From an optimization exercise on the open Yosys and OpenROAD flow, aimed at small area, a short achievable clock period and few clock cycles per item; shortcuts taken in it are not production practice.
RTL that was checked went through simulation tests only; none was proved equivalent to the original.
Not every run is shown, and edits may drop behaviour that the tests do not exercise.
Only the layout flow was run in runs 3 and 7 to 10; the RTL was not checked for function there.

--- flow/design.v ---
module huffman(clk, reset, gray_valid, gray_data , CNT_valid, CNT1, CNT2, CNT3, CNT4, CNT5, CNT6, code_valid, HC1, HC2, HC3, HC4, HC5, HC6 , M1, M2, M3, M4, M5, M6);
input clk;
input reset;
input gray_valid;
input [7:0] gray_data;
output CNT_valid;
output reg [7:0] CNT1, CNT2, CNT3, CNT4, CNT5, CNT6;
output reg code_valid;
output reg [7:0] HC1, HC2, HC3, HC4, HC5, HC6; 	 
output reg [7:0] M1, M2, M3, M4, M5, M6; 		 
reg gray_valid_1T, gray_valid_2T;
reg [7:0] gray_data_1T;
reg [13:0] CNT1_temp, CNT2_temp, CNT3_temp, CNT4_temp, CNT5_temp, CNT6_temp;
reg [2:0] sort_con;
assign CNT_valid = ~gray_valid_1T & gray_valid_2T;
reg [2:0] comb_con;
reg first_sort;
reg hf_add_0_valid;
reg hf_add_1_valid;
reg [6:1] hf_add_0_data;
reg [6:1] hf_add_1_data;
reg [7:0] M1_sel;
reg [7:0] M2_sel;
reg [7:0] M3_sel;
reg [7:0] M4_sel;
reg [7:0] M5_sel;
reg [7:0] M6_sel;
reg [1:0] huffman_state;
always@(posedge clk, posedge reset)begin
	if(reset)begin
		gray_valid_1T <= 0;
		gray_valid_2T <= 0;
		gray_data_1T  <= 0;
	end else begin
		gray_valid_1T <= gray_valid;
		gray_valid_2T <= gray_valid_1T;
		gray_data_1T  <= gray_data;
	end
end
always@(posedge clk, posedge reset)begin
	if(reset)begin
		CNT1 <= 0;
		CNT2 <= 0;
		CNT3 <= 0;
		CNT4 <= 0;
		CNT5 <= 0;
		CNT6 <= 0;
	end else begin
		if(gray_valid_1T)begin
			case(gray_data_1T[2:0])
				3'd1: CNT1 <= CNT1 + 1;
				3'd2: CNT2 <= CNT2 + 1;
				3'd3: CNT3 <= CNT3 + 1;
				3'd4: CNT4 <= CNT4 + 1;
				3'd5: CNT5 <= CNT5 + 1;
				3'd6: CNT6 <= CNT6 + 1;
			endcase
		end
	end
end
always@(posedge clk, posedge reset)begin
	if(reset)begin
		CNT1_temp <= 0;
		CNT2_temp <= 0;
		CNT3_temp <= 0;
		CNT4_temp <= 0;
		CNT5_temp <= 0;
		CNT6_temp <= 0;
		sort_con  <= 0;
		comb_con  <= 0;
		code_valid <= 0;
		first_sort <= 0;
		huffman_state  <= 0;
		hf_add_0_valid <= 0;
		hf_add_1_valid <= 0;
		hf_add_0_data  <= 0;
		hf_add_1_data  <= 0;
	end else begin
		case(huffman_state)
			2'd0: begin
				if(CNT_valid)begin
					CNT1_temp  <= {6'b000001, CNT1};
					CNT2_temp  <= {6'b000010, CNT2};
					CNT3_temp  <= {6'b000100, CNT3};
					CNT4_temp  <= {6'b001000, CNT4};
					CNT5_temp  <= {6'b010000, CNT5};
					CNT6_temp  <= {6'b100000, CNT6};
					first_sort <= 1;
					huffman_state <= 2'd1;
				end
				code_valid <= 0;
			end
			2'd1: begin
				if(~sort_con[0])begin
					if( (CNT1_temp[7:0]>CNT2_temp[7:0]) | (CNT1_temp[7:0]==CNT2_temp[7:0] && CNT1_temp[13:8]<CNT2_temp[13:8] && first_sort) )begin
						CNT1_temp <= CNT2_temp;
						CNT2_temp <= CNT1_temp;
					end
					if( (CNT3_temp[7:0]>CNT4_temp[7:0]) | (CNT3_temp[7:0]==CNT4_temp[7:0] && CNT3_temp[13:8]<CNT4_temp[13:8] && first_sort) )begin
						CNT3_temp <= CNT4_temp;
						CNT4_temp <= CNT3_temp;
					end
					if( (CNT5_temp[7:0]>CNT6_temp[7:0]) | (CNT5_temp[7:0]==CNT6_temp[7:0] && CNT5_temp[13:8]<CNT6_temp[13:8] && first_sort) )begin
						CNT5_temp <= CNT6_temp;
						CNT6_temp <= CNT5_temp;
					end	
				end else begin
					if( (CNT2_temp[7:0]>CNT3_temp[7:0]) | (CNT2_temp[7:0]==CNT3_temp[7:0] && CNT2_temp[13:8]<CNT3_temp[13:8] && first_sort) )begin
						CNT2_temp <= CNT3_temp;
						CNT3_temp <= CNT2_temp;
					end
					if( (CNT4_temp[7:0]>CNT5_temp[7:0]) | (CNT4_temp[7:0]==CNT5_temp[7:0] && CNT4_temp[13:8]<CNT5_temp[13:8] && first_sort) )begin
						CNT4_temp <= CNT5_temp;
						CNT5_temp <= CNT4_temp;
					end
				end
				if(sort_con==5)begin
					sort_con <= 0;
					huffman_state <= 2'd2;
				end else begin
					sort_con <= sort_con + 1;
					huffman_state <= 2'd1;
				end
				hf_add_0_valid <= 0;
				hf_add_1_valid <= 0;
			end
			2'd2: begin
				first_sort <= 0;
				hf_add_0_valid <= 1;
				hf_add_1_valid <= 1;
				hf_add_0_data <= CNT2_temp[13:8];
				hf_add_1_data <= CNT1_temp[13:8];
				CNT1_temp <= CNT2_temp + CNT1_temp;
				CNT2_temp <= CNT3_temp;
				CNT3_temp <= CNT4_temp;
				CNT4_temp <= CNT5_temp;
				CNT5_temp <= CNT6_temp;
				CNT6_temp <= 14'h3fff;
				if(comb_con == 4)begin
					comb_con <= 0;
					huffman_state <= 2'd3;
				end else begin
					comb_con <= comb_con + 1;
					huffman_state <= 2'd1;
				end
			end
			2'd3: begin
				code_valid     <= 1;
				hf_add_0_valid <= 0;
				hf_add_1_valid <= 0;
				huffman_state  <= 2'd0;
			end
		endcase
	end
end
always@(posedge clk, posedge reset)begin
	if(reset)begin
		M1 <= 0; M2 <= 0; M3 <= 0; M4 <= 0; M5 <= 0; M6 <= 0;
		M1_sel <= 0; M2_sel <= 0; M3_sel <= 0; M4_sel<= 0; M5_sel <= 0; M6_sel <= 0;	
	end else begin
		if( (hf_add_0_valid & hf_add_0_data[1]) | (hf_add_1_valid & hf_add_1_data[1]) ) begin M1 <= (M1<<1) + 1; M1_sel <= M1_sel + 1; end
		if( (hf_add_0_valid & hf_add_0_data[2]) | (hf_add_1_valid & hf_add_1_data[2]) ) begin M2 <= (M2<<1) + 1; M2_sel <= M2_sel + 1; end
		if( (hf_add_0_valid & hf_add_0_data[3]) | (hf_add_1_valid & hf_add_1_data[3]) ) begin M3 <= (M3<<1) + 1; M3_sel <= M3_sel + 1; end
		if( (hf_add_0_valid & hf_add_0_data[4]) | (hf_add_1_valid & hf_add_1_data[4]) ) begin M4 <= (M4<<1) + 1; M4_sel <= M4_sel + 1; end
		if( (hf_add_0_valid & hf_add_0_data[5]) | (hf_add_1_valid & hf_add_1_data[5]) ) begin M5 <= (M5<<1) + 1; M5_sel <= M5_sel + 1; end
		if( (hf_add_0_valid & hf_add_0_data[6]) | (hf_add_1_valid & hf_add_1_data[6]) ) begin M6 <= (M6<<1) + 1; M6_sel <= M6_sel + 1; end
	end
end
always@(posedge clk, posedge reset)begin
	if(reset)begin
		HC1 <= 0; HC2 <= 0; HC3 <= 0; HC4 <= 0; HC5 <= 0; HC6 <= 0;
	end else begin
		if(hf_add_1_valid & hf_add_1_data[1]) HC1[M1_sel] <= 1;
		if(hf_add_1_valid & hf_add_1_data[2]) HC2[M2_sel] <= 1;
		if(hf_add_1_valid & hf_add_1_data[3]) HC3[M3_sel] <= 1;
		if(hf_add_1_valid & hf_add_1_data[4]) HC4[M4_sel] <= 1;
		if(hf_add_1_valid & hf_add_1_data[5]) HC5[M5_sel] <= 1;
		if(hf_add_1_valid & hf_add_1_data[6]) HC6[M6_sel] <= 1;
	end
end
endmodule
--- flow/run.sh ---
#!/bin/bash
# synth_recipe.tcl (not shown) runs the flow's synth.tcl, then flattens the netlist and writes it again
# the make line also repeats each setting of config.mk as NAME=value (left out here)
make -C /OpenROAD-flow-scripts/flow DESIGN_CONFIG=/design/flow/config.mk WORK_HOME=/design/flow/orfs CLKGATE_MAP_FILE= SYNTH_SCRIPT=/design/flow/synth_recipe.tcl finish
--- flow/config.mk ---
export PLATFORM = sky130hd
export DESIGN_NAME = huffman
export DESIGN_NICKNAME = huffman
export VERILOG_FILES = /design/flow/design.v
export SDC_FILE = /design/flow/constraint.sdc
export NUM_CORES = 4
export LEC_CHECK = 0
export CAP_MARGIN = 20
export CORE_MARGIN = 2
export CORE_UTILIZATION = 40
export SLEW_MARGIN = 20
--- flow/constraint.sdc ---
create_clock -name core_clock -period 4.0 [get_ports {clk}]
set_input_delay 0.8000 -clock core_clock [delete_from_list [all_inputs] [get_ports {clk}]]
set_output_delay 0.8000 -clock core_clock [all_outputs]
set_load 0.01 [all_outputs]
**Run 1: the metal 3 layer**

Cells faint in the background.
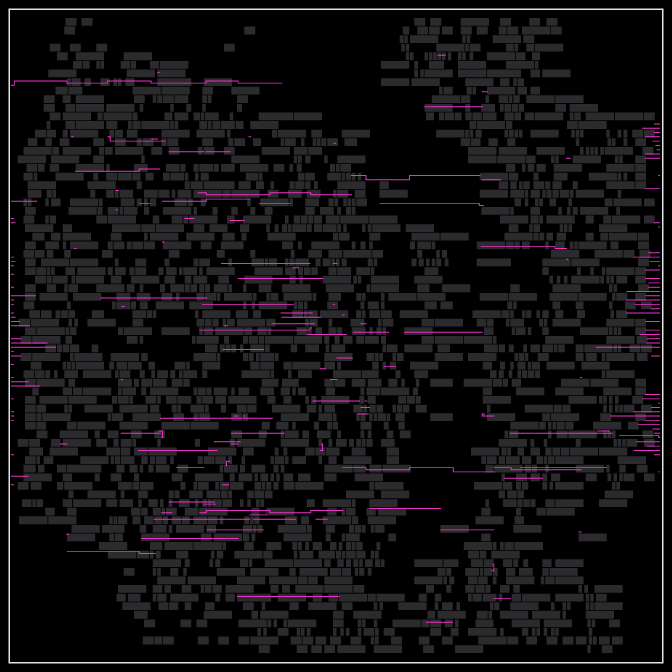
- nets with wire on the layer: 128
- main direction: horizontal
met3 capacity usage during global routing: 3.47%
routed via count: 12,500
wire length reported by the detailed router: 40.0 mm

**Run 1: clock tree after CTS**

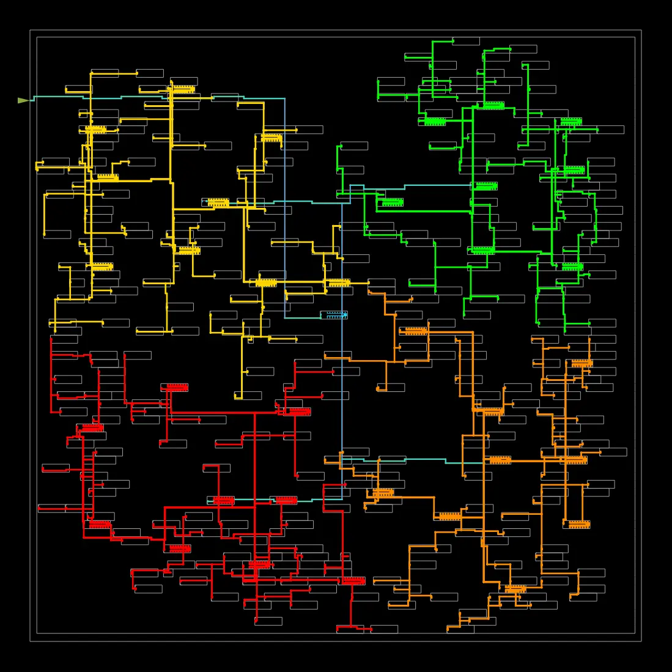
number of flip-flops and latches: 304
number of buffers created by CTS: 36
H-tree lvl count: 2
root buf cell: sky130_fd_sc_hd__clkbuf_16

**Run 1: port wiring**

Scale bar: 50 µm.
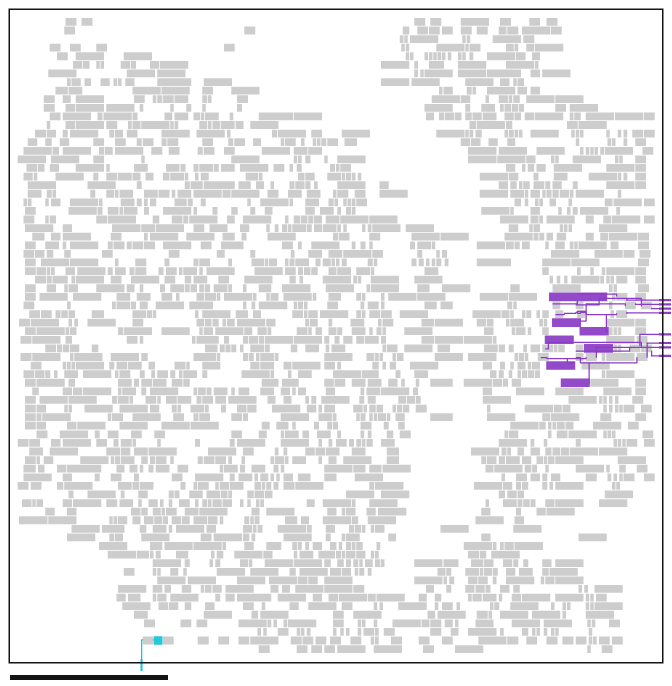
- HC5: purple (direction output; edge right; end cells 8; wire 276 µm)
- reset: cyan (direction input; edge bottom; end cells 1; wire 7.50 µm)
boundary pin count: 157
input/output buffers: 151

**Run 1: floorplan with the power grid**

Pins as bars on the die edge. Tap cells in grey.
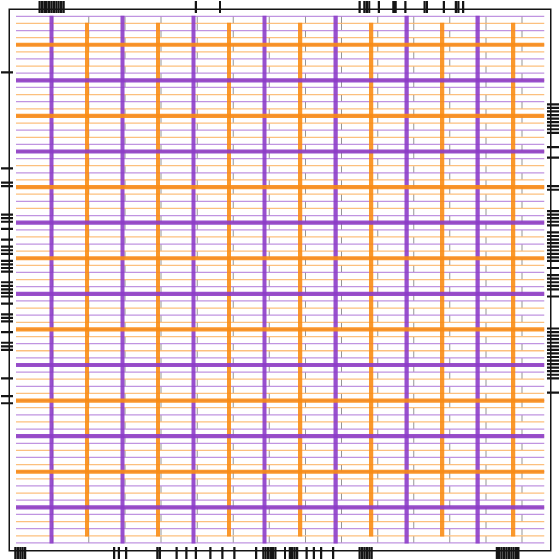
- VDD: orange
- VSS: purple
- signal pins: 157
- tap cells: 532
- rows: 74
- met4 straps: 14
- met5 straps: 14
chip width: 206 µm
Die Height: 206 µm

==> results.toml, run 1 <==
[routing]
drcViolationCount = 0
detail_route.vias_per_cell = 5.33
top_layer = "met5"
met2RoutedLength_mm = 18.9
routed-wl-met3_mm = 1.58

[status]
outcome = "no timing/DRC/antenna violations"

[critical_path]
timing.reg2reg.setup_slack_ps = 930
path_cells = "inv_1 > ha_1 > buf_4 > nand2_1 > buf_4 > and2_1 > o311a_1 > mux2_2"
critical_path_arrival_ps = 3480
cp-end-kind = "register"
worst_r2r_endpoint = "CNT1_temp[9]"
timing.critical_path.fanout_max = 24
critical_path.startpoint_type = "register"
timing.critical_path.required_ps = 4410
timing_worst_setup_path_type = "register to register"

[clock_tree]
clock_sink_count = 304
post-cts-setup-buffers = 0
path_clk_slew_ps = 60
worst_skew_pair.late_latency_ps = 540

[cells_and_area]
nonClockInverterCount = 111
clock_tree_area_fraction_pct = 6.35
n_clock_buffer = 43
fraction_of_standard_cell_area_in_multi_input_logic_pct = 40.7
fillers = 3758
share_of_cells_above_drive_strength_1_pct = 8.33
nets = 1906
layout.cells.most_common = "sky130_fd_sc_hd__dfrtp_1"
final_cell_area_um2 = 19700

[worst_hold_path]
worst_hold_path.endpoint = "gray_valid_2T"
hold_class = "register to register"

[job]
maxCapViolations = 0

[yosys]
synth_area_per_cell_um2 = 9.98
ys_ff_latch = 304
netlist-cell-type-count = 86

[timing]
maxSlewHeadroom_pct = 31.6
setup-violations-final = 0
timing.setup.tns_ps = 0
unrepaired_setup_endpoints_after_global_routing = "no"
worst_hold_slack_ps = 434
pin_slew_with_the_least_headroom_to_its_limit_ps = 1030
max_frequency_mhz = 325

[global_routing]
met1_usage_pct = 26.1
Testbench counts for the RTL of run 1, summed over its fixed seeds: cycles 26,688, images 192.
==> run 1: synthesized netlist by cell type (33+ instances only) <==
| cell | instances | area share (%) |
|---|---|---|
| sky130_fd_sc_hd__a21oi_1 | 42 | 1.3 |
| sky130_fd_sc_hd__a221o_1 | 35 | 2.1 |
| sky130_fd_sc_hd__clkbuf_1 | 36 | 0.82 |
| sky130_fd_sc_hd__dfrtp_1 | 304 | 46 |
| sky130_fd_sc_hd__ha_1 | 105 | 8.0 |
| sky130_fd_sc_hd__inv_1 | 108 | 2.5 |
| sky130_fd_sc_hd__mux2i_1 | 68 | 4.2 |
| sky130_fd_sc_hd__nand2_1 | 258 | 5.9 |
| sky130_fd_sc_hd__nand3_1 | 33 | 1.0 |
| sky130_fd_sc_hd__nor2_1 | 89 | 2.0 |
| sky130_fd_sc_hd__o21ai_0 | 92 | 2.8 |
| sky130_fd_sc_hd__xnor2_1 | 73 | 3.9 |
==> run 1: cells by family after synthesis <==
logic type	Yosys count	synth area share, %
AND/OR/NAND/NOR	522	14.6
AO/OA/AOI/OAI	330	14.3
flip-flops	304	46.4
buffers and inverters	176	4.63
adder cells (fa/ha/maj)	106	8.14
XOR/XNOR	105	5.61
multiplexers	99	6.28
**Run 1: logic cells by family**

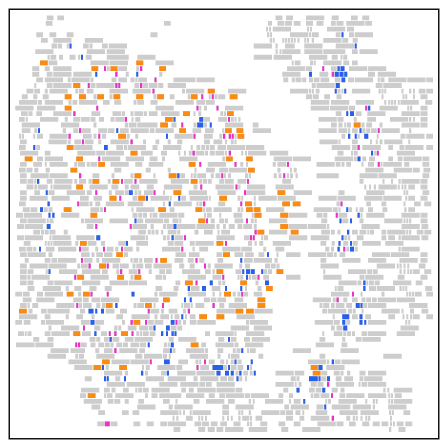

==> run 2: changes to the inputs <==
==> flow/design.v (replaced) <==
module huffman(clk, reset, gray_valid, gray_data, CNT_valid, CNT1, CNT2, CNT3, CNT4, CNT5, CNT6,
               code_valid, HC1, HC2, HC3, HC4, HC5, HC6, M1, M2, M3, M4, M5, M6);
input clk;
input reset;
input gray_valid;
input [7:0] gray_data;
output CNT_valid;
output [7:0] CNT1, CNT2, CNT3, CNT4, CNT5, CNT6;
output code_valid;
output [7:0] HC1, HC2, HC3, HC4, HC5, HC6;
output [7:0] M1, M2, M3, M4, M5, M6;
localparam ST_COUNT = 2'd0, ST_SORT = 2'd1, ST_MERGE = 2'd2, ST_DONE = 2'd3;
reg  [1:0] st;
reg  [1:0] mc;           
reg        par;          
reg        gv1;
reg  [7:0] w [0:5];      
reg  [2:0] ptr [1:6];    
reg  [2:0] dep [1:6];    
reg  [4:0] hc  [1:6];    
wire fin = gv1 & ~gray_valid;
assign CNT_valid = fin;
assign CNT1 = w[5]; assign CNT2 = w[4]; assign CNT3 = w[3];
assign CNT4 = w[2]; assign CNT5 = w[1]; assign CNT6 = w[0];
wire [4:0] inv;
genvar gi;
generate for (gi = 0; gi < 5; gi = gi + 1) begin : g_inv
  assign inv[gi] = w[gi] > w[gi+1];
end endgenerate
wire sorted = ~|inv;
wire inv_even = inv[0] | inv[2] | inv[4];
wire inv_odd  = inv[1] | inv[3];
wire rpar = par ? inv_odd : ~inv_even;
wire [4:0] swp = inv & (rpar ? 5'b01010 : 5'b10101);
wire [7:0] sum = w[0] + w[1];
wire [5:2] lt;
generate for (gi = 2; gi < 6; gi = gi + 1) begin : g_lt
  assign lt[gi] = w[gi] < sum;
end endgenerate
wire [2:0] pos = {lt[5], lt[3] & ~lt[5], (lt[2] & ~lt[3]) | (lt[4] & ~lt[5])};
wire counting = (st == ST_COUNT) & ~fin;
wire active   = (st == ST_SORT) | ((st == ST_COUNT) & fin);
wire do_sort  = active & ~sorted;
wire do_merge = (active & sorted) | ((st == ST_MERGE) & (mc != 2'd3));
assign code_valid = (st == ST_MERGE) & (mc == 2'd3);
always @(posedge clk or posedge reset) begin
  if (reset) begin
    st <= ST_COUNT; mc <= 2'd0; par <= 1'b0; gv1 <= 1'b0;
  end else begin
    gv1 <= gray_valid;
    if (do_sort) begin
      st <= ST_SORT;
      par <= ~rpar;
    end
    if (do_merge) begin
      st <= ST_MERGE;
      if (st == ST_MERGE) mc <= mc + 2'd1;
    end
    if (code_valid) st <= ST_DONE;
  end
end
integer i;
always @(posedge clk or posedge reset) begin
  if (reset) begin
    for (i = 0; i < 6; i = i + 1) w[i] <= 8'd0;
  end else if (counting) begin
    if (gray_valid)
      for (i = 0; i < 6; i = i + 1)
        if (gray_data[2:0] == 6 - i) w[i] <= w[i] + 8'd1;
  end else if (do_sort) begin
    for (i = 0; i < 5; i = i + 1)
      if (swp[i]) begin w[i] <= w[i+1]; w[i+1] <= w[i]; end
  end else if (do_merge) begin
    w[0] <= lt[2] ? w[2] : sum;
    w[1] <= lt[3] ? w[3] : lt[2] ? sum : w[2];
    w[2] <= lt[4] ? w[4] : lt[3] ? sum : w[3];
    w[3] <= lt[5] ? w[5] : lt[4] ? sum : w[4];
    w[4] <= lt[5] ? sum : w[5];
    w[5] <= 8'hff;
  end
end
genvar k;
generate for (k = 1; k <= 6; k = k + 1) begin : g_lvl
  wire [2:0] p = ptr[k];
  always @(posedge clk or posedge reset) begin
    if (reset) begin
      ptr[k] <= 6 - k; dep[k] <= 3'd0; hc[k] <= 5'd0;
    end else if (do_sort) begin
      if (p != 3'd5 && swp[p])           ptr[k] <= p + 3'd1;
      else if (p != 3'd0 && swp[p - 1])  ptr[k] <= p - 3'd1;
    end else if (do_merge) begin
      if (p[2:1] == 2'b00) begin
        ptr[k] <= pos;
        dep[k] <= dep[k] + 3'd1;
        if (~p[0]) hc[k] <= hc[k] | (5'd1 << dep[k]);
      end else begin
        ptr[k] <= lt[p] ? p - 3'd2 : p - 3'd1;
      end
    end
  end
end endgenerate
function [7:0] mask_of(input [2:0] d);
  mask_of = (8'd1 << (d + 3'd1)) - 8'd1;
endfunction
function [7:0] code_of(input [4:0] h, input [2:0] d, input [2:0] p);
  code_of = {3'b000, h} | ((p == 3'd0) ? (8'd1 << d) : 8'd0);
endfunction
assign M1 = mask_of(dep[1]); assign HC1 = code_of(hc[1], dep[1], ptr[1]);
assign M2 = mask_of(dep[2]); assign HC2 = code_of(hc[2], dep[2], ptr[2]);
assign M3 = mask_of(dep[3]); assign HC3 = code_of(hc[3], dep[3], ptr[3]);
assign M4 = mask_of(dep[4]); assign HC4 = code_of(hc[4], dep[4], ptr[4]);
assign M5 = mask_of(dep[5]); assign HC5 = code_of(hc[5], dep[5], ptr[5]);
assign M6 = mask_of(dep[6]); assign HC6 = code_of(hc[6], dep[6], ptr[6]);
endmodule
**Run 2: logic cells by family**

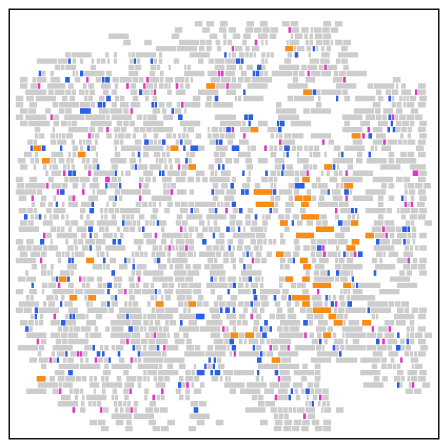
- mux cells: orange (cells 50; most used mux2i_1)
- nor cells: blue (cells 217; most used nor2_1)
- inv cells: magenta (cells 103; most used inv_1; where all over the die)
fraction of standard cell area in multi-input logic: 56.0%
most common library cell in the layout ignoring fill and taps: sky130_fd_sc_hd__buf_4

**Run 2: floorplan with the power grid**

Pins as bars on the die edge. Tap cells in grey.
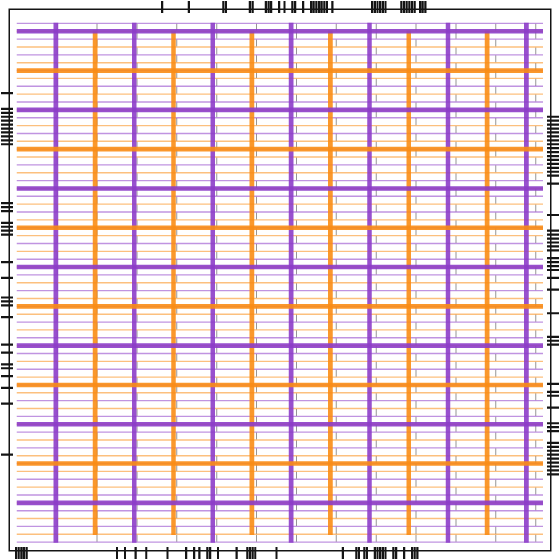
Die Height: 187 µm
chip width: 187 µm

==> run 2 against run 1 <==
Against the previous run: now fails the layout checks on setup timing; design area fell by 8.3%; core utilization up 6.8 points; maximum frequency fell by 24%; count of clock-buffer cells in the layout decreased by 25; synthesized cell count rose by 4.0%.
==> results.toml, run 2 <==
[yosys]
main_combinational_cell_family_by_area_after_synthesis = "compound AO/OA/AOI/OAI gates"
synth_area_per_cell_um2 = 7.83
synth.top_cell.area_share_pct = 21.1
synth_xor_xnor_area_share_pct = 2.36
post_synth_mux_area_share_pct = 4.59
ys_ff_latch = 120
synth_compound_gate_area_share_pct = 28.4
synth.top_cells.by_count = "sky130_fd_sc_hd__ha_1 (170), sky130_fd_sc_hd__nand2_1 (160), sky130_fd_sc_hd__nor2_1 (140)"
netlist-cell-type-count = 86
post_synth_main_area_contributors = "sky130_fd_sc_hd__dfrtp_1 (21%), sky130_fd_sc_hd__ha_1 (16%), sky130_fd_sc_hd__o21ai_0 (5.0%), sky130_fd_sc_hd__a21oi_1 (4.7%), sky130_fd_sc_hd__nand2_1 (4.5%)"
synth-adder-area-share_pct = 16.5
synthSimpleGateAreaFrac_pct = 19.8

[critical_path]
cp-end-kind = "register"
path_cells = "ha_4 > fa_2 > nor2b_4 > nor2_2 > nor2_1 > nor2_2 > xnor2_2 > inv_4 > ha_4 > nand2_1 > a211oi_2 > a211o_1 > maj3_2 > maj3_2 > a21o_4 > buf_12 > nor2_4 > buf_4 > a221o_1 > nor3_2 > a211oi_2"
timing.critical_path.required_ps = 4360
timing_worst_setup_path_type = "register to register"
critical_path_arrival_ps = 4420
critical_path.startpoint_type = "register"

[timing]
timing.final.ws_setup_ps = -60.5
max_frequency_mhz = 246
slew_violations = 0
unrepaired_setup_endpoints_after_global_routing = "yes"
pin_slew_with_the_least_headroom_to_its_limit_ps = 822
timing.setup.tns_ps = -350
setup-violations-final = 9
maxSlewHeadroom_pct = 44.6

[clock_tree]
htree_levels = 4
cts-root-buf = "sky130_fd_sc_hd__clkbuf_16"
number_of_buffers_created_by_cts = 17
post-cts-setup-buffers = 5
worst_skew_pair.late_latency_ps = 440
path_clk_slew_ps = 60

[cells_and_area]
fillers = 3079
clock_tree_area_fraction_pct = 3.27
n_clock_buffer = 18
share_of_cells_above_drive_strength_1_pct = 20.1
nets = 2188
nonClockInverterCount = 103
register_area_um2 = 3020
layout.sequential_cells = 120
final_cell_area_um2 = 18100

[routing]
detail_route.vias_per_cell = 5.87
drcViolationCount = 0

[status]
failed_checks = "setup timing"
outcome = "failed layout checks"

[floorplan]
fp.coreArea_um2 = 32700
floorplan.io_pins = 157

[place]
place_hpwl_mm = 34.3
input_output_buffers = 151

[worst_hold_path]
hold_class = "register to register"

[job]
maxCapViolations = 0
Testbench counts for the RTL of run 2, summed over its fixed seeds: cycles 20,962, images 192.
**Run 2: the metal 3 layer**

Cells faint in the background.
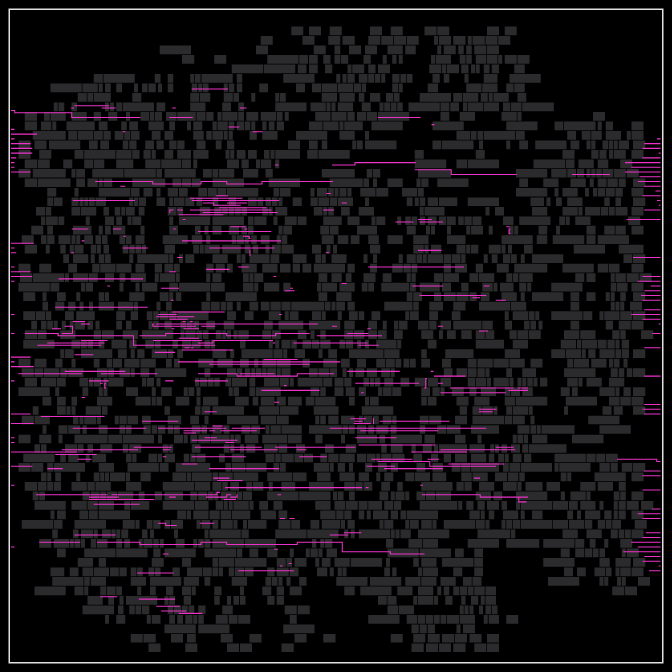
- main direction: horizontal
- nets with wire on the layer: 228
- longest straight run: 46.2 µm
- share of all routed wire: 5.7%
- wire length on this layer: 2,630 µm
wire length reported by the detailed router: 46.5 mm
met3 capacity usage during global routing: 4.35%
routed via count: 14,400

**Run 2: port wiring**

Scale bar: 50 µm.
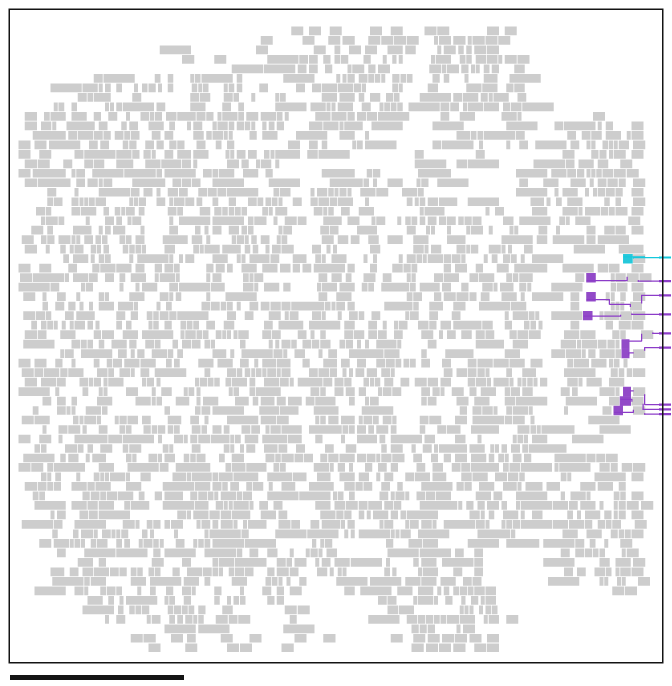
- reset: cyan (direction input; edge right; end cells 1; wire 13.7 µm)
- HC5: purple (direction output; edge right; end cells 8; wire 104 µm)

[run 2: changes by cell type in the layout (fill, tap and decap cells not counted), moves of 35 or more]
cell / change
sky130_fd_sc_hd__a21o_1: +35
sky130_fd_sc_hd__a21oi_1: +77
sky130_fd_sc_hd__buf_4: +176
sky130_fd_sc_hd__dfrtp_1: -195
sky130_fd_sc_hd__ha_1: +60
sky130_fd_sc_hd__mux2i_1: -37
sky130_fd_sc_hd__nand2_1: -101
sky130_fd_sc_hd__nor2_1: +44
sky130_fd_sc_hd__xnor2_1: -44
[run 2: per-layer routing]
layer	part of all wire [%]	vias to the layer above	wire, µm	GRT usage [%]
met2	48	481	22200	43.4
met3	5.7	92	2630	4.35
li1	-	6920	-	-
met4	3.3	0	1520	11.4
met1	43	6942	20100	32.8
met5	0	-	0	0
[run 2: path summary, 6_finish.rpt]
check	start	endpoint	slack [ps]
min in group asynchronous	reset	hc[4][4]	900
worst max-delay path	w[0][0]	ptr[1][2]	-60
max in group asynchronous	reset	w[2][1]	2540
worst min-delay path	hc[4][2]	hc[4][2]	450
worst min register to register	hc[4][2]	hc[4][2]	450
worst max register to register	w[0][0]	ptr[1][2]	-60
==> run 3: changes to the inputs <==
==> flow/design.v (replaced) <==
module huffman(clk, reset, gray_valid, gray_data, CNT_valid, CNT1, CNT2, CNT3, CNT4, CNT5, CNT6,
               code_valid, HC1, HC2, HC3, HC4, HC5, HC6, M1, M2, M3, M4, M5, M6);
input clk;
input reset;
input gray_valid;
input [7:0] gray_data;
output reg CNT_valid;
output [7:0] CNT1, CNT2, CNT3, CNT4, CNT5, CNT6;
output reg code_valid;
output [7:0] HC1, HC2, HC3, HC4, HC5, HC6;
output [7:0] M1, M2, M3, M4, M5, M6;
reg        pv;           
reg  [2:0] pd;
reg        run;          
reg  [3:0] tc;           
reg  [7:0] w [0:5];      
reg  [5:0] m [0:5];      
reg  [4:0] r [1:6];      
assign CNT1 = w[5]; assign CNT2 = w[0]; assign CNT3 = w[1];
assign CNT4 = w[2]; assign CNT5 = w[3]; assign CNT6 = w[4];
wire go      = run | CNT_valid;
wire step    = go & (~tc[3] | (tc[2:0] < 3'd5));    
wire combine = (tc > 4'd4) & tc[0] & (tc != 4'd13);
wire [4:0] uns;
assign uns[0] = tc < 4'd4;
assign uns[1] = tc < 4'd3;
assign uns[2] = tc < 4'd2;
assign uns[3] = tc < 4'd1;
assign uns[4] = 1'b0;
wire [5:1] lt;
genvar gi;
generate for (gi = 1; gi < 6; gi = gi + 1) begin : g_lt
  assign lt[gi] = w[gi] < w[0];
end endgenerate
wire [4:0] c = uns | lt;
reg  [7:0] wsel;
always @* begin
  case (pd)
    3'd1: wsel = w[5];
    3'd2: wsel = w[0];
    3'd3: wsel = w[1];
    3'd4: wsel = w[2];
    3'd5: wsel = w[3];
    default: wsel = w[4];
  endcase
end
wire [7:0] sum = (run ? w[0] : wsel) + (run ? w[1] : 8'd1);
always @(posedge clk or posedge reset) begin
  if (reset) begin
    pv <= 1'b0; pd <= 3'd0; CNT_valid <= 1'b0; code_valid <= 1'b0;
    run <= 1'b0; tc <= 4'd0;
  end else begin
    pv <= gray_valid & ~run;
    pd <= gray_data[2:0];
    CNT_valid <= pv & ~gray_valid;
    if (CNT_valid) run <= 1'b1;
    if (step) tc <= tc + 4'd1;
    code_valid <= step & (tc == 4'd12);
  end
end
wire cnt = pv & (pd != 3'd0) & (pd != 3'd7);
integer i;
always @(posedge clk or posedge reset) begin
  if (reset) begin
    for (i = 0; i < 6; i = i + 1) w[i] <= 8'd0;
    m[0] <= 6'b000010; m[1] <= 6'b000100; m[2] <= 6'b001000;
    m[3] <= 6'b010000; m[4] <= 6'b100000; m[5] <= 6'b000001;
  end else if (step) begin
    if (combine) begin
      w[0] <= sum;
      m[0] <= m[0] | m[1];
      for (i = 1; i < 5; i = i + 1) begin w[i] <= w[i+1]; m[i] <= m[i+1]; end
      w[5] <= 8'hff;
      m[5] <= 6'd0;
    end else begin
      for (i = 0; i < 5; i = i + 1)
        if (c[i]) begin w[i] <= w[i+1]; m[i] <= m[i+1]; end
        else if (i == 0 || c[i-1]) begin w[i] <= w[0]; m[i] <= m[0]; end
      if (c[4]) begin w[5] <= w[0]; m[5] <= m[0]; end
    end
  end else if (cnt) begin
    for (i = 0; i < 5; i = i + 1)
      if (pd == i + 2) w[i] <= sum;
    if (pd == 3'd1) w[5] <= sum;
  end
end
function [4:0] lead(input [4:0] v);    
  lead = {v[4], v[3] & ~v[4], v[2] & ~|v[4:3], v[1] & ~|v[4:2], v[0] & ~|v[4:1]};
endfunction
function [4:0] add_bit(input [4:0] v, input b);   
  reg [4:0] l;
  begin
    l = lead(v);
    add_bit = (v & ~l) | (l & {5{b}}) | {l[3:0], 1'b0};
  end
endfunction
genvar k;
generate for (k = 1; k <= 6; k = k + 1) begin : g_lvl
  wire a = m[0][k-1];
  wire b = m[1][k-1];
  always @(posedge clk or posedge reset) begin
    if (reset) r[k] <= 5'b00001;
    else if (step & combine & (a | b)) r[k] <= add_bit(r[k], a);
  end
end endgenerate
function [7:0] mask_of(input [4:0] v);
  mask_of = {3'b000, |v[4], |v[4:3], |v[4:2], |v[4:1], |v[4:0]};
endfunction
function [7:0] code_of(input [4:0] v, input b);
  code_of = {3'b000, (v & {1'b0, |v[4], |v[4:3], |v[4:2], |v[4:1]}) | (lead(v) & {5{b}})};
endfunction
assign M1 = mask_of(r[1]); assign HC1 = code_of(r[1], m[0][0]);
assign M2 = mask_of(r[2]); assign HC2 = code_of(r[2], m[0][1]);
assign M3 = mask_of(r[3]); assign HC3 = code_of(r[3], m[0][2]);
assign M4 = mask_of(r[4]); assign HC4 = code_of(r[4], m[0][3]);
assign M5 = mask_of(r[5]); assign HC5 = code_of(r[5], m[0][4]);
assign M6 = mask_of(r[6]); assign HC6 = code_of(r[6], m[0][5]);
endmodule
==> run 3 against run 2 <==
Against the previous run: the run now finishes clean; final cell count is 46% lower; synthesized area is 37% lower; global-route usage is 3.9 points lower; register-to-register slack better by 320 ps; largest cell class unchanged.
==> results.toml, run 3 <==
[routing]
top_layer = "met4"
wl_met1_mm = 11.5
met2RoutedLength_mm = 10.7
routed-wl-met3_mm = 1.54
drcViolationCount = 0
detail_route.vias_per_cell = 5.56

[worst_hold_path]
worst_hold_startpoint = "m[2][3]"
hold_class = "register to register"
worst_hold_path.endpoint = "m[2][3]"

[cells_and_area]
nets = 1096
layout.cells.most_common = "sky130_fd_sc_hd__clkdlybuf4s50_1"
final_cell_area_um2 = 10200
clock_tree_area_fraction_pct = 5.35
fraction_of_standard_cell_area_in_multi_input_logic_pct = 45.8

[critical_path]
timing.critical_path.required_ps = 4300
critical_path_arrival_ps = 4040
critical_path.startpoint_type = "register"
timing.reg2reg.setup_slack_ps = 260
cp-end-kind = "register"
timing_worst_setup_path_type = "register to register"
reg2reg_from = "pd[2]"

[timing]
unrepaired_setup_endpoints_after_global_routing = "no"
timing.setup.tns_ps = 0
setup-violations-final = 0
max_frequency_mhz = 268

[yosys]
synth.top_cells.by_count = "sky130_fd_sc_hd__dfrtp_1 (113), sky130_fd_sc_hd__a21oi_1 (86), sky130_fd_sc_hd__nor2_1 (81)"
netlist-cell-type-count = 67

[clock_tree]
post-cts-setup-buffers = 0
path_clk_slew_ps = 60

[floorplan]
floorplan.die.width_um = 149

[status]
outcome = "no timing/DRC/antenna violations"

[global_routing]
met1_usage_pct = 31.6
global_route.peak_usage_layer = "met2"

[place]
place_hpwl_mm = 17.1
-- run 3: changes by cell type in the layout (fill, tap and decap cells not counted), moves of 44 or more --
| cell | before | now |
|---|---|---|
| sky130_fd_sc_hd__nand2_1 | 157 | 79 |
| sky130_fd_sc_hd__buf_4 | 194 | 27 |
| sky130_fd_sc_hd__a21o_1 | 48 | 4 |
| sky130_fd_sc_hd__o21ai_0 | 116 | 63 |
| sky130_fd_sc_hd__nor2_1 | 133 | 80 |
| sky130_fd_sc_hd__ha_1 | 163 | 45 |
| sky130_fd_sc_hd__inv_1 | 96 | 32 |
-- run 3: worst reg2reg max path, delay by kind of cell (launching register included) --
kind | cells | cell delay, ps
AOI/OAI and AO/OA | 6 | 1350
xor gates and xnor gates | 1 | 330
adders and majority gates | 1 | 360
buffers and inverters | 1 | 260
DFF | 1 | 630
muxes | 2 | 650
and+or+nand+nor | 1 | 60
-- run 3: kinds of logic after synthesis --
family          Yosys count  share of synthesized area (%)
xor+xnor                  9                          0.941
flops                   125                           37.5
buf+inv                 130                           7.99
fa+ha+maj                46                           6.96
compound gates          300                           23.2
simple gates            257                           14.1
mux                      69                           9.22
other cells               1                         0.0448
**Run 3: floorplan with the power grid**

Pins as bars on the die edge. Tap cells in grey.
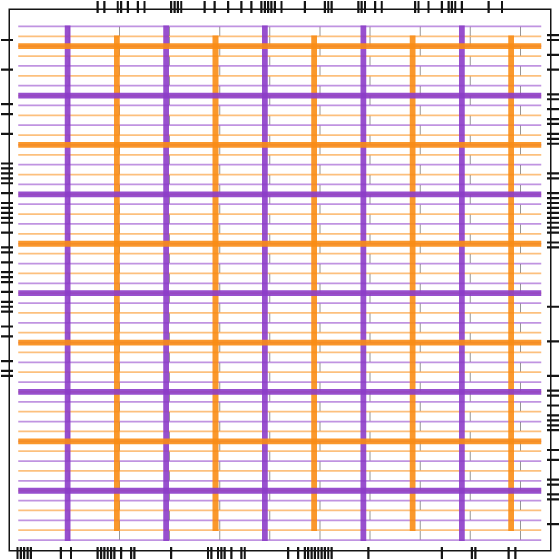
Die Height: 149 µm
area of the placeable core: 20,400 µm²

**Run 3: the metal 3 layer**

Cells faint in the background.
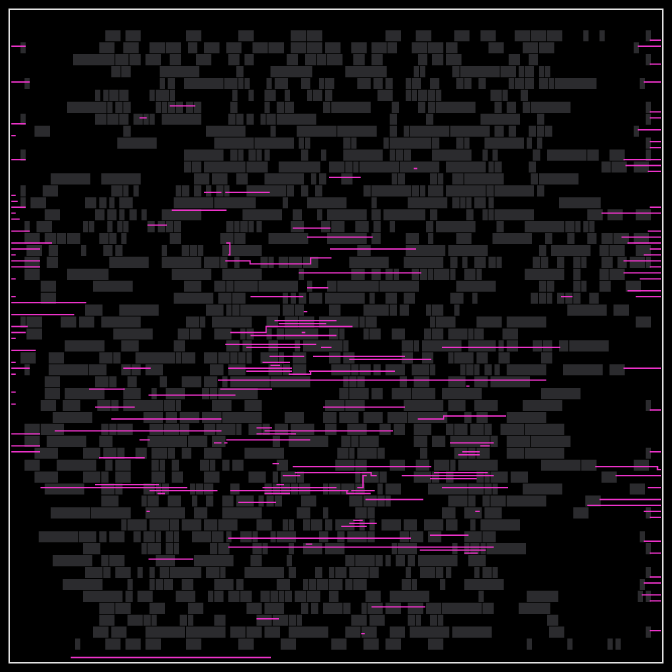
- nets with wire on the layer: 135
- wire length on this layer: 1,540 µm
- longest straight run: 74.5 µm
- share of all routed wire: 6.4%
- main direction: horizontal
met3 capacity usage during global routing: 3.83%
wire length reported by the detailed router: 24.1 mm
routed via count: 7,344

**Run 3: port wiring**

Scale bar: 50 µm.
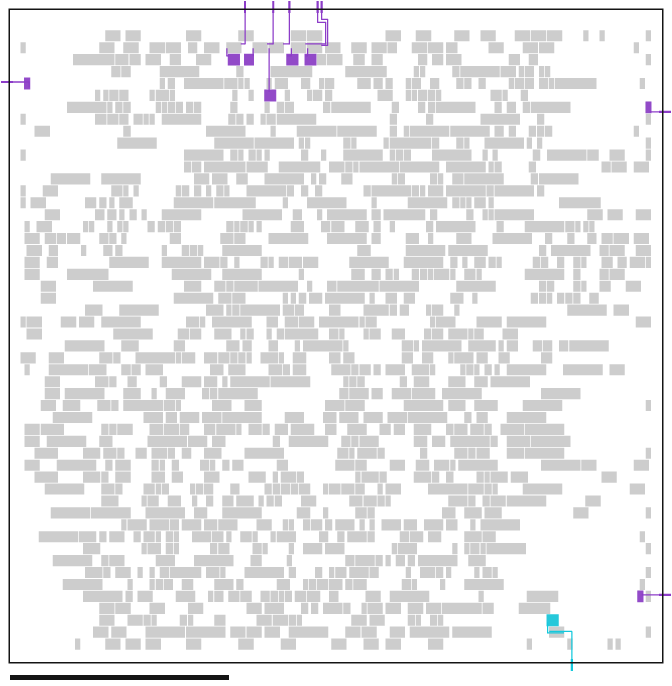
- reset: cyan (direction input; edge bottom; end cells 1; wire 17.8 µm)
- HC5: purple (direction output; edge 5 top, 2 right, 1 left; end cells 8; wire 81.0 µm)
input/output buffers: 115

**Run 3: clock tree after CTS**

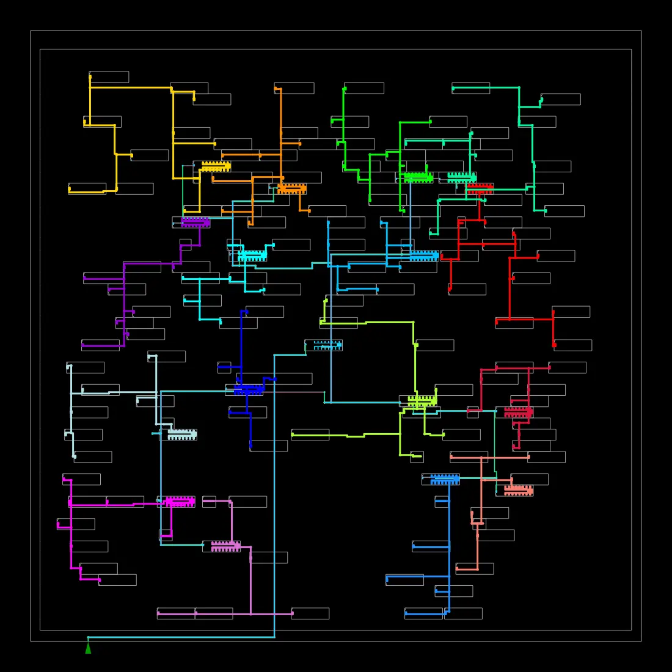
number of flip-flops and latches: 125
clock sinks: 125
H-tree lvl count: 4
number of buffers created by CTS: 17

==> run 4: changes to the inputs <==
--- a/flow/design.v
+++ b/flow/design.v
@@ -28,22 +28,30 @@
 assign uns[3] = tc < 4'd1;
 assign uns[4] = 1'b0;
+function lt8(input [7:0] a, input [7:0] b);   
+  reg [7:0] l, g;
+  reg [3:0] l1, g1;
+  reg [1:0] l2, g2;
+  integer j;
+  begin
+    l = ~a & b;
+    g = a & ~b;
+    for (j = 0; j < 4; j = j + 1) begin
+      l1[j] = l[2*j+1] | ~g[2*j+1] & l[2*j];
+      g1[j] = g[2*j+1] | ~l[2*j+1] & g[2*j];
+    end
+    for (j = 0; j < 2; j = j + 1) begin
+      l2[j] = l1[2*j+1] | ~g1[2*j+1] & l1[2*j];
+      g2[j] = g1[2*j+1] | ~l1[2*j+1] & g1[2*j];
+    end
+    lt8 = l2[1] | ~g2[1] & l2[0];
+  end
+endfunction
 wire [5:1] lt;
 genvar gi;
 generate for (gi = 1; gi < 6; gi = gi + 1) begin : g_lt
-  assign lt[gi] = w[gi] < w[0];
+  assign lt[gi] = lt8(w[gi], w[0]);
 end endgenerate
 wire [4:0] c = uns | lt;
-reg  [7:0] wsel;
-always @* begin
-  case (pd)
-    3'd1: wsel = w[5];
-    3'd2: wsel = w[0];
-    3'd3: wsel = w[1];
-    3'd4: wsel = w[2];
-    3'd5: wsel = w[3];
-    default: wsel = w[4];
-  endcase
-end
-wire [7:0] sum = (run ? w[0] : wsel) + (run ? w[1] : 8'd1);
+wire [7:0] sum = w[0] + w[1];
 always @(posedge clk or posedge reset) begin
   if (reset) begin
@@ -59,5 +67,4 @@
   end
 end
-wire cnt = pv & (pd != 3'd0) & (pd != 3'd7);
 integer i;
 always @(posedge clk or posedge reset) begin
@@ -79,8 +86,8 @@
       if (c[4]) begin w[5] <= w[0]; m[5] <= m[0]; end
     end
-  end else if (cnt) begin
+  end else if (pv) begin
     for (i = 0; i < 5; i = i + 1)
-      if (pd == i + 2) w[i] <= sum;
-    if (pd == 3'd1) w[5] <= sum;
+      if (pd == i + 2) w[i] <= w[i] + 8'd1;
+    if (pd == 3'd1) w[5] <= w[5] + 8'd1;
   end
 end
@@ -108,5 +115,5 @@
 endfunction
 function [7:0] code_of(input [4:0] v, input b);
-  code_of = {3'b000, (v & {1'b0, |v[4], |v[4:3], |v[4:2], |v[4:1]}) | (lead(v) & {5{b}})};
+  code_of = {3'b000, v & ({1'b0, |v[4], |v[4:3], |v[4:2], |v[4:1]} | {5{b}})};
 endfunction
 assign M1 = mask_of(r[1]); assign HC1 = code_of(r[1], m[0][0]);
**Run 4: port wiring**

Scale bar: 50 µm.
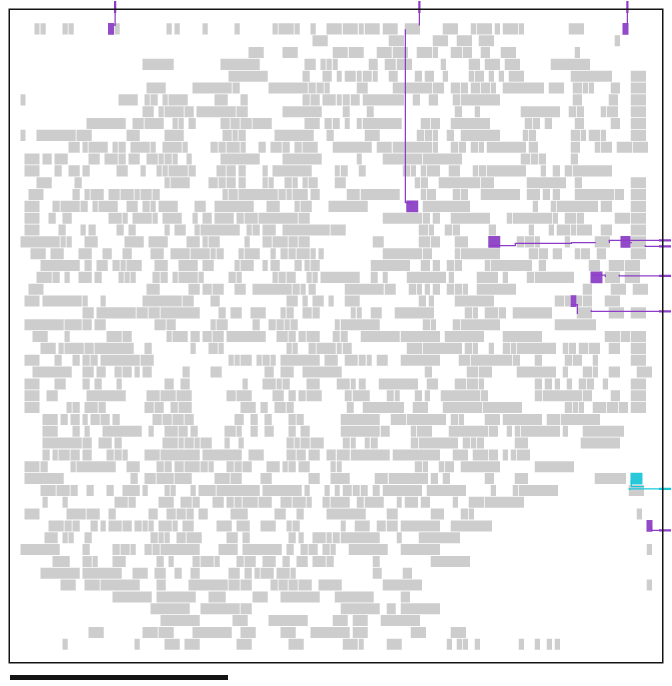

**Run 4: the metal 3 layer**

Cells faint in the background.
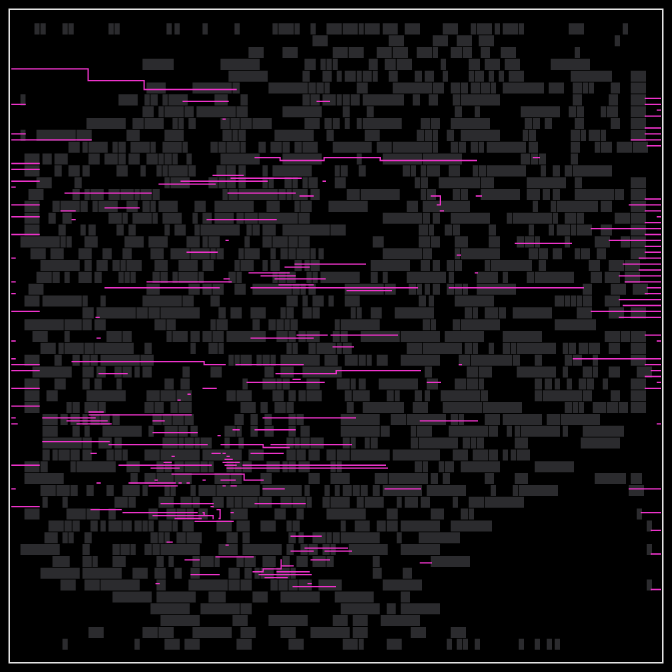
- main direction: horizontal
- longest straight run: 38.2 µm
- wire length on this layer: 1,500 µm
routed via count: 8,155
met3 capacity usage during global routing: 3.41%
wire length reported by the detailed router: 26.0 mm

**Run 4: floorplan with the power grid**

Pins as bars on the die edge. Tap cells in grey.
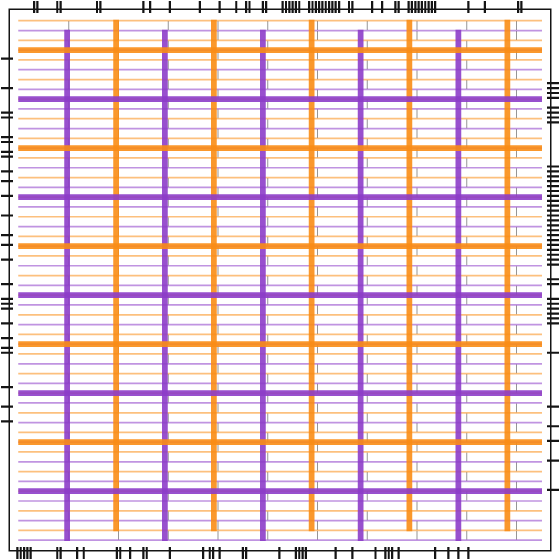
- VSS: purple
- VDD: orange
- rows: 53
- met4 straps: 10
- met5 straps: 10
- signal pins: 157
Die Height: 150 µm
chip width: 150 µm

**Run 4: clock tree after CTS**

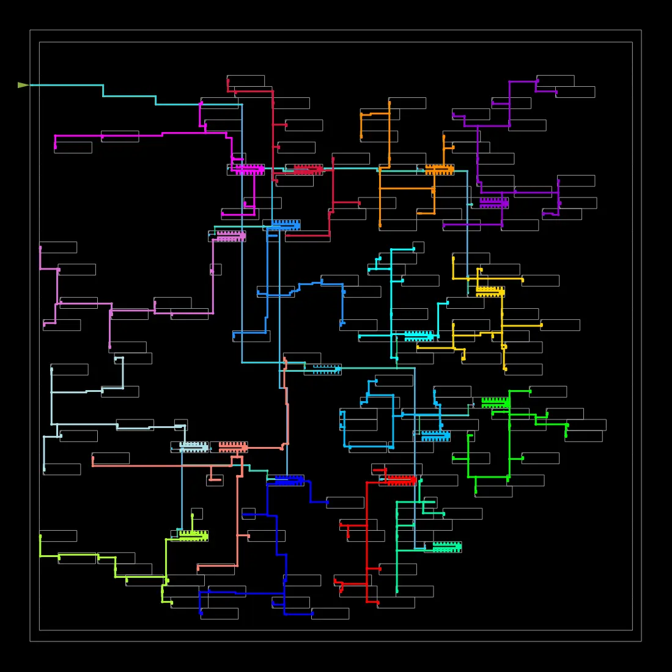

==> run 4 against run 3 <==
Against the previous run: synthesized cell count increased by 10%; synthesized area is 1.6% higher; global-route usage is 1.7 points higher; count of clock-buffer cells in the layout did not move.
==> results.toml, run 4 <==
[floorplan]
floorplan.io_pins = 157
fp.coreArea_um2 = 21000
die_area_um2 = 22500

[place]
input_output_buffers = 115
place_hpwl_mm = 18.4
place.gp.congestion = 0.895

[cells_and_area]
nets = 1179
fillers = 2060
final_cell_area_um2 = 10500
layout.cells.most_common = "sky130_fd_sc_hd__clkdlybuf4s50_1"

[timing]
setup-violations-final = 0
unrepaired_setup_endpoints_after_global_routing = "no"
max_frequency_mhz = 293
timing.final.crit_share_pct = 85.2

[yosys]
netlist-cell-type-count = 75
post_synth_mux_area_share_pct = 2.29
synth-adder-area-share_pct = 6.25
synth_compound_gate_area_share_pct = 25.7
postSynth.asyncResetShare_pct = 100
synth_xor_xnor_area_share_pct = 1.03
synth.top_cell.area_share_pct = 33.2
synthSimpleGateAreaFrac_pct = 18.2
synthesis.yosys.warnings = 5
synth.top_cells.by_count = "sky130_fd_sc_hd__dfrtp_1 (113), sky130_fd_sc_hd__nor2_1 (104), sky130_fd_sc_hd__a21oi_1 (98)"

[worst_hold_path]
worst_hold_startpoint = "run"
worst_hold_path.endpoint = "pv"
hold_class = "register to register"

[clock_tree]
path_clk_slew_ps = 60
post-cts-setup-buffers = 0
htree_levels = 4
number_of_buffers_created_by_cts = 17
tritoncts = "built"
clock_sink_count = 125

[critical_path]
timing.reg2reg.setup_slack_ps = 590
cp-end-kind = "register"
reg2reg_from = "tc[0]"
timing_worst_setup_path_type = "register to register"
timing.critical_path.required_ps = 4300
critical_path.startpoint_type = "register"
critical_path_arrival_ps = 3710

[routing]
top_layer = "met4"
detail_route.vias_per_cell = 5.73
routed-wl-met3_mm = 1.50
drcViolationCount = 0
wl_met1_mm = 11.6

[global_routing]
global_route.peak_usage_layer = "met2"
groute.layer.met2.usage_pct = 37.3
met1_usage_pct = 32.6
grt_max_degree = 126

[status]
outcome = "no timing/DRC/antenna violations"
Testbench counts for the RTL of run 4, summed over its fixed seeds: cycles 22,080, images 192.
==> run 4: how the worst max path moves through the flow <==
stage	from	to	slack [ps]	cells after the start
final	tc[0]	w[5][6]	590	12
after global routing	tc[0]	w[5][2]	200	12
after CTS	tc[0]	w[5][6]	620	12
after detailed placement	tc[0]	w[5][6]	630	12
after global placement	tc[0]	w[5][2]	670	12
after floorplan	w[0][5]	w[0][7]	1050	12
==> run 4: cell type report <==
type / instances / area, µm² / area share, %
clock buffers: 18 / 439 / 4.19
clock inverters: 14 / 181 / 1.73
inverters: 68 / 259 / 2.47
multi-input cells: 774 / 4690 / 44.8
flip-flops and latches: 125 / 3140 / 30.0
well taps: 275 / 344 / 3.28
repair buffers: 150 / 1430 / 13.6
==> run 4: critical path, delay by kind of cell, from the launching register on <==
family | cells | cell delay (ps)
fa+ha+maj | 1 | 310
simple gates | 5 | 1350
buf+inv | 3 | 670
compound gates | 3 | 510
flops | 1 | 450
==> run 5: changes to the inputs <==
--- a/flow/config.mk
+++ b/flow/config.mk
@@ -9,3 +9,4 @@
 export CORE_MARGIN = 2
 export CORE_UTILIZATION = 40
+export SETUP_SLACK_MARGIN = 1.6
 export SLEW_MARGIN = 20
**Run 5: floorplan with the power grid**

Pins as bars on the die edge. Tap cells in grey.
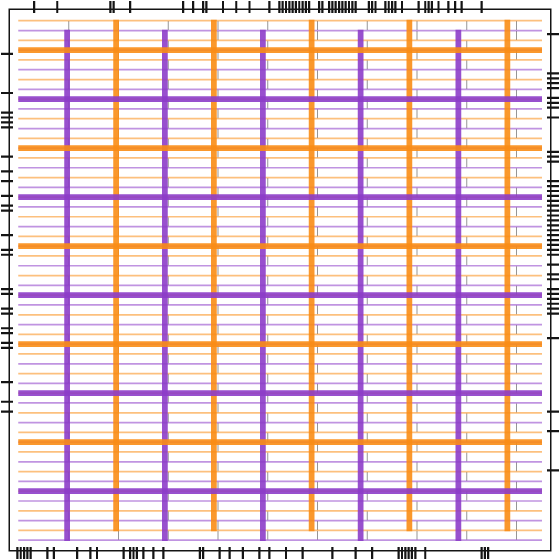
- VDD: orange
- VSS: purple
- met1 rails: 54
- rows: 53
- met5 straps: 10
- tap cells: 275
area of the placeable core: 21,000 µm²

**Run 5: the metal 3 layer**

Cells faint in the background.
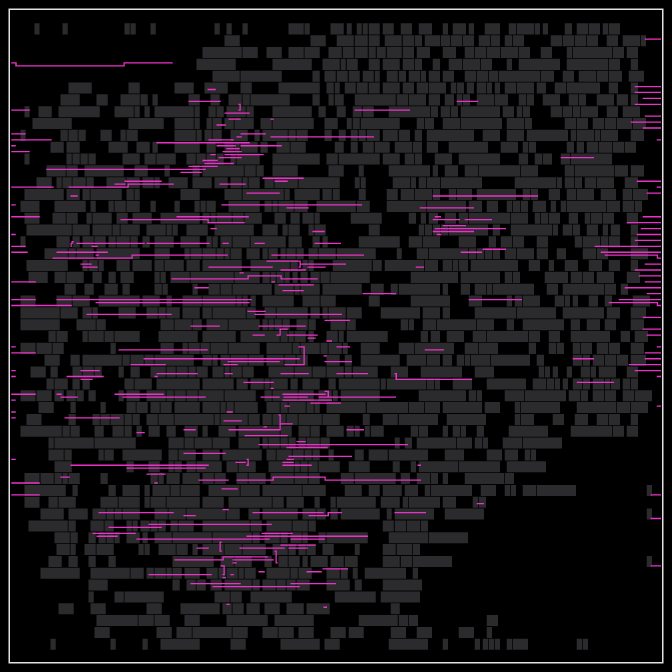
met3 capacity usage during global routing: 4.66%
wire length reported by the detailed router: 31.2 mm
routed via count: 9,250

**Run 5: logic cells by family**

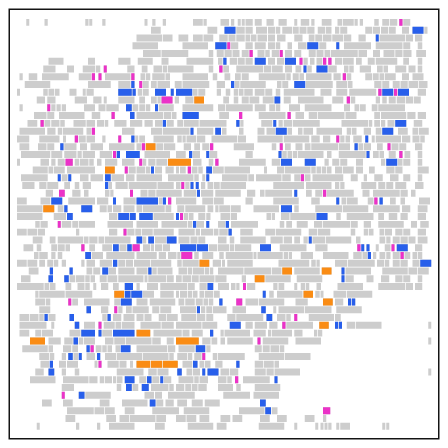
- mux cells: orange (cells 19; most used mux2i_1)
- inv cells: magenta (cells 68; most used inv_1; where all over the die)
- nor cells: blue (cells 149; most used nor2_1; where all over the die)
fraction of standard cell area in multi-input logic: 43.1%
Layout Cells excl Fill: 1,608

**Run 5: port wiring**

Scale bar: 50 µm.
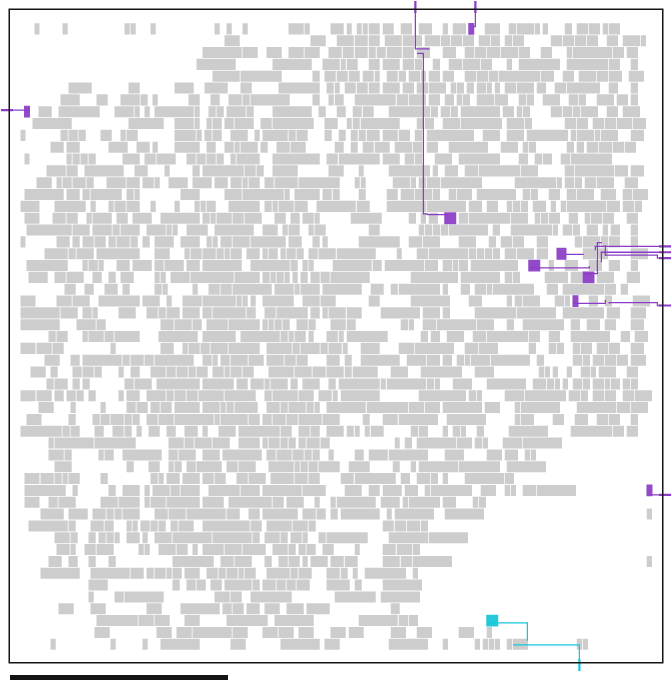
- HC5: purple (direction output; edge 5 right, 2 top, 1 left; end cells 8; wire 164 µm)
- reset: cyan (direction input; edge bottom; end cells 1; wire 32.0 µm)

==> run 5 against run 4 <==
Against the previous run: still clean; first-iteration DRC count decreased by 11%; synthesized area stayed put; via count grew 13%; sequential share of layout area fell by 5.9 points; routed wire length rose by 20%; die area stayed put; core utilization increased by 13 points; critical path type unchanged; largest cell class unchanged.
==> results.toml, run 5 <==
[routing]
top_layer = "met4"
detail_route.vias_per_cell = 5.75
routed-wl-met3_mm = 1.99
drcViolationCount = 0

[worst_hold_path]
hold_class = "register to register"
worst_hold_startpoint = "run"
worst_hold_path.endpoint = "pv"

[critical_path]
timing.reg2reg.setup_slack_ps = 1220
bufs_and_invs_on_worst_path = 1
cp-end-kind = "register"
cp_top_family = "adder cells"
worst_setup_path_startpoint = "w[0][4]"
timing_worst_setup_path_type = "register to register"
reg2reg_from = "w[0][4]"
timing.critical_path.required_ps = 4310
critical_path_arrival_ps = 3090

[global_routing]
global_route.peak_usage_layer = "met2"

[floorplan]
die_area_um2 = 22500
floorplan.io_pins = 157

[clock_tree]
path_clk_slew_ps = 60
htree_levels = 4
number_of_buffers_created_by_cts = 17
tritoncts = "built"

[timing]
setup-violations-final = 0
timing.final.crit_share_pct = 69.4

[cells_and_area]
layout.cells.most_common = "sky130_fd_sc_hd__buf_4"
final_cell_area_um2 = 13300

[yosys]
synth.top_cells.by_count = "sky130_fd_sc_hd__dfrtp_1 (113), sky130_fd_sc_hd__nor2_1 (104), sky130_fd_sc_hd__a21oi_1 (98)"
synth_compound_gate_area_share_pct = 25.7
synth.top_cell.area_share_pct = 33.2
postSynth.asyncResetShare_pct = 100
synth-adder-area-share_pct = 6.25
post_synth_mux_area_share_pct = 2.29
synth_xor_xnor_area_share_pct = 1.03

[status]
outcome = "no timing/DRC/antenna violations"

[place]
place_hpwl_mm = 18.2
[run 5: cell counts after synthesis]
Identical to the previous run, type by type.
[run 5: how the worst max path moves through the flow]
stage,to,slack (ps),cells past startpoint
3_3_place_gp,w[3][1],840,8
5_1_grt,w[3][1],1160,10
3_5_place_dp,w[3][1],840,8
2_1_floorplan,w[3][2],1250,8
6_report,w[3][2],1220,9
4_1_cts,w[3][5],1330,9
[run 5: repair_timing]
action                     4_1_cts  5_1_grt
resized for setup              310      190
setup endpoints to repair      170      138
gates cloned                     2        1
hold endpoints to repair         0        0
buffers inserted               153       41
pin swaps                       57       73
[run 5: cell families after synthesis]
| family | after synthesis |
|---|---|
| other | 1 |
| multiplexers | 19 |
| AND/OR/NAND/NOR | 325 |
| AO/OA/AOI/OAI | 340 |
| buffers and inverters | 169 |
| XOR/XNOR | 10 |
| adder cells (fa/ha/maj) | 44 |
| flip-flops | 125 |
[run 5: final cells by class]
type	instances	area, µm²
sequential	125	3200
multi-input combinational	775	5720
inverter	68	287
clock inverter	15	256
tap	275	344
timing repair buffer	333	3040
fill	1715	7680
clock buffer	17	425
==> run 6: changes to the inputs <==
--- a/flow/config.mk
+++ b/flow/config.mk
@@ -9,4 +9,4 @@
 export CORE_MARGIN = 2
 export CORE_UTILIZATION = 40
-export SETUP_SLACK_MARGIN = 1.6
+export SETUP_SLACK_MARGIN = 1.2
 export SLEW_MARGIN = 20
**Run 6: floorplan with the power grid**

Pins as bars on the die edge. Tap cells in grey.
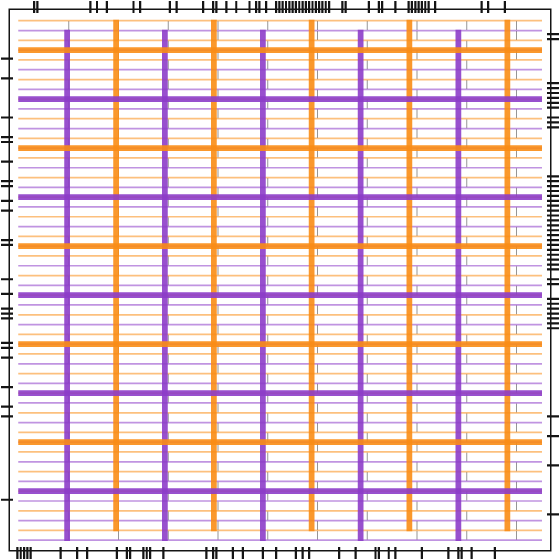
- VSS: purple
- VDD: orange
- met1 rails: 54
- met4 straps: 10
- rows: 53
- signal pins: 157
- tap cells: 275

**Run 6: the metal 3 layer**

Cells faint in the background.
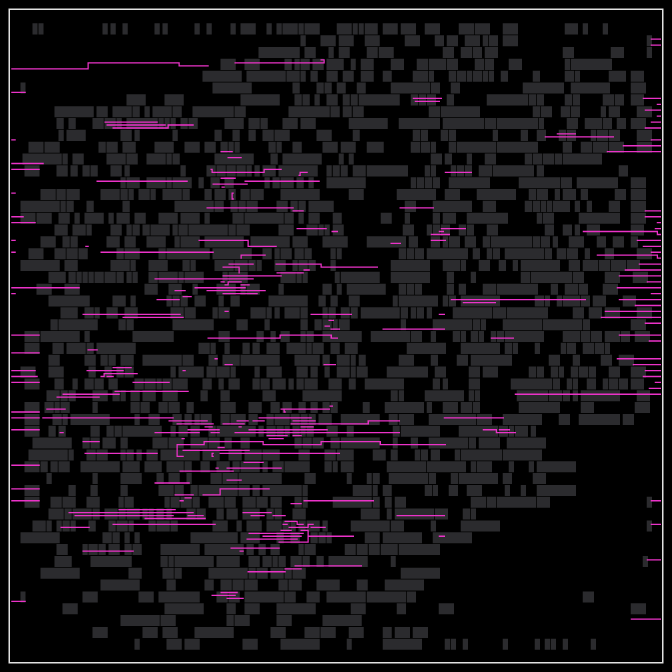
- longest straight run: 37.7 µm
- wire length on this layer: 1,760 µm
- nets with wire on the layer: 165
met3 capacity usage during global routing: 4.73%
wire length reported by the detailed router: 27.3 mm
routed via count: 8,405

**Run 6: port wiring**

Scale bar: 50 µm.
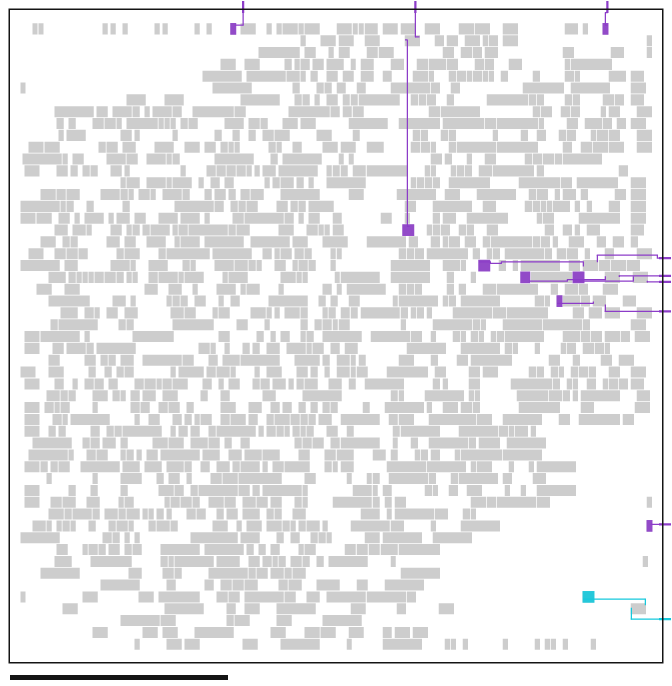
- reset: cyan (direction input; edge right; end cells 1; wire 24.8 µm)
- HC5: purple (direction output; edge 5 right, 3 top; end cells 8; wire 173 µm)

**Run 6: clock tree after CTS**

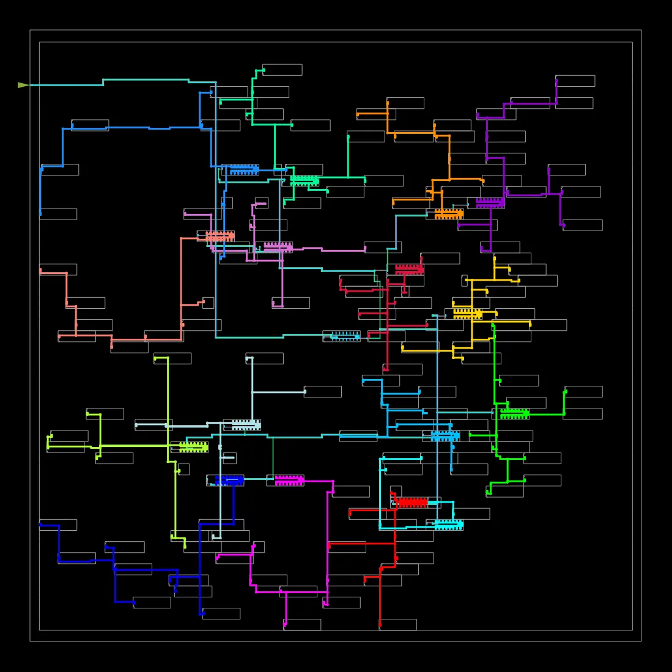

==> run 6 against run 5 <==
Against the previous run: synthesized area did not move; sequential share of layout area rose by 4.6 points; worst setup slack improved by 28 ps; critical path depth rose by 1; register-to-register slack improved by 30 ps; flip-flop and latch count did not move; routed wire length fell by 12%; global-route usage fell by 3.1 points; critical path type unchanged; final cell count fell by 8.6%; via count fell by 9.1%; design area fell by 17%; non-clock buffer count fell by 137.
==> results.toml, run 6 <==
[global_routing]
global_route.peak_usage_layer = "met2"

[cells_and_area]
fillers = 2049
final_cell_area_um2 = 11000
fin_cells = 1470
register_area_um2 = 3170
layout.cells.most_common = "sky130_fd_sc_hd__clkdlybuf4s50_1"

[clock_tree]
number_of_buffers_created_by_cts = 17
tritoncts = "built"
path_clk_slew_ps = 60
htree_levels = 4
cts_resized = 73

[floorplan]
floorplan.io_pins = 157
die_area_um2 = 22500

[yosys]
synth.top_cells.by_count = "sky130_fd_sc_hd__dfrtp_1 (113), sky130_fd_sc_hd__nor2_1 (104), sky130_fd_sc_hd__a21oi_1 (98)"
synth.top_cell.area_share_pct = 33.2

[critical_path]
worstSetupEndpoint = "w[3][1]"
cp-end-kind = "register"
timing.reg2reg.setup_slack_ps = 1250
reg2reg_from = "w[0][4]"
timing_worst_setup_path_type = "register to register"
timing.critical_path.required_ps = 4370

[timing]
setup-violations-final = 0
timing.final.crit_share_pct = 68.7

[status]
outcome = "no timing/DRC/antenna violations"

[routing]
drcViolationCount = 0
top_layer = "met4"
detail_route.vias_per_cell = 5.72

[worst_hold_path]
worst_hold_startpoint = "run"

[place]
place_hpwl_mm = 18.6
## run 6: worst max-delay path: cells and delay by family (launching register included)
family	cells	cell delay (ps)
flip-flops	1	440
multiplexers	1	210
AND/OR/NAND/NOR	2	190
buffers and inverters	2	280
adder cells (fa/ha/maj)	3	980
AO/OA/AOI/OAI	2	600
## run 6: kinds of logic (layout without fill, tap and decap cells)
group | count (synthesis) | in the layout | synth area share, %
muxes | 19 | 19 | 2.29
buffers and inverters | 169 | 296 | 9.57
DFF | 125 | 125 | 36.9
and+or+nand+nor | 325 | 325 | 18.2
other | 1 | 36 | 0.0441
AOI/OAI and AO/OA | 340 | 340 | 25.7
xor gates and xnor gates | 10 | 10 | 1.03
adders and majority gates | 44 | 44 | 6.25
## run 6: area by class of cell
type / count / area share, %
Clock buffer: 19 / 4.01
Clock inverter: 13 / 1.26
Inverter: 68 / 2.39
Multi-Input combinational cell: 774 / 44.7
Sequential cell: 125 / 28.7
Tap cell: 275 / 3.11
Timing Repair Buffer: 196 / 15.9
**Run 6: logic cells by family**

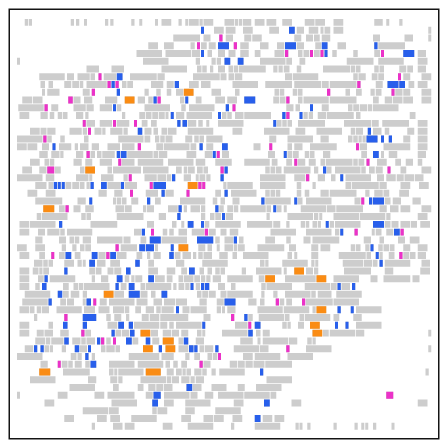

==> run 7: changes to the inputs <==
--- a/flow/design.v
+++ b/flow/design.v
@@ -68,21 +68,17 @@
 end
 integer i;
-always @(posedge clk or posedge reset) begin
+always @(posedge clk) begin
   if (reset) begin
     for (i = 0; i < 6; i = i + 1) w[i] <= 8'd0;
-    m[0] <= 6'b000010; m[1] <= 6'b000100; m[2] <= 6'b001000;
-    m[3] <= 6'b010000; m[4] <= 6'b100000; m[5] <= 6'b000001;
   end else if (step) begin
     if (combine) begin
       w[0] <= sum;
-      m[0] <= m[0] | m[1];
-      for (i = 1; i < 5; i = i + 1) begin w[i] <= w[i+1]; m[i] <= m[i+1]; end
+      for (i = 1; i < 5; i = i + 1) w[i] <= w[i+1];
       w[5] <= 8'hff;
-      m[5] <= 6'd0;
     end else begin
       for (i = 0; i < 5; i = i + 1)
-        if (c[i]) begin w[i] <= w[i+1]; m[i] <= m[i+1]; end
-        else if (i == 0 || c[i-1]) begin w[i] <= w[0]; m[i] <= m[0]; end
-      if (c[4]) begin w[5] <= w[0]; m[5] <= m[0]; end
+        if (c[i]) w[i] <= w[i+1];
+        else if (i == 0 || c[i-1]) w[i] <= w[0];
+      if (c[4]) w[5] <= w[0];
     end
   end else if (pv) begin
@@ -90,4 +86,20 @@
       if (pd == i + 2) w[i] <= w[i] + 8'd1;
     if (pd == 3'd1) w[5] <= w[5] + 8'd1;
+  end
+end
+always @* m[5] = ~(m[0] | m[1] | m[2] | m[3] | m[4]);
+always @(posedge clk or posedge reset) begin
+  if (reset) begin
+    m[0] <= 6'b000010; m[1] <= 6'b000100; m[2] <= 6'b001000;
+    m[3] <= 6'b010000; m[4] <= 6'b100000;
+  end else if (step) begin
+    if (combine) begin
+      m[0] <= m[0] | m[1];
+      for (i = 1; i < 5; i = i + 1) m[i] <= m[i+1];
+    end else begin
+      for (i = 0; i < 5; i = i + 1)
+        if (c[i]) m[i] <= m[i+1];
+        else if (i == 0 || c[i-1]) m[i] <= m[0];
+    end
   end
 end
@@ -112,5 +124,5 @@
 end endgenerate
 function [7:0] mask_of(input [4:0] v);
-  mask_of = {3'b000, |v[4], |v[4:3], |v[4:2], |v[4:1], |v[4:0]};
+  mask_of = {3'b000, |v[4], |v[4:3], |v[4:2], |v[4:1], 1'b1};   
 endfunction
 function [7:0] code_of(input [4:0] v, input b);
--- a/flow/config.mk
+++ b/flow/config.mk
@@ -9,4 +9,4 @@
 export CORE_MARGIN = 2
 export CORE_UTILIZATION = 40
-export SETUP_SLACK_MARGIN = 1.2
+export SETUP_SLACK_MARGIN = 1.3
 export SLEW_MARGIN = 20
**Run 7: logic cells by family**

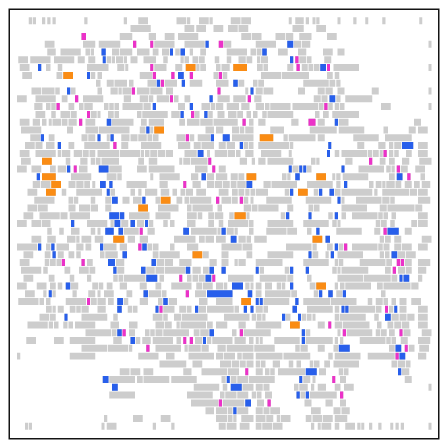
fraction of standard cell area in multi-input logic: 46.7%
most common library cell in the layout ignoring fill and taps: sky130_fd_sc_hd__a21oi_1
Layout Cells excl Fill: 1,517

**Run 7: floorplan with the power grid**

Pins as bars on the die edge. Tap cells in grey.
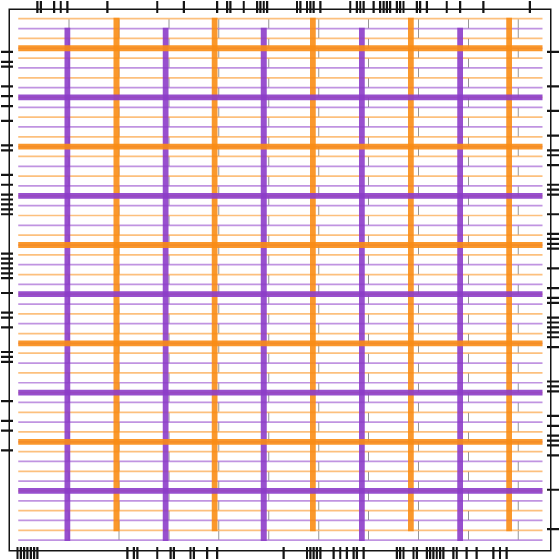
- VSS: purple
- VDD: orange
- tap cells: 275
- rows: 53
- signal pins: 157
- met4 straps: 10
Die Height: 149 µm
chip width: 149 µm
area of the placeable core: 20,900 µm²

**Run 7: clock tree after CTS**

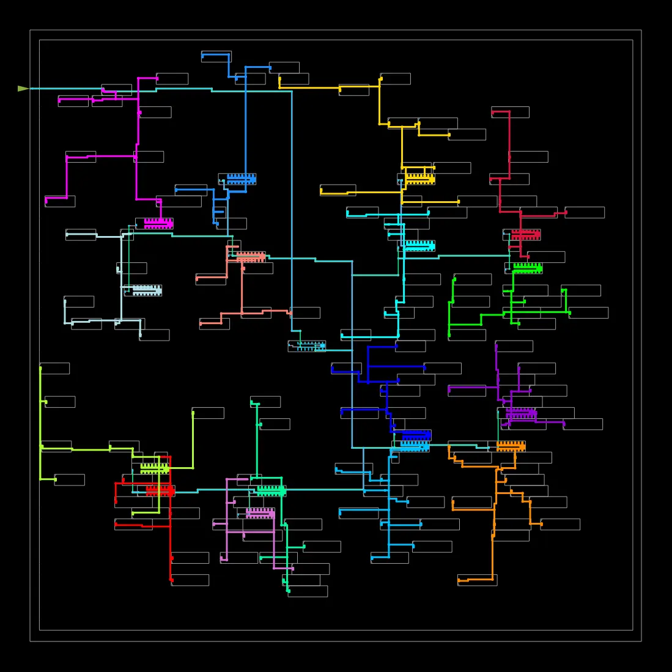
clock sinks: 119
number of flip-flops and latches: 119

**Run 7: port wiring**

Scale bar: 50 µm.
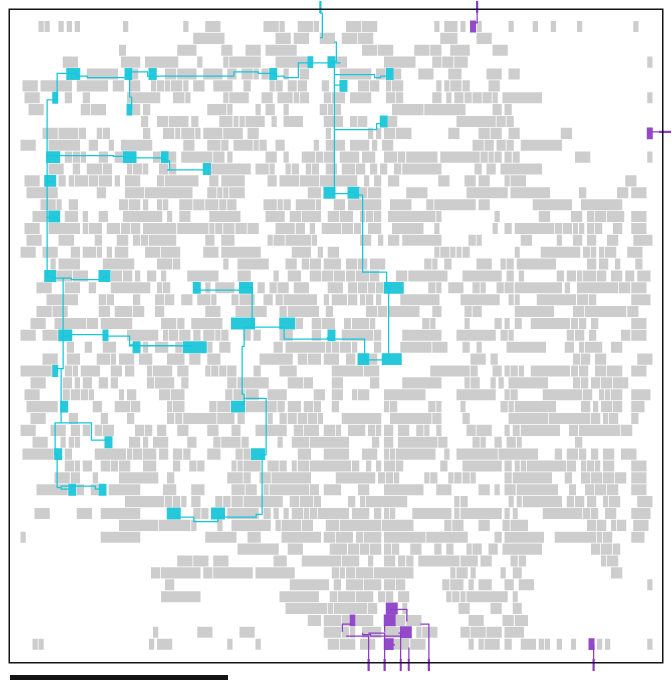
- reset: cyan (direction input; edge top; end cells 43; wire 564 µm)
- HC5: purple (direction output; edge 6 bottom, 1 right, 1 top; end cells 8; wire 70.9 µm)
input/output buffers: 109

==> run 7 against run 6 <==
Against the previous run: synthesized area shrank 0.76%; sequential share of layout area down 3.8 points; count of clock-buffer cells in the layout shrank 1; critical path type unchanged; clock skew down 1.6 ps; core utilization up 0.60 points; still clean.
==> results.toml, run 7 <==
[status]
outcome = "no timing/DRC/antenna violations"

[routing]
detail_route.vias_per_cell = 5.62
drcViolationCount = 0
detailroute.via_count = 8519
wirelength_mm = 26.6

[timing]
timing.final.crit_share_pct = 66.8
pin_slew_with_the_least_headroom_to_its_limit_ps = 688
setup-violations-final = 0
slew_violations = 0

[critical_path]
timing_worst_setup_path_type = "register to register"
timing.critical_path.required_ps = 4330
timing.reg2reg.setup_slack_ps = 1330
critical-path-max-stage-delay_ps = 420
cp-end-kind = "register"
reg2reg_from = "r[5][3]"

[cells_and_area]
antennaDiodeCount = 0
final_cell_area_um2 = 11100

[job]
maxCapViolations = 0

[yosys]
yosys.cell_count.top_type = "sky130_fd_sc_hd__nor2_1"
synth.top_cell.area_share_pct = 17.8
synth.top_cells.by_count = "sky130_fd_sc_hd__nor2_1 (101), sky130_fd_sc_hd__a21oi_1 (97), sky130_fd_sc_hd__o21ai_0 (72)"

[worst_hold_path]
worst_hold_startpoint = "run"
holdPathStages = 1

[place]
place.gp.congestion = 0.850
place_hpwl_mm = 17.6

[floorplan]
floorplan.io_pins = 157
die_area_um2 = 22300

[clock_tree]
cts_resized = 79
tritoncts = "built"
number_of_buffers_created_by_cts = 17
path_clk_slew_ps = 60
htree_levels = 4

[global_routing]
antenna_found_initial = 0
run 7: changes by cell type in the layout (fill, tap and decap cells not counted), sizes merged, moves of 9 or more:
cell,before,now
a22oi,14,1
dfrtp,113,60
nand2b,11,23
a31oi,26,39
nor2b,20,7
buf,81,106
a211oi,5,14
nor3,21,32
and3,4,14
dfxtp,0,48
run 7: logic make-up after synthesis:
group	synth area share [%]
AO/OA/AOI/OAI	27.6
AND/OR/NAND/NOR	19.6
buffers and inverters	10.8
flip-flops	32.6
adder cells (fa/ha/maj)	5.67
multiplexers	2.52
XOR/XNOR	1.14
other	0.0889
run 7: worst max-delay path, delay by kind of cell (launching register included):
family / cells / cell delay (ps)
simple gates: 3 / 800
flops: 1 / 400
compound gates: 1 / 70
buf+inv: 15 / 1260
run 7: metal layers:
metal  global-route usage, %  wire length, µm
met3                    4.16             1490
met4                    8.19              679
met2                    39.9            12500
met5                       0                0
met1                    31.0            11900
run 7: area by class of cell:
class,count,area (µm²)
Timing Repair Buffer,213,1950
Fill cell,1971,9750
Clock buffer,18,439
Clock inverter,14,174
Inverter,67,258
Tap cell,275,344
Sequential cell,119,2780
Multi-Input combinational cell,811,5200
==> run 8: changes to the inputs <==
--- a/flow/design.v
+++ b/flow/design.v
@@ -28,27 +28,8 @@
 assign uns[3] = tc < 4'd1;
 assign uns[4] = 1'b0;
-function lt8(input [7:0] a, input [7:0] b);   
-  reg [7:0] l, g;
-  reg [3:0] l1, g1;
-  reg [1:0] l2, g2;
-  integer j;
-  begin
-    l = ~a & b;
-    g = a & ~b;
-    for (j = 0; j < 4; j = j + 1) begin
-      l1[j] = l[2*j+1] | ~g[2*j+1] & l[2*j];
-      g1[j] = g[2*j+1] | ~l[2*j+1] & g[2*j];
-    end
-    for (j = 0; j < 2; j = j + 1) begin
-      l2[j] = l1[2*j+1] | ~g1[2*j+1] & l1[2*j];
-      g2[j] = g1[2*j+1] | ~l1[2*j+1] & g1[2*j];
-    end
-    lt8 = l2[1] | ~g2[1] & l2[0];
-  end
-endfunction
 wire [5:1] lt;
 genvar gi;
 generate for (gi = 1; gi < 6; gi = gi + 1) begin : g_lt
-  assign lt[gi] = lt8(w[gi], w[0]);
+  assign lt[gi] = w[gi] < w[0];
 end endgenerate
 wire [4:0] c = uns | lt;
--- a/flow/config.mk
+++ b/flow/config.mk
@@ -9,4 +9,4 @@
 export CORE_MARGIN = 2
 export CORE_UTILIZATION = 40
-export SETUP_SLACK_MARGIN = 1.3
+export SETUP_SLACK_MARGIN = 1.4
 export SLEW_MARGIN = 20
==> run 8 against run 7 <==
Against the previous run: still clean; flip-flop and latch count unchanged; synthesized cell count about the same; via count increased by 2.2%; first-iteration DRC count increased by 9.3%.
==> results.toml, run 8 <==
[clock_tree]
number_of_buffers_created_by_cts = 17
htree_levels = 4
path_clk_slew_ps = 50
clock_sink_count = 119

[floorplan]
tap_cell_count = 280
die_area_um2 = 23100
floorplan.io_pins = 157

[yosys]
synth-adder-area-share_pct = 7.64
yosys.cell_count.top_type = "sky130_fd_sc_hd__nor2_1"
synth_xor_xnor_area_share_pct = 1.30
synth.top_cells.by_count = "sky130_fd_sc_hd__nor2_1 (135), sky130_fd_sc_hd__a21oi_1 (99), sky130_fd_sc_hd__nand2_1 (67)"
synth.top_cell.area_share_pct = 17.1
synth_compound_gate_area_share_pct = 27.5
synthSimpleGateAreaFrac_pct = 19.3
main_combinational_cell_family_by_area_after_synthesis = "compound AO/OA/AOI/OAI gates"

[cells_and_area]
buf_share_pct = 14.8
seqAreaFraction_pct = 24.8
final_cell_area_um2 = 11200
multi_input_comb_area_um2 = 5690
nonClockInverterCount = 47
antennaDiodeCount = 0
multi_input_cells = 840
layout.sequential_cells = 119
fillers = 2019
n_clock_buffer = 24
register_area_um2 = 2780
buffers_excl_clock = 183

[global_routing]
grt_max_degree = 49
met1_usage_pct = 33.9
antenna_found_initial = 0

[routing]
routed-wl-met3_mm = 1.98
met2RoutedLength_mm = 12.5
detail_route.vias_per_cell = 5.80
top_layer = "met4"
drcViolationCount = 0
wl_met1_mm = 13.0

[place]
input_output_buffers = 109
place.gp.congestion = 0.887
place_hpwl_mm = 18.6
placed_cells = 1420

[status]
outcome = "no timing/DRC/antenna violations"

[timing]
timing.final.crit_share_pct = 64.2
slew_violations = 0
pin_slew_with_the_least_headroom_to_its_limit_ps = 861

[critical_path]
timing.reg2reg.setup_slack_ps = 1440
reg2reg_from = "w[0][2]"
cp-end-kind = "primary output"
timing.critical_path.required_ps = 3200
timing_worst_setup_path_type = "register to primary output"

[worst_hold_path]
worst_hold_startpoint = "run"
holdPathStages = 1

[job]
maxCapViolations = 0
-- run 8: cell count changes after synthesis, sizes merged, moves of 8 or more --
cell and change:
o32ai +9, nor2 +37, clkbuf -13, inv -19, nand4 -8, ha +21
nand3 -8, o22ai -18, nor3 -15, nand2b -15
-- run 8: critical path: stages (launching register included) --
cell	delay, ps
sky130_fd_sc_hd__dfrtp_2	400
sky130_fd_sc_hd__or3_4	410
sky130_fd_sc_hd__or2_4	250
sky130_fd_sc_hd__o21a_1	160
sky130_fd_sc_hd__buf_2	130
-- run 8: timing repair --
| item | in CTS | in global routing |
|---|---|---|
| endpoints found under the setup margin | 85 | 74 |
| pin swaps | 17 | 30 |
| cloned | 1 | 1 |
| setup buffers | 27 | 20 |
| resized for setup | 109 | 55 |
**Run 8: logic cells by family**

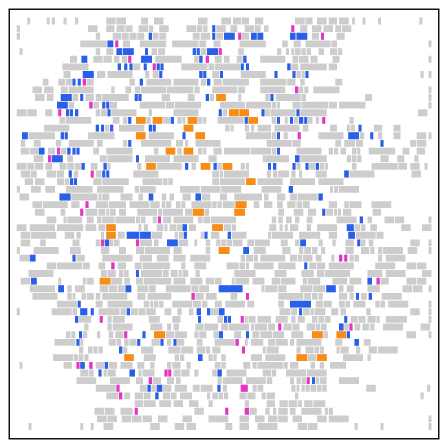
- inv cells: magenta (cells 47; most used inv_1)
- mux cells: orange (cells 30; most used mux2i_1)
- nor cells: blue (cells 170; most used nor2_1)
fraction of standard cell area in multi-input logic: 50.6%
most common library cell in the layout ignoring fill and taps: sky130_fd_sc_hd__nor2_1
Layout Cells excl Fill: 1,501

**Run 8: port wiring**

Scale bar: 50 µm.
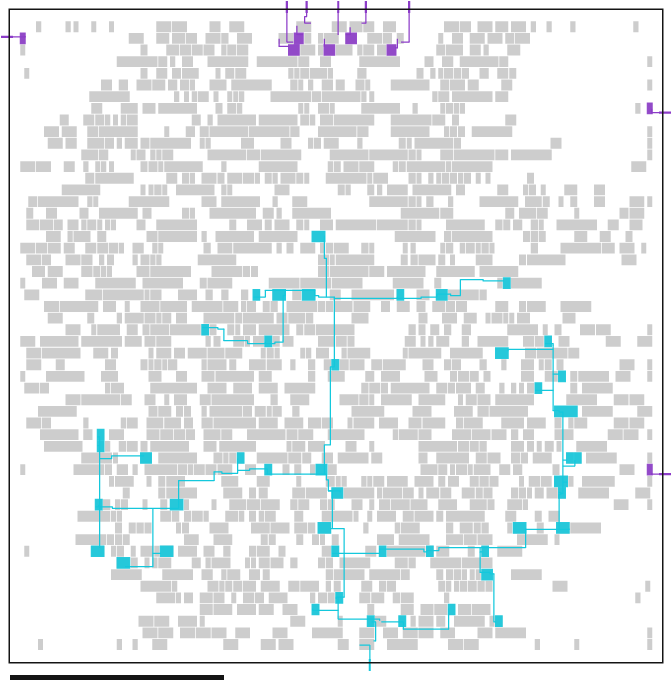

**Run 8: the metal 3 layer**

Cells faint in the background.
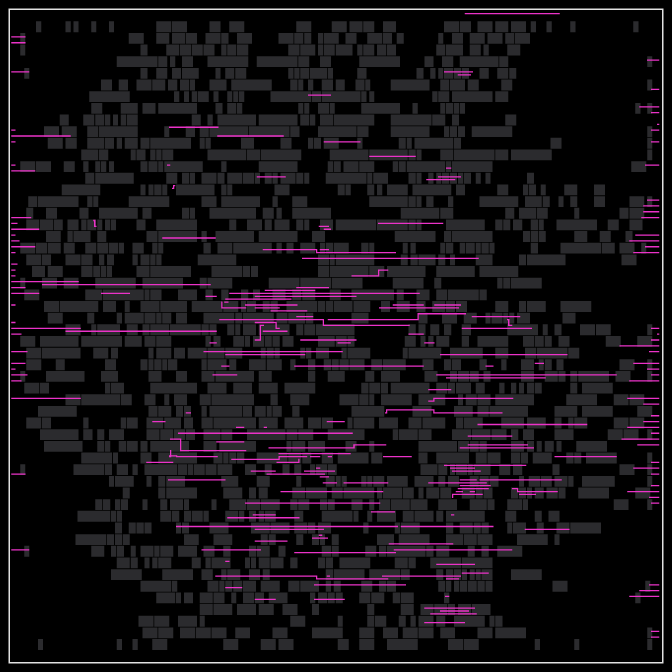
- nets with wire on the layer: 169
- longest straight run: 51.5 µm
wire length reported by the detailed router: 28.0 mm
routed via count: 8,708
met3 capacity usage during global routing: 4.86%

**Run 8: floorplan with the power grid**

Pins as bars on the die edge. Tap cells in grey.
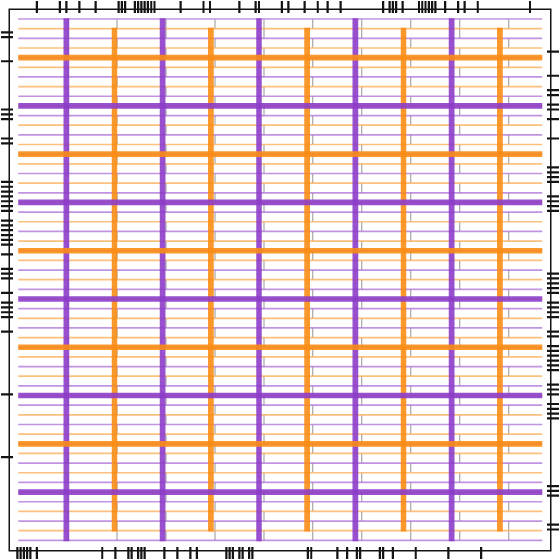
- VSS: purple
- VDD: orange
- tap cells: 280
- met1 rails: 55
- met4 straps: 10
- rows: 54
area of the placeable core: 21,700 µm²
Die Height: 152 µm
chip width: 152 µm

==> run 9: changes to the inputs <==
--- a/flow/config.mk
+++ b/flow/config.mk
@@ -9,4 +9,4 @@
 export CORE_MARGIN = 2
 export CORE_UTILIZATION = 40
-export SETUP_SLACK_MARGIN = 1.4
+export SETUP_SLACK_MARGIN = 1.55
 export SLEW_MARGIN = 20
**Run 9: clock tree after CTS**

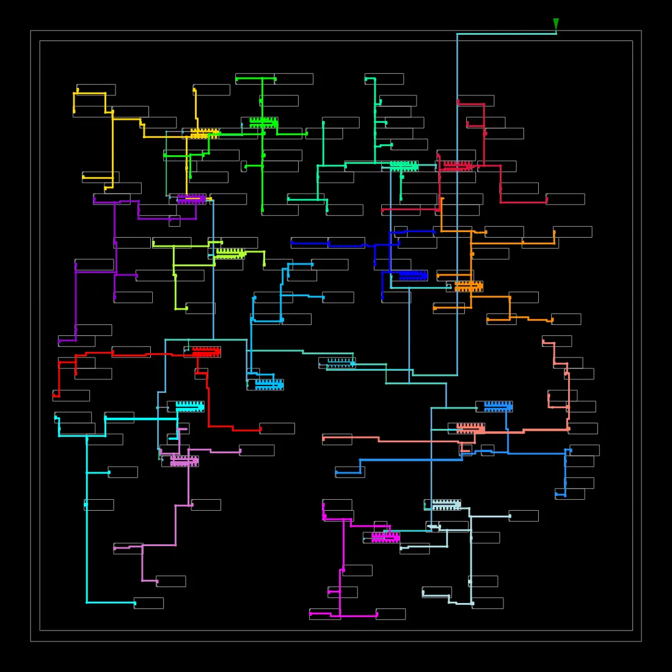

**Run 9: logic cells by family**

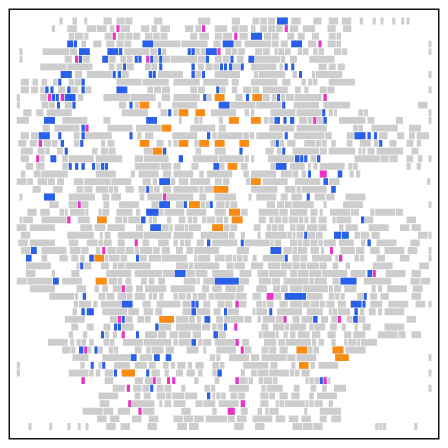
- inv cells: magenta (cells 47; most used inv_1)
- mux cells: orange (cells 30; most used mux2i_1)
- nor cells: blue (cells 171; most used nor2_1)
Layout Cells excl Fill: 1,595
most common library cell in the layout ignoring fill and taps: sky130_fd_sc_hd__buf_4
fraction of standard cell area in multi-input logic: 49.2%

==> run 9 against run 8 <==
Against the previous run: still clean; synthesized cell count is the same; hold slack improved by 8.7 ps; design area is 11% higher; critical path type unchanged.
==> results.toml, run 9 <==
[critical_path]
path_cells = "or3_4 > or2_4 > o21a_1 > buf_2"
reg2reg_from = "w[0][5]"
bufs_and_invs_on_worst_path = 1
timing.reg2reg.setup_slack_ps = 1470
critPathSlowestCell = "sky130_fd_sc_hd__dfrtp_2"
cp-end-kind = "primary output"
critical-path-max-stage-delay_ps = 400

[routing]
top_layer = "met4"
detail_route.vias_per_cell = 5.81
met2RoutedLength_mm = 13.4
routed-wl-met3_mm = 2.48
first_iter_violations = 1025
wl_met1_mm = 13.6

[worst_hold_path]
holdPathStages = 1
worst_hold_startpoint = "run"

[timing]
pin_slew_with_the_least_headroom_to_its_limit_ps = 799
slew_violations = 0
timing.final.crit_share_pct = 63.8

[status]
outcome = "no timing/DRC/antenna violations"

[job]
maxCapViolations = 0

[yosys]
synthSimpleGateAreaFrac_pct = 19.3
synth_compound_gate_area_share_pct = 27.5
synth.top_cell.area_share_pct = 17.1
synth_xor_xnor_area_share_pct = 1.30
main_combinational_cell_family_by_area_after_synthesis = "compound AO/OA/AOI/OAI gates"
synth.top_cells.by_count = "sky130_fd_sc_hd__nor2_1 (135), sky130_fd_sc_hd__a21oi_1 (99), sky130_fd_sc_hd__nand2_1 (67)"
synth-adder-area-share_pct = 7.64

[cells_and_area]
multi_input_cells = 843
multi_input_comb_area_um2 = 6120
seqAreaFraction_pct = 22.4
buffers_excl_clock = 274
fillers = 1932
buf_share_pct = 19.3
nonClockInverterCount = 47
n_clock_buffer = 18
register_area_um2 = 2790
layout.sequential_cells = 119

[floorplan]
floorplan.die.width_um = 152
die_area_um2 = 23100
floorplan.io_pins = 157
floorplan.die.height_um = 152
fp.coreArea_um2 = 21700

[global_routing]
grt_max_degree = 45
antenna_found_initial = 0

[clock_tree]
number_of_buffers_created_by_cts = 17
htree_levels = 4
clock_sink_count = 119
path_clk_slew_ps = 60

[place]
place.gp.congestion = 0.897

[pwr]
**Run 9: port wiring**

Scale bar: 50 µm.
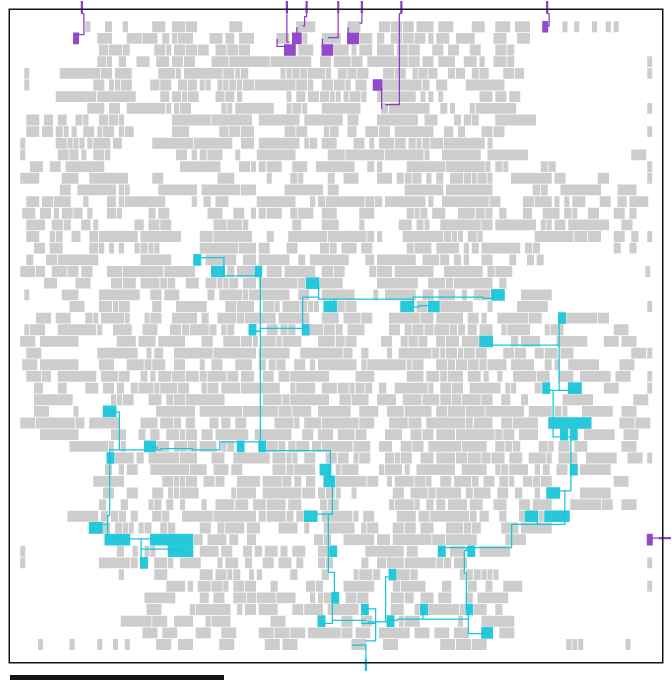
- HC5: purple (direction output; edge 7 top, 1 right; end cells 8; wire 78.2 µm)
- reset: cyan (direction input; edge bottom; end cells 45; wire 525 µm)

**Run 9: the metal 3 layer**

Cells faint in the background.
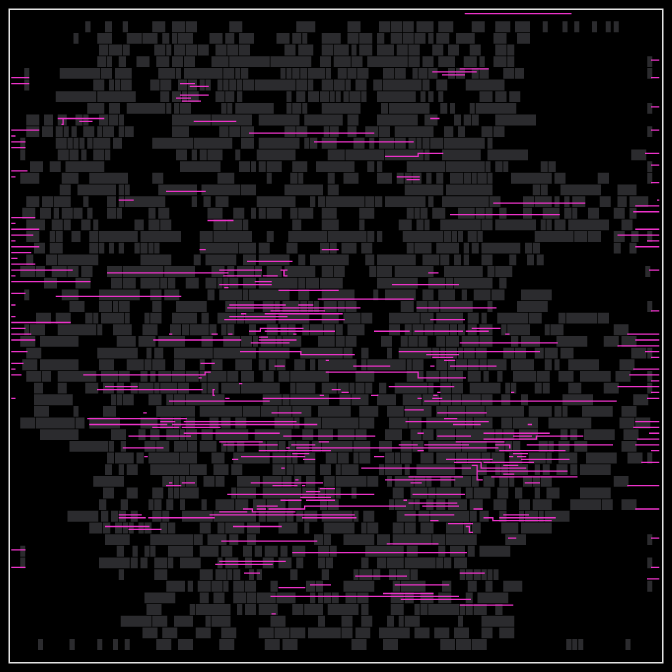
met3 capacity usage during global routing: 4.27%
wire length reported by the detailed router: 30.6 mm
routed via count: 9,269

==> run 9: cell counts after synthesis <==
Identical to the previous run, type by type.
==> run 9: through the flow <==
step	instances	utilization (%)	hold slack [ps]	instance area [µm²]
after floorplan	1109	-	395	8960
after global placement	1418	45.8	423	9930
after detailed placement	1418	45.8	417	9930
after CTS	1565	54.3	434	11800
after global routing	1595	57.4	439	12400
final	1595	57.4	437	12400
==> run 9: per-layer routing <==
layer,GRT usage (%),vias up
met2,38.6,460
met1,35.9,4410
met5,0,-
li1,-,4309
met3,4.27,90
met4,9.75,0
==> run 9: timing repair <==
action,in CTS,in global routing
endpoints found under the setup margin,148,104
pin swaps,46,56
gates cloned,4,2
setup buffers,111,28
gates resized for setup,211,117
==> run 10: changes to the inputs <==
--- a/flow/config.mk
+++ b/flow/config.mk
@@ -8,5 +8,5 @@
 export CAP_MARGIN = 20
 export CORE_MARGIN = 2
-export CORE_UTILIZATION = 40
-export SETUP_SLACK_MARGIN = 1.55
+export CORE_UTILIZATION = 65
+export SETUP_SLACK_MARGIN = 1.4
 export SLEW_MARGIN = 20
**Run 10: logic cells by family**

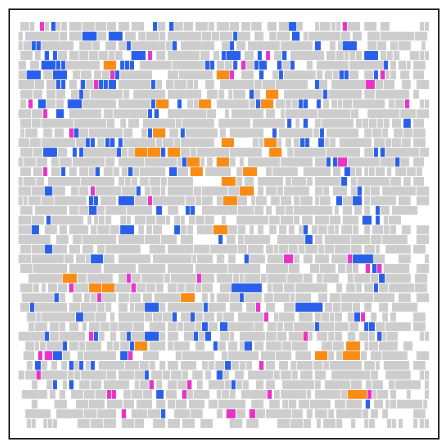
fraction of standard cell area in multi-input logic: 49.8%
most common library cell in the layout ignoring fill and taps: sky130_fd_sc_hd__nor2_1

**Run 10: port wiring**

Scale bar: 20 µm.
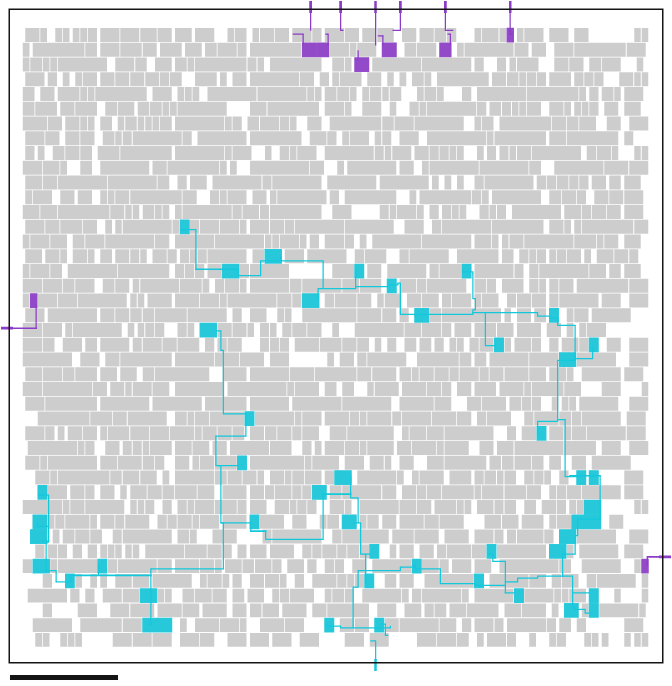
- reset: cyan (direction input; edge bottom; end cells 45; wire 495 µm)
- HC5: purple (direction output; edge 6 top, 1 left, 1 right; end cells 8; wire 54.8 µm)

**Run 10: floorplan with the power grid**

Pins as bars on the die edge. Tap cells in grey.
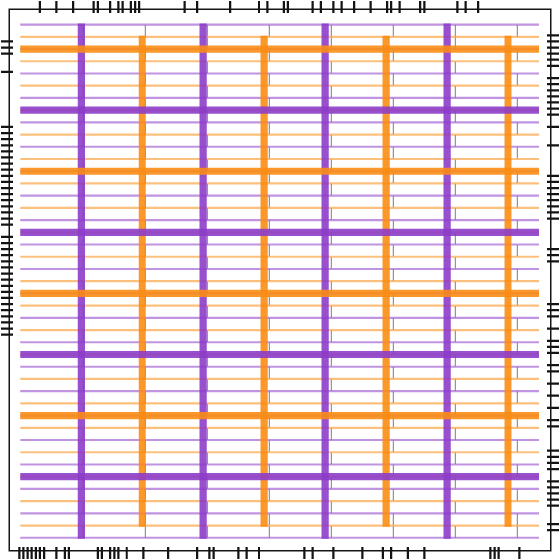
- VDD: orange
- VSS: purple
- rows: 42
- met4 straps: 8
Die Height: 120 µm
area of the placeable core: 13,200 µm²
chip width: 120 µm

**Run 10: the metal 3 layer**

Cells faint in the background.
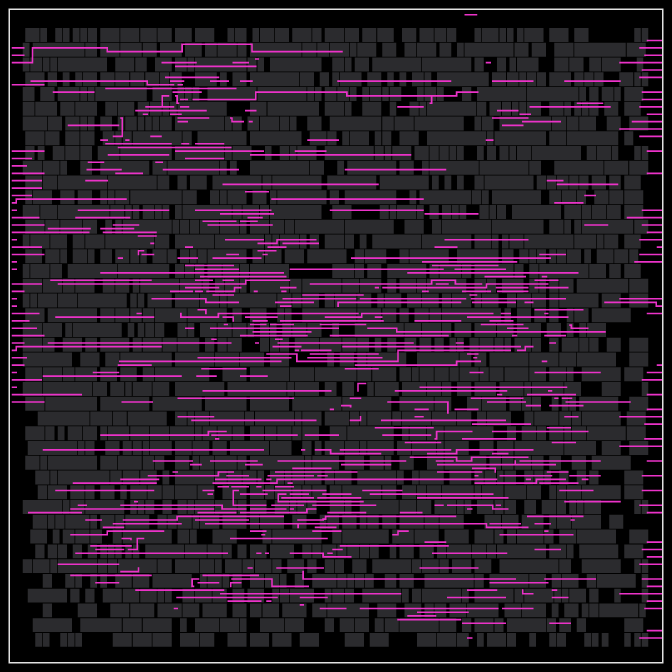
- share of all routed wire: 13%
- wire length on this layer: 4,070 µm
met3 capacity usage during global routing: 8.87%
wire length reported by the detailed router: 30.4 mm
routed via count: 9,774

==> run 10 against run 9 <==
Against the previous run: synthesized cell count unchanged; via count up 5.4%; global-route usage up 13 points; non-clock buffer count down 54; hold slack better by 0.60 ps; final cell count down 10%.
==> results.toml, run 10 <==
[worst_hold_path]
holdPathStages = 1
worst_hold_startpoint = "run"

[clock_tree]
number_of_buffers_created_by_cts = 17
path_clk_slew_ps = 60
clock_sink_count = 119

[cells_and_area]
final_core_density_pct = 87.7
final_cell_area_um2 = 11600

[routing]
routed-wl-met3_mm = 4.07
wl_met1_mm = 11.3
met2RoutedLength_mm = 13.5

[critical_path]
path_cells = "inv_1 > ha_1 > o21a_1 > nor2_1 > o32a_1 > o31ai_4 > buf_6 > and2_4 > a2111o_1 > a21oi_1"
critPathSlowestCell = "sky130_fd_sc_hd__a2111o_1"
cp-end-kind = "register"
timing.reg2reg.setup_slack_ps = 1340
critical-path-max-stage-delay_ps = 390

[global_routing]
met1_usage_pct = 51.1
antenna_found_initial = 0
groute.layer.met2.usage_pct = 59.7
grt_max_degree = 45
global_route.peak_usage_layer = "met2"

[yosys]
synth_compound_gate_area_share_pct = 27.5
synthSimpleGateAreaFrac_pct = 19.3
synth.top_cells.by_count = "sky130_fd_sc_hd__nor2_1 (135), sky130_fd_sc_hd__a21oi_1 (99), sky130_fd_sc_hd__nand2_1 (67)"
synth-adder-area-share_pct = 7.64
main_combinational_cell_family_by_area_after_synthesis = "compound AO/OA/AOI/OAI gates"

[job]
maxCapViolations = 0

[floorplan]
die_area_um2 = 14500

[place]
placed_cells = 1317
place.gp.congestion = 0.960
place_area_um2 = 9820

[timing]
worst_hold_slack_ps = 438

[status]
outcome = "no timing/DRC/antenna violations"
[run 10: worst max-delay path, delay by kind of cell, from the launching register on]
kind | cells | cell delay, ps
buffers and inverters | 2 | 440
DFF | 1 | 310
AOI/OAI and AO/OA | 5 | 1140
and+or+nand+nor | 2 | 390
adders and majority gates | 1 | 310
[run 10: layout make-up]
cell class | count | area [µm²]
Multi-Input combinational cell | 841 | 5760
Clock inverter | 14 | 221
Inverter | 47 | 195
Fill cell | 679 | 1620
Timing Repair Buffer | 220 | 1960
Clock buffer | 18 | 429
Tap cell | 176 | 220
Sequential cell | 119 | 2780
[run 10: what timing repair did]
| item | CTS | global route |
|---|---|---|
| buffers inserted | 53 | 30 |
| resized for setup | 117 | 59 |
| endpoints found under the setup margin | 130 | 73 |
| cloned | 2 | 1 |
| pin swaps | 23 | 33 |
[run 10: how the worst max path moves through the flow]
stage                   end
floorplan           w[3][1]
global placement    w[3][0]
detailed placement  w[3][0]
CTS                  HC6[0]
global route        w[3][0]
finish              w[3][0]
==> run 11: changes to the inputs <==
--- a/flow/design.v
+++ b/flow/design.v
@@ -10,6 +10,5 @@
 output [7:0] HC1, HC2, HC3, HC4, HC5, HC6;
 output [7:0] M1, M2, M3, M4, M5, M6;
-reg        pv;           
-reg  [2:0] pd;
+reg        gv1;          
 reg        run;          
 reg  [3:0] tc;           
@@ -37,10 +36,9 @@
 always @(posedge clk or posedge reset) begin
   if (reset) begin
-    pv <= 1'b0; pd <= 3'd0; CNT_valid <= 1'b0; code_valid <= 1'b0;
+    gv1 <= 1'b0; CNT_valid <= 1'b0; code_valid <= 1'b0;
     run <= 1'b0; tc <= 4'd0;
   end else begin
-    pv <= gray_valid & ~run;
-    pd <= gray_data[2:0];
-    CNT_valid <= pv & ~gray_valid;
+    gv1 <= gray_valid;
+    CNT_valid <= gv1 & ~gray_valid;
     if (CNT_valid) run <= 1'b1;
     if (step) tc <= tc + 4'd1;
@@ -63,8 +61,8 @@
       if (c[4]) w[5] <= w[0];
     end
-  end else if (pv) begin
+  end else if (gray_valid & ~run) begin
     for (i = 0; i < 5; i = i + 1)
-      if (pd == i + 2) w[i] <= w[i] + 8'd1;
-    if (pd == 3'd1) w[5] <= w[5] + 8'd1;
+      if (gray_data[2:0] == i + 2) w[i] <= w[i] + 8'd1;
+    if (gray_data[2:0] == 3'd1) w[5] <= w[5] + 8'd1;
   end
 end
--- a/flow/config.mk
+++ b/flow/config.mk
@@ -8,5 +8,5 @@
 export CAP_MARGIN = 20
 export CORE_MARGIN = 2
-export CORE_UTILIZATION = 65
+export CORE_UTILIZATION = 40
 export SETUP_SLACK_MARGIN = 1.4
 export SLEW_MARGIN = 20
**Run 11: port wiring**

Scale bar: 50 µm.
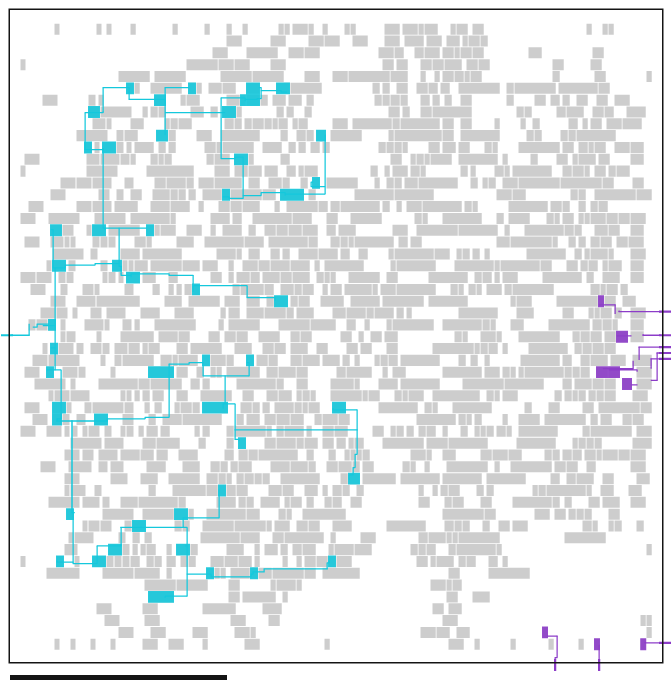
- reset: cyan (direction input; edge left; end cells 50; wire 608 µm)
- HC5: purple (direction output; edge 6 right, 2 bottom; end cells 8; wire 75.3 µm)

**Run 11: logic cells by family**

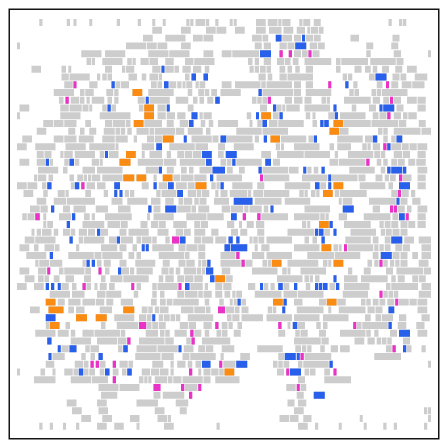
Layout Cells excl Fill: 1,532
fraction of standard cell area in multi-input logic: 47.9%

==> run 11 against run 10 <==
Against the previous run: clock skew up 0.65 ps; maximum frequency up 3.0%; synthesized area decreased by 3.0%; first-iteration DRC count fell by 52%; final cell count rose by 6.8%; routed wire length down 11%; design area shrank 0.12%; via count is 12% lower; largest cell class unchanged; highest routed layer unchanged.
==> results.toml, run 11 <==
[clock_tree]
post-cts-setup-buffers = 79
cts_resized = 107
path_clk_slew_ps = 60
number_of_buffers_created_by_cts = 17
htree_levels = 4
cts-root-buf = "sky130_fd_sc_hd__clkbuf_16"
hold_buffers = 0
clock_sink_count = 116

[yosys]
synth_area_per_cell_um2 = 8.08
synth.top_cells.by_count = "sky130_fd_sc_hd__a21oi_1 (109), sky130_fd_sc_hd__nor2_1 (94), sky130_fd_sc_hd__nand2_1 (74)"
postSynth.asyncResetShare_pct = 58.6
synth-edff-count = 0
synth_sequential_area_ratio_pct = 31.4
synth.top_cell.area_share_pct = 16.7
yosys.cell_count.top_type = "sky130_fd_sc_hd__a21oi_1"

[timing]
timing.final.crit_share_pct = 64.5
setup-violations-final = 0
worst_hold_slack_ps = 461
max_frequency_mhz = 387

[global_routing]
grt_max_degree = 69
antenna_found_initial = 0
groute.layer.met2.usage_pct = 37.3
global_route.peak_usage_layer = "met2"
met1_usage_pct = 31.6
global_route.usage.total_pct = 23.5

[critical_path]
critical-path-max-stage-delay_ps = 390
path_cells = "clkinvlp_4 > buf_6 > ha_4 > nand4_1 > nor2_2 > a211oi_2 > buf_4 > nor2_4 > a31o_2 > nor2_1 > a2111oi_2"
timing_worst_setup_path_type = "register to register"
cp-end-kind = "register"
critPathSlowestCell = "sky130_fd_sc_hd__a31o_2"
timing.critical_path.required_ps = 4320
bufs_and_invs_on_worst_path = 3
cp_top_family = "compound AO/OA/AOI/OAI gates"

[place]
place_area_um2 = 9640
place.gp.congestion = 0.851
placed_cells = 1390

[cells_and_area]
antennaDiodeCount = 0
final_core_density_pct = 55.1
final_cell_area_um2 = 11600
layout.cells.most_common = "sky130_fd_sc_hd__buf_4"

[floorplan]
die_area_um2 = 22500

[routing]
routed-wl-met3_mm = 1.50
wl_met1_mm = 12.2
met2RoutedLength_mm = 12.5

[job]
maxCapViolations = 0

[status]
outcome = "no timing/DRC/antenna violations"
Testbench counts for the RTL of run 11, summed over its fixed seeds: cycles 22,080, images 192.
**Run 11: the metal 3 layer**

Cells faint in the background.
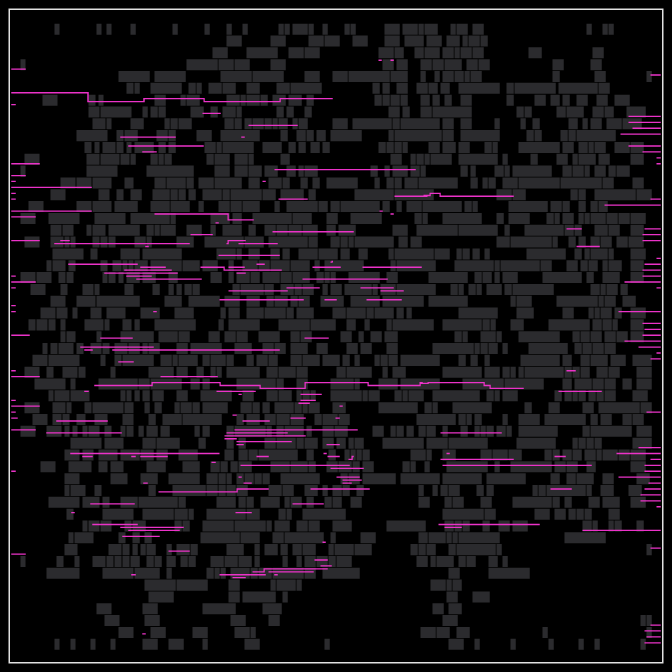
- share of all routed wire: 5.6%
- main direction: horizontal
- longest straight run: 38.2 µm
routed via count: 8,586
wire length reported by the detailed router: 27.0 mm
met3 capacity usage during global routing: 5.00%

**Run 11: floorplan with the power grid**

Pins as bars on the die edge. Tap cells in grey.
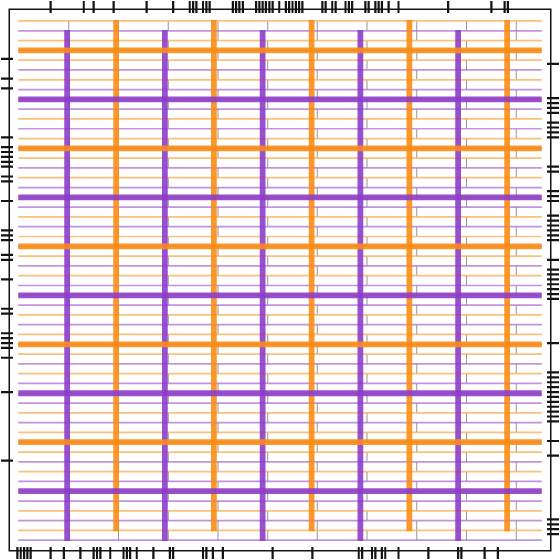
- VSS: purple
- VDD: orange
- met5 straps: 10
- met1 rails: 54
- rows: 53
area of the placeable core: 21,000 µm²
chip width: 150 µm
Die Height: 150 µm

run 11: cell count changes after synthesis, sizes merged, moves of 6 or more:
cell   change
nor2      -38
nand3     +16
nor3      +11
inv       +10
a21oi      +9
buf        +8
nand2      +6
run 11: final cells by class:
type	instances	area, µm²
timing repair buffer	239	2110
inverter	57	230
clock buffer	21	480
fill	1944	9400
multi-input combinational	813	5540
tap	275	344
sequential	116	2710
clock inverter	11	148
run 11: final timing paths:
check | from | end | slack (ps) | cells after the start
max in group asynchronous | reset | r[1][4] | 2500 | 3
hold reg to reg | gv1 | CNT_valid | 460 | 1
hold / removal | gv1 | CNT_valid | 460 | 1
setup reg to reg | w[0][5] | w[4][0] | 1420 | 11
min in group asynchronous | reset | r[4][2] | 870 | 3
setup / recovery | w[0][5] | w[4][0] | 1420 | 11
run 11: kinds of logic (layout without fill, tap and decap cells):
family	Yosys count	in the layout	synth area share, %
buffers and inverters	167	328	10.4
DFF	116	116	31.4
muxes	31	31	3.80
xor gates and xnor gates	11	11	1.13
adders and majority gates	53	53	7.87
AOI/OAI and AO/OA	350	351	26.9
other	2	42	0.0882
and+or+nand+nor	324	325	18.3

## Gallery

Clock tree after CTS.
(a)
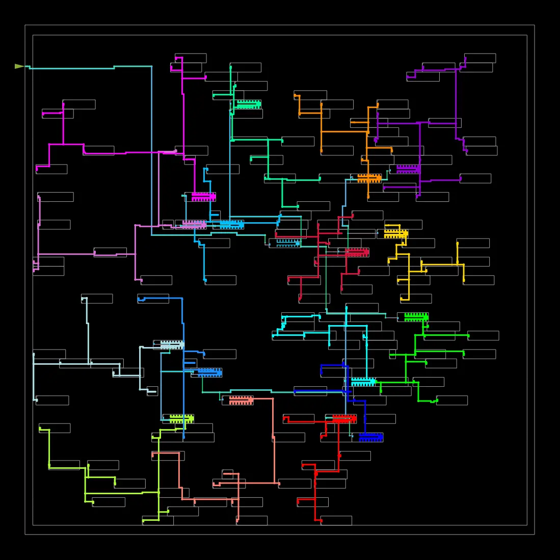
(b)
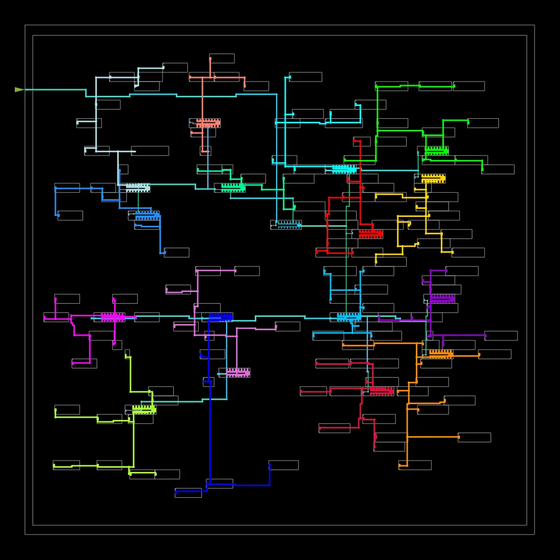
(c)
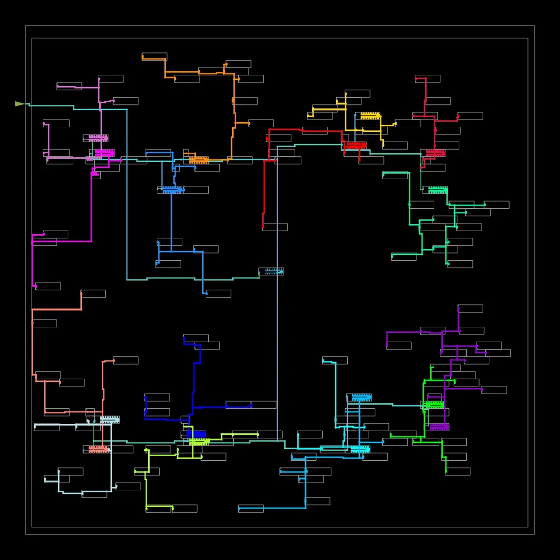
(d)
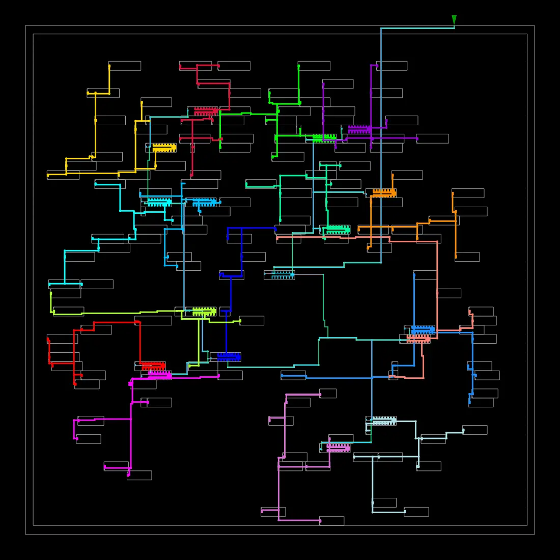
(e)
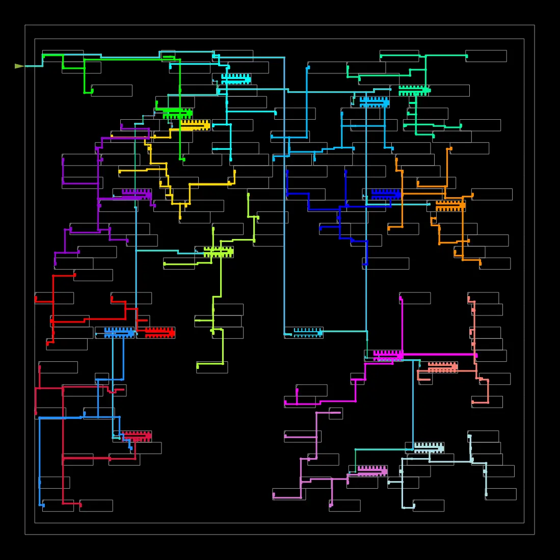
run 5: (a)
run 11: (b)
run 8: (d)
run 10: (e)
run 2: (c)

==> separate check: timing with driven ports <==
Ports are ideal in the flow. The routed layouts listed here were re-timed in OpenROAD.
Step 1 assumes that a clkbuf_16 drives the clock port and a buf_2 every other input.
Step 2 moves the port delays by t, midway between the first and last clock arrival at a register: inputs arrive t later, outputs are due t later. That takes back most of the time a late clock gives input paths.
Three values: ideal, step 1, step 2; two values: the first two.
run | t (ns) | setup slack, ns | worst hold slack (ns) | worst register clock-pin slew, ns | worst data-port slew with drivers (ns)
run 1 | 0.579 | 0.927 / 0.927 / 0.927 | 0.434 / 0.434 / 0.434 | 0.06 / 0.06 | 0.03
run 2 | 0.490 | -0.061 / -0.061 / -0.061 | 0.454 / 0.454 / 0.454 | 0.06 / 0.06 | 0.04
run 3 | 0.467 | 0.263 / 0.263 / 0.263 | 0.477 / 0.477 / 0.477 | 0.07 / 0.07 | 0.04
run 4 | 0.476 | 0.591 / 0.591 / 0.591 | 0.416 / 0.416 / 0.416 | 0.07 / 0.07 | 0.03
run 5 | 0.468 | 1.224 / 1.224 / 1.224 | 0.420 / 0.420 / 0.420 | 0.07 / 0.07 | 0.03
run 6 | 0.474 | 1.252 / 1.240 / 1.252 | 0.411 / 0.411 / 0.411 | 0.06 / 0.06 | 0.03
run 7 | 0.471 | 1.328 / 1.285 / 1.328 | 0.437 / 0.437 / 0.437 | 0.06 / 0.06 | 0.03
run 8 | 0.468 | 1.431 / 1.386 / 1.234 | 0.429 / 0.429 / 0.429 | 0.06 / 0.06 | 0.03
run 9 | 0.478 | 1.448 / 1.399 / 1.360 | 0.437 / 0.437 / 0.437 | 0.06 / 0.06 | 0.03
run 10 | 0.472 | 1.340 / 1.340 / 1.340 | 0.438 / 0.438 / 0.438 | 0.06 / 0.06 | 0.03
run 11 | 0.467 | 1.419 / 1.409 / 1.066 | 0.461 / 0.461 / 0.461 | 0.06 / 0.06 | 0.06
For run 11, which loses most, drivers alone change the setup slack by -0.010 ns; drivers and shift together by -0.353 ns.
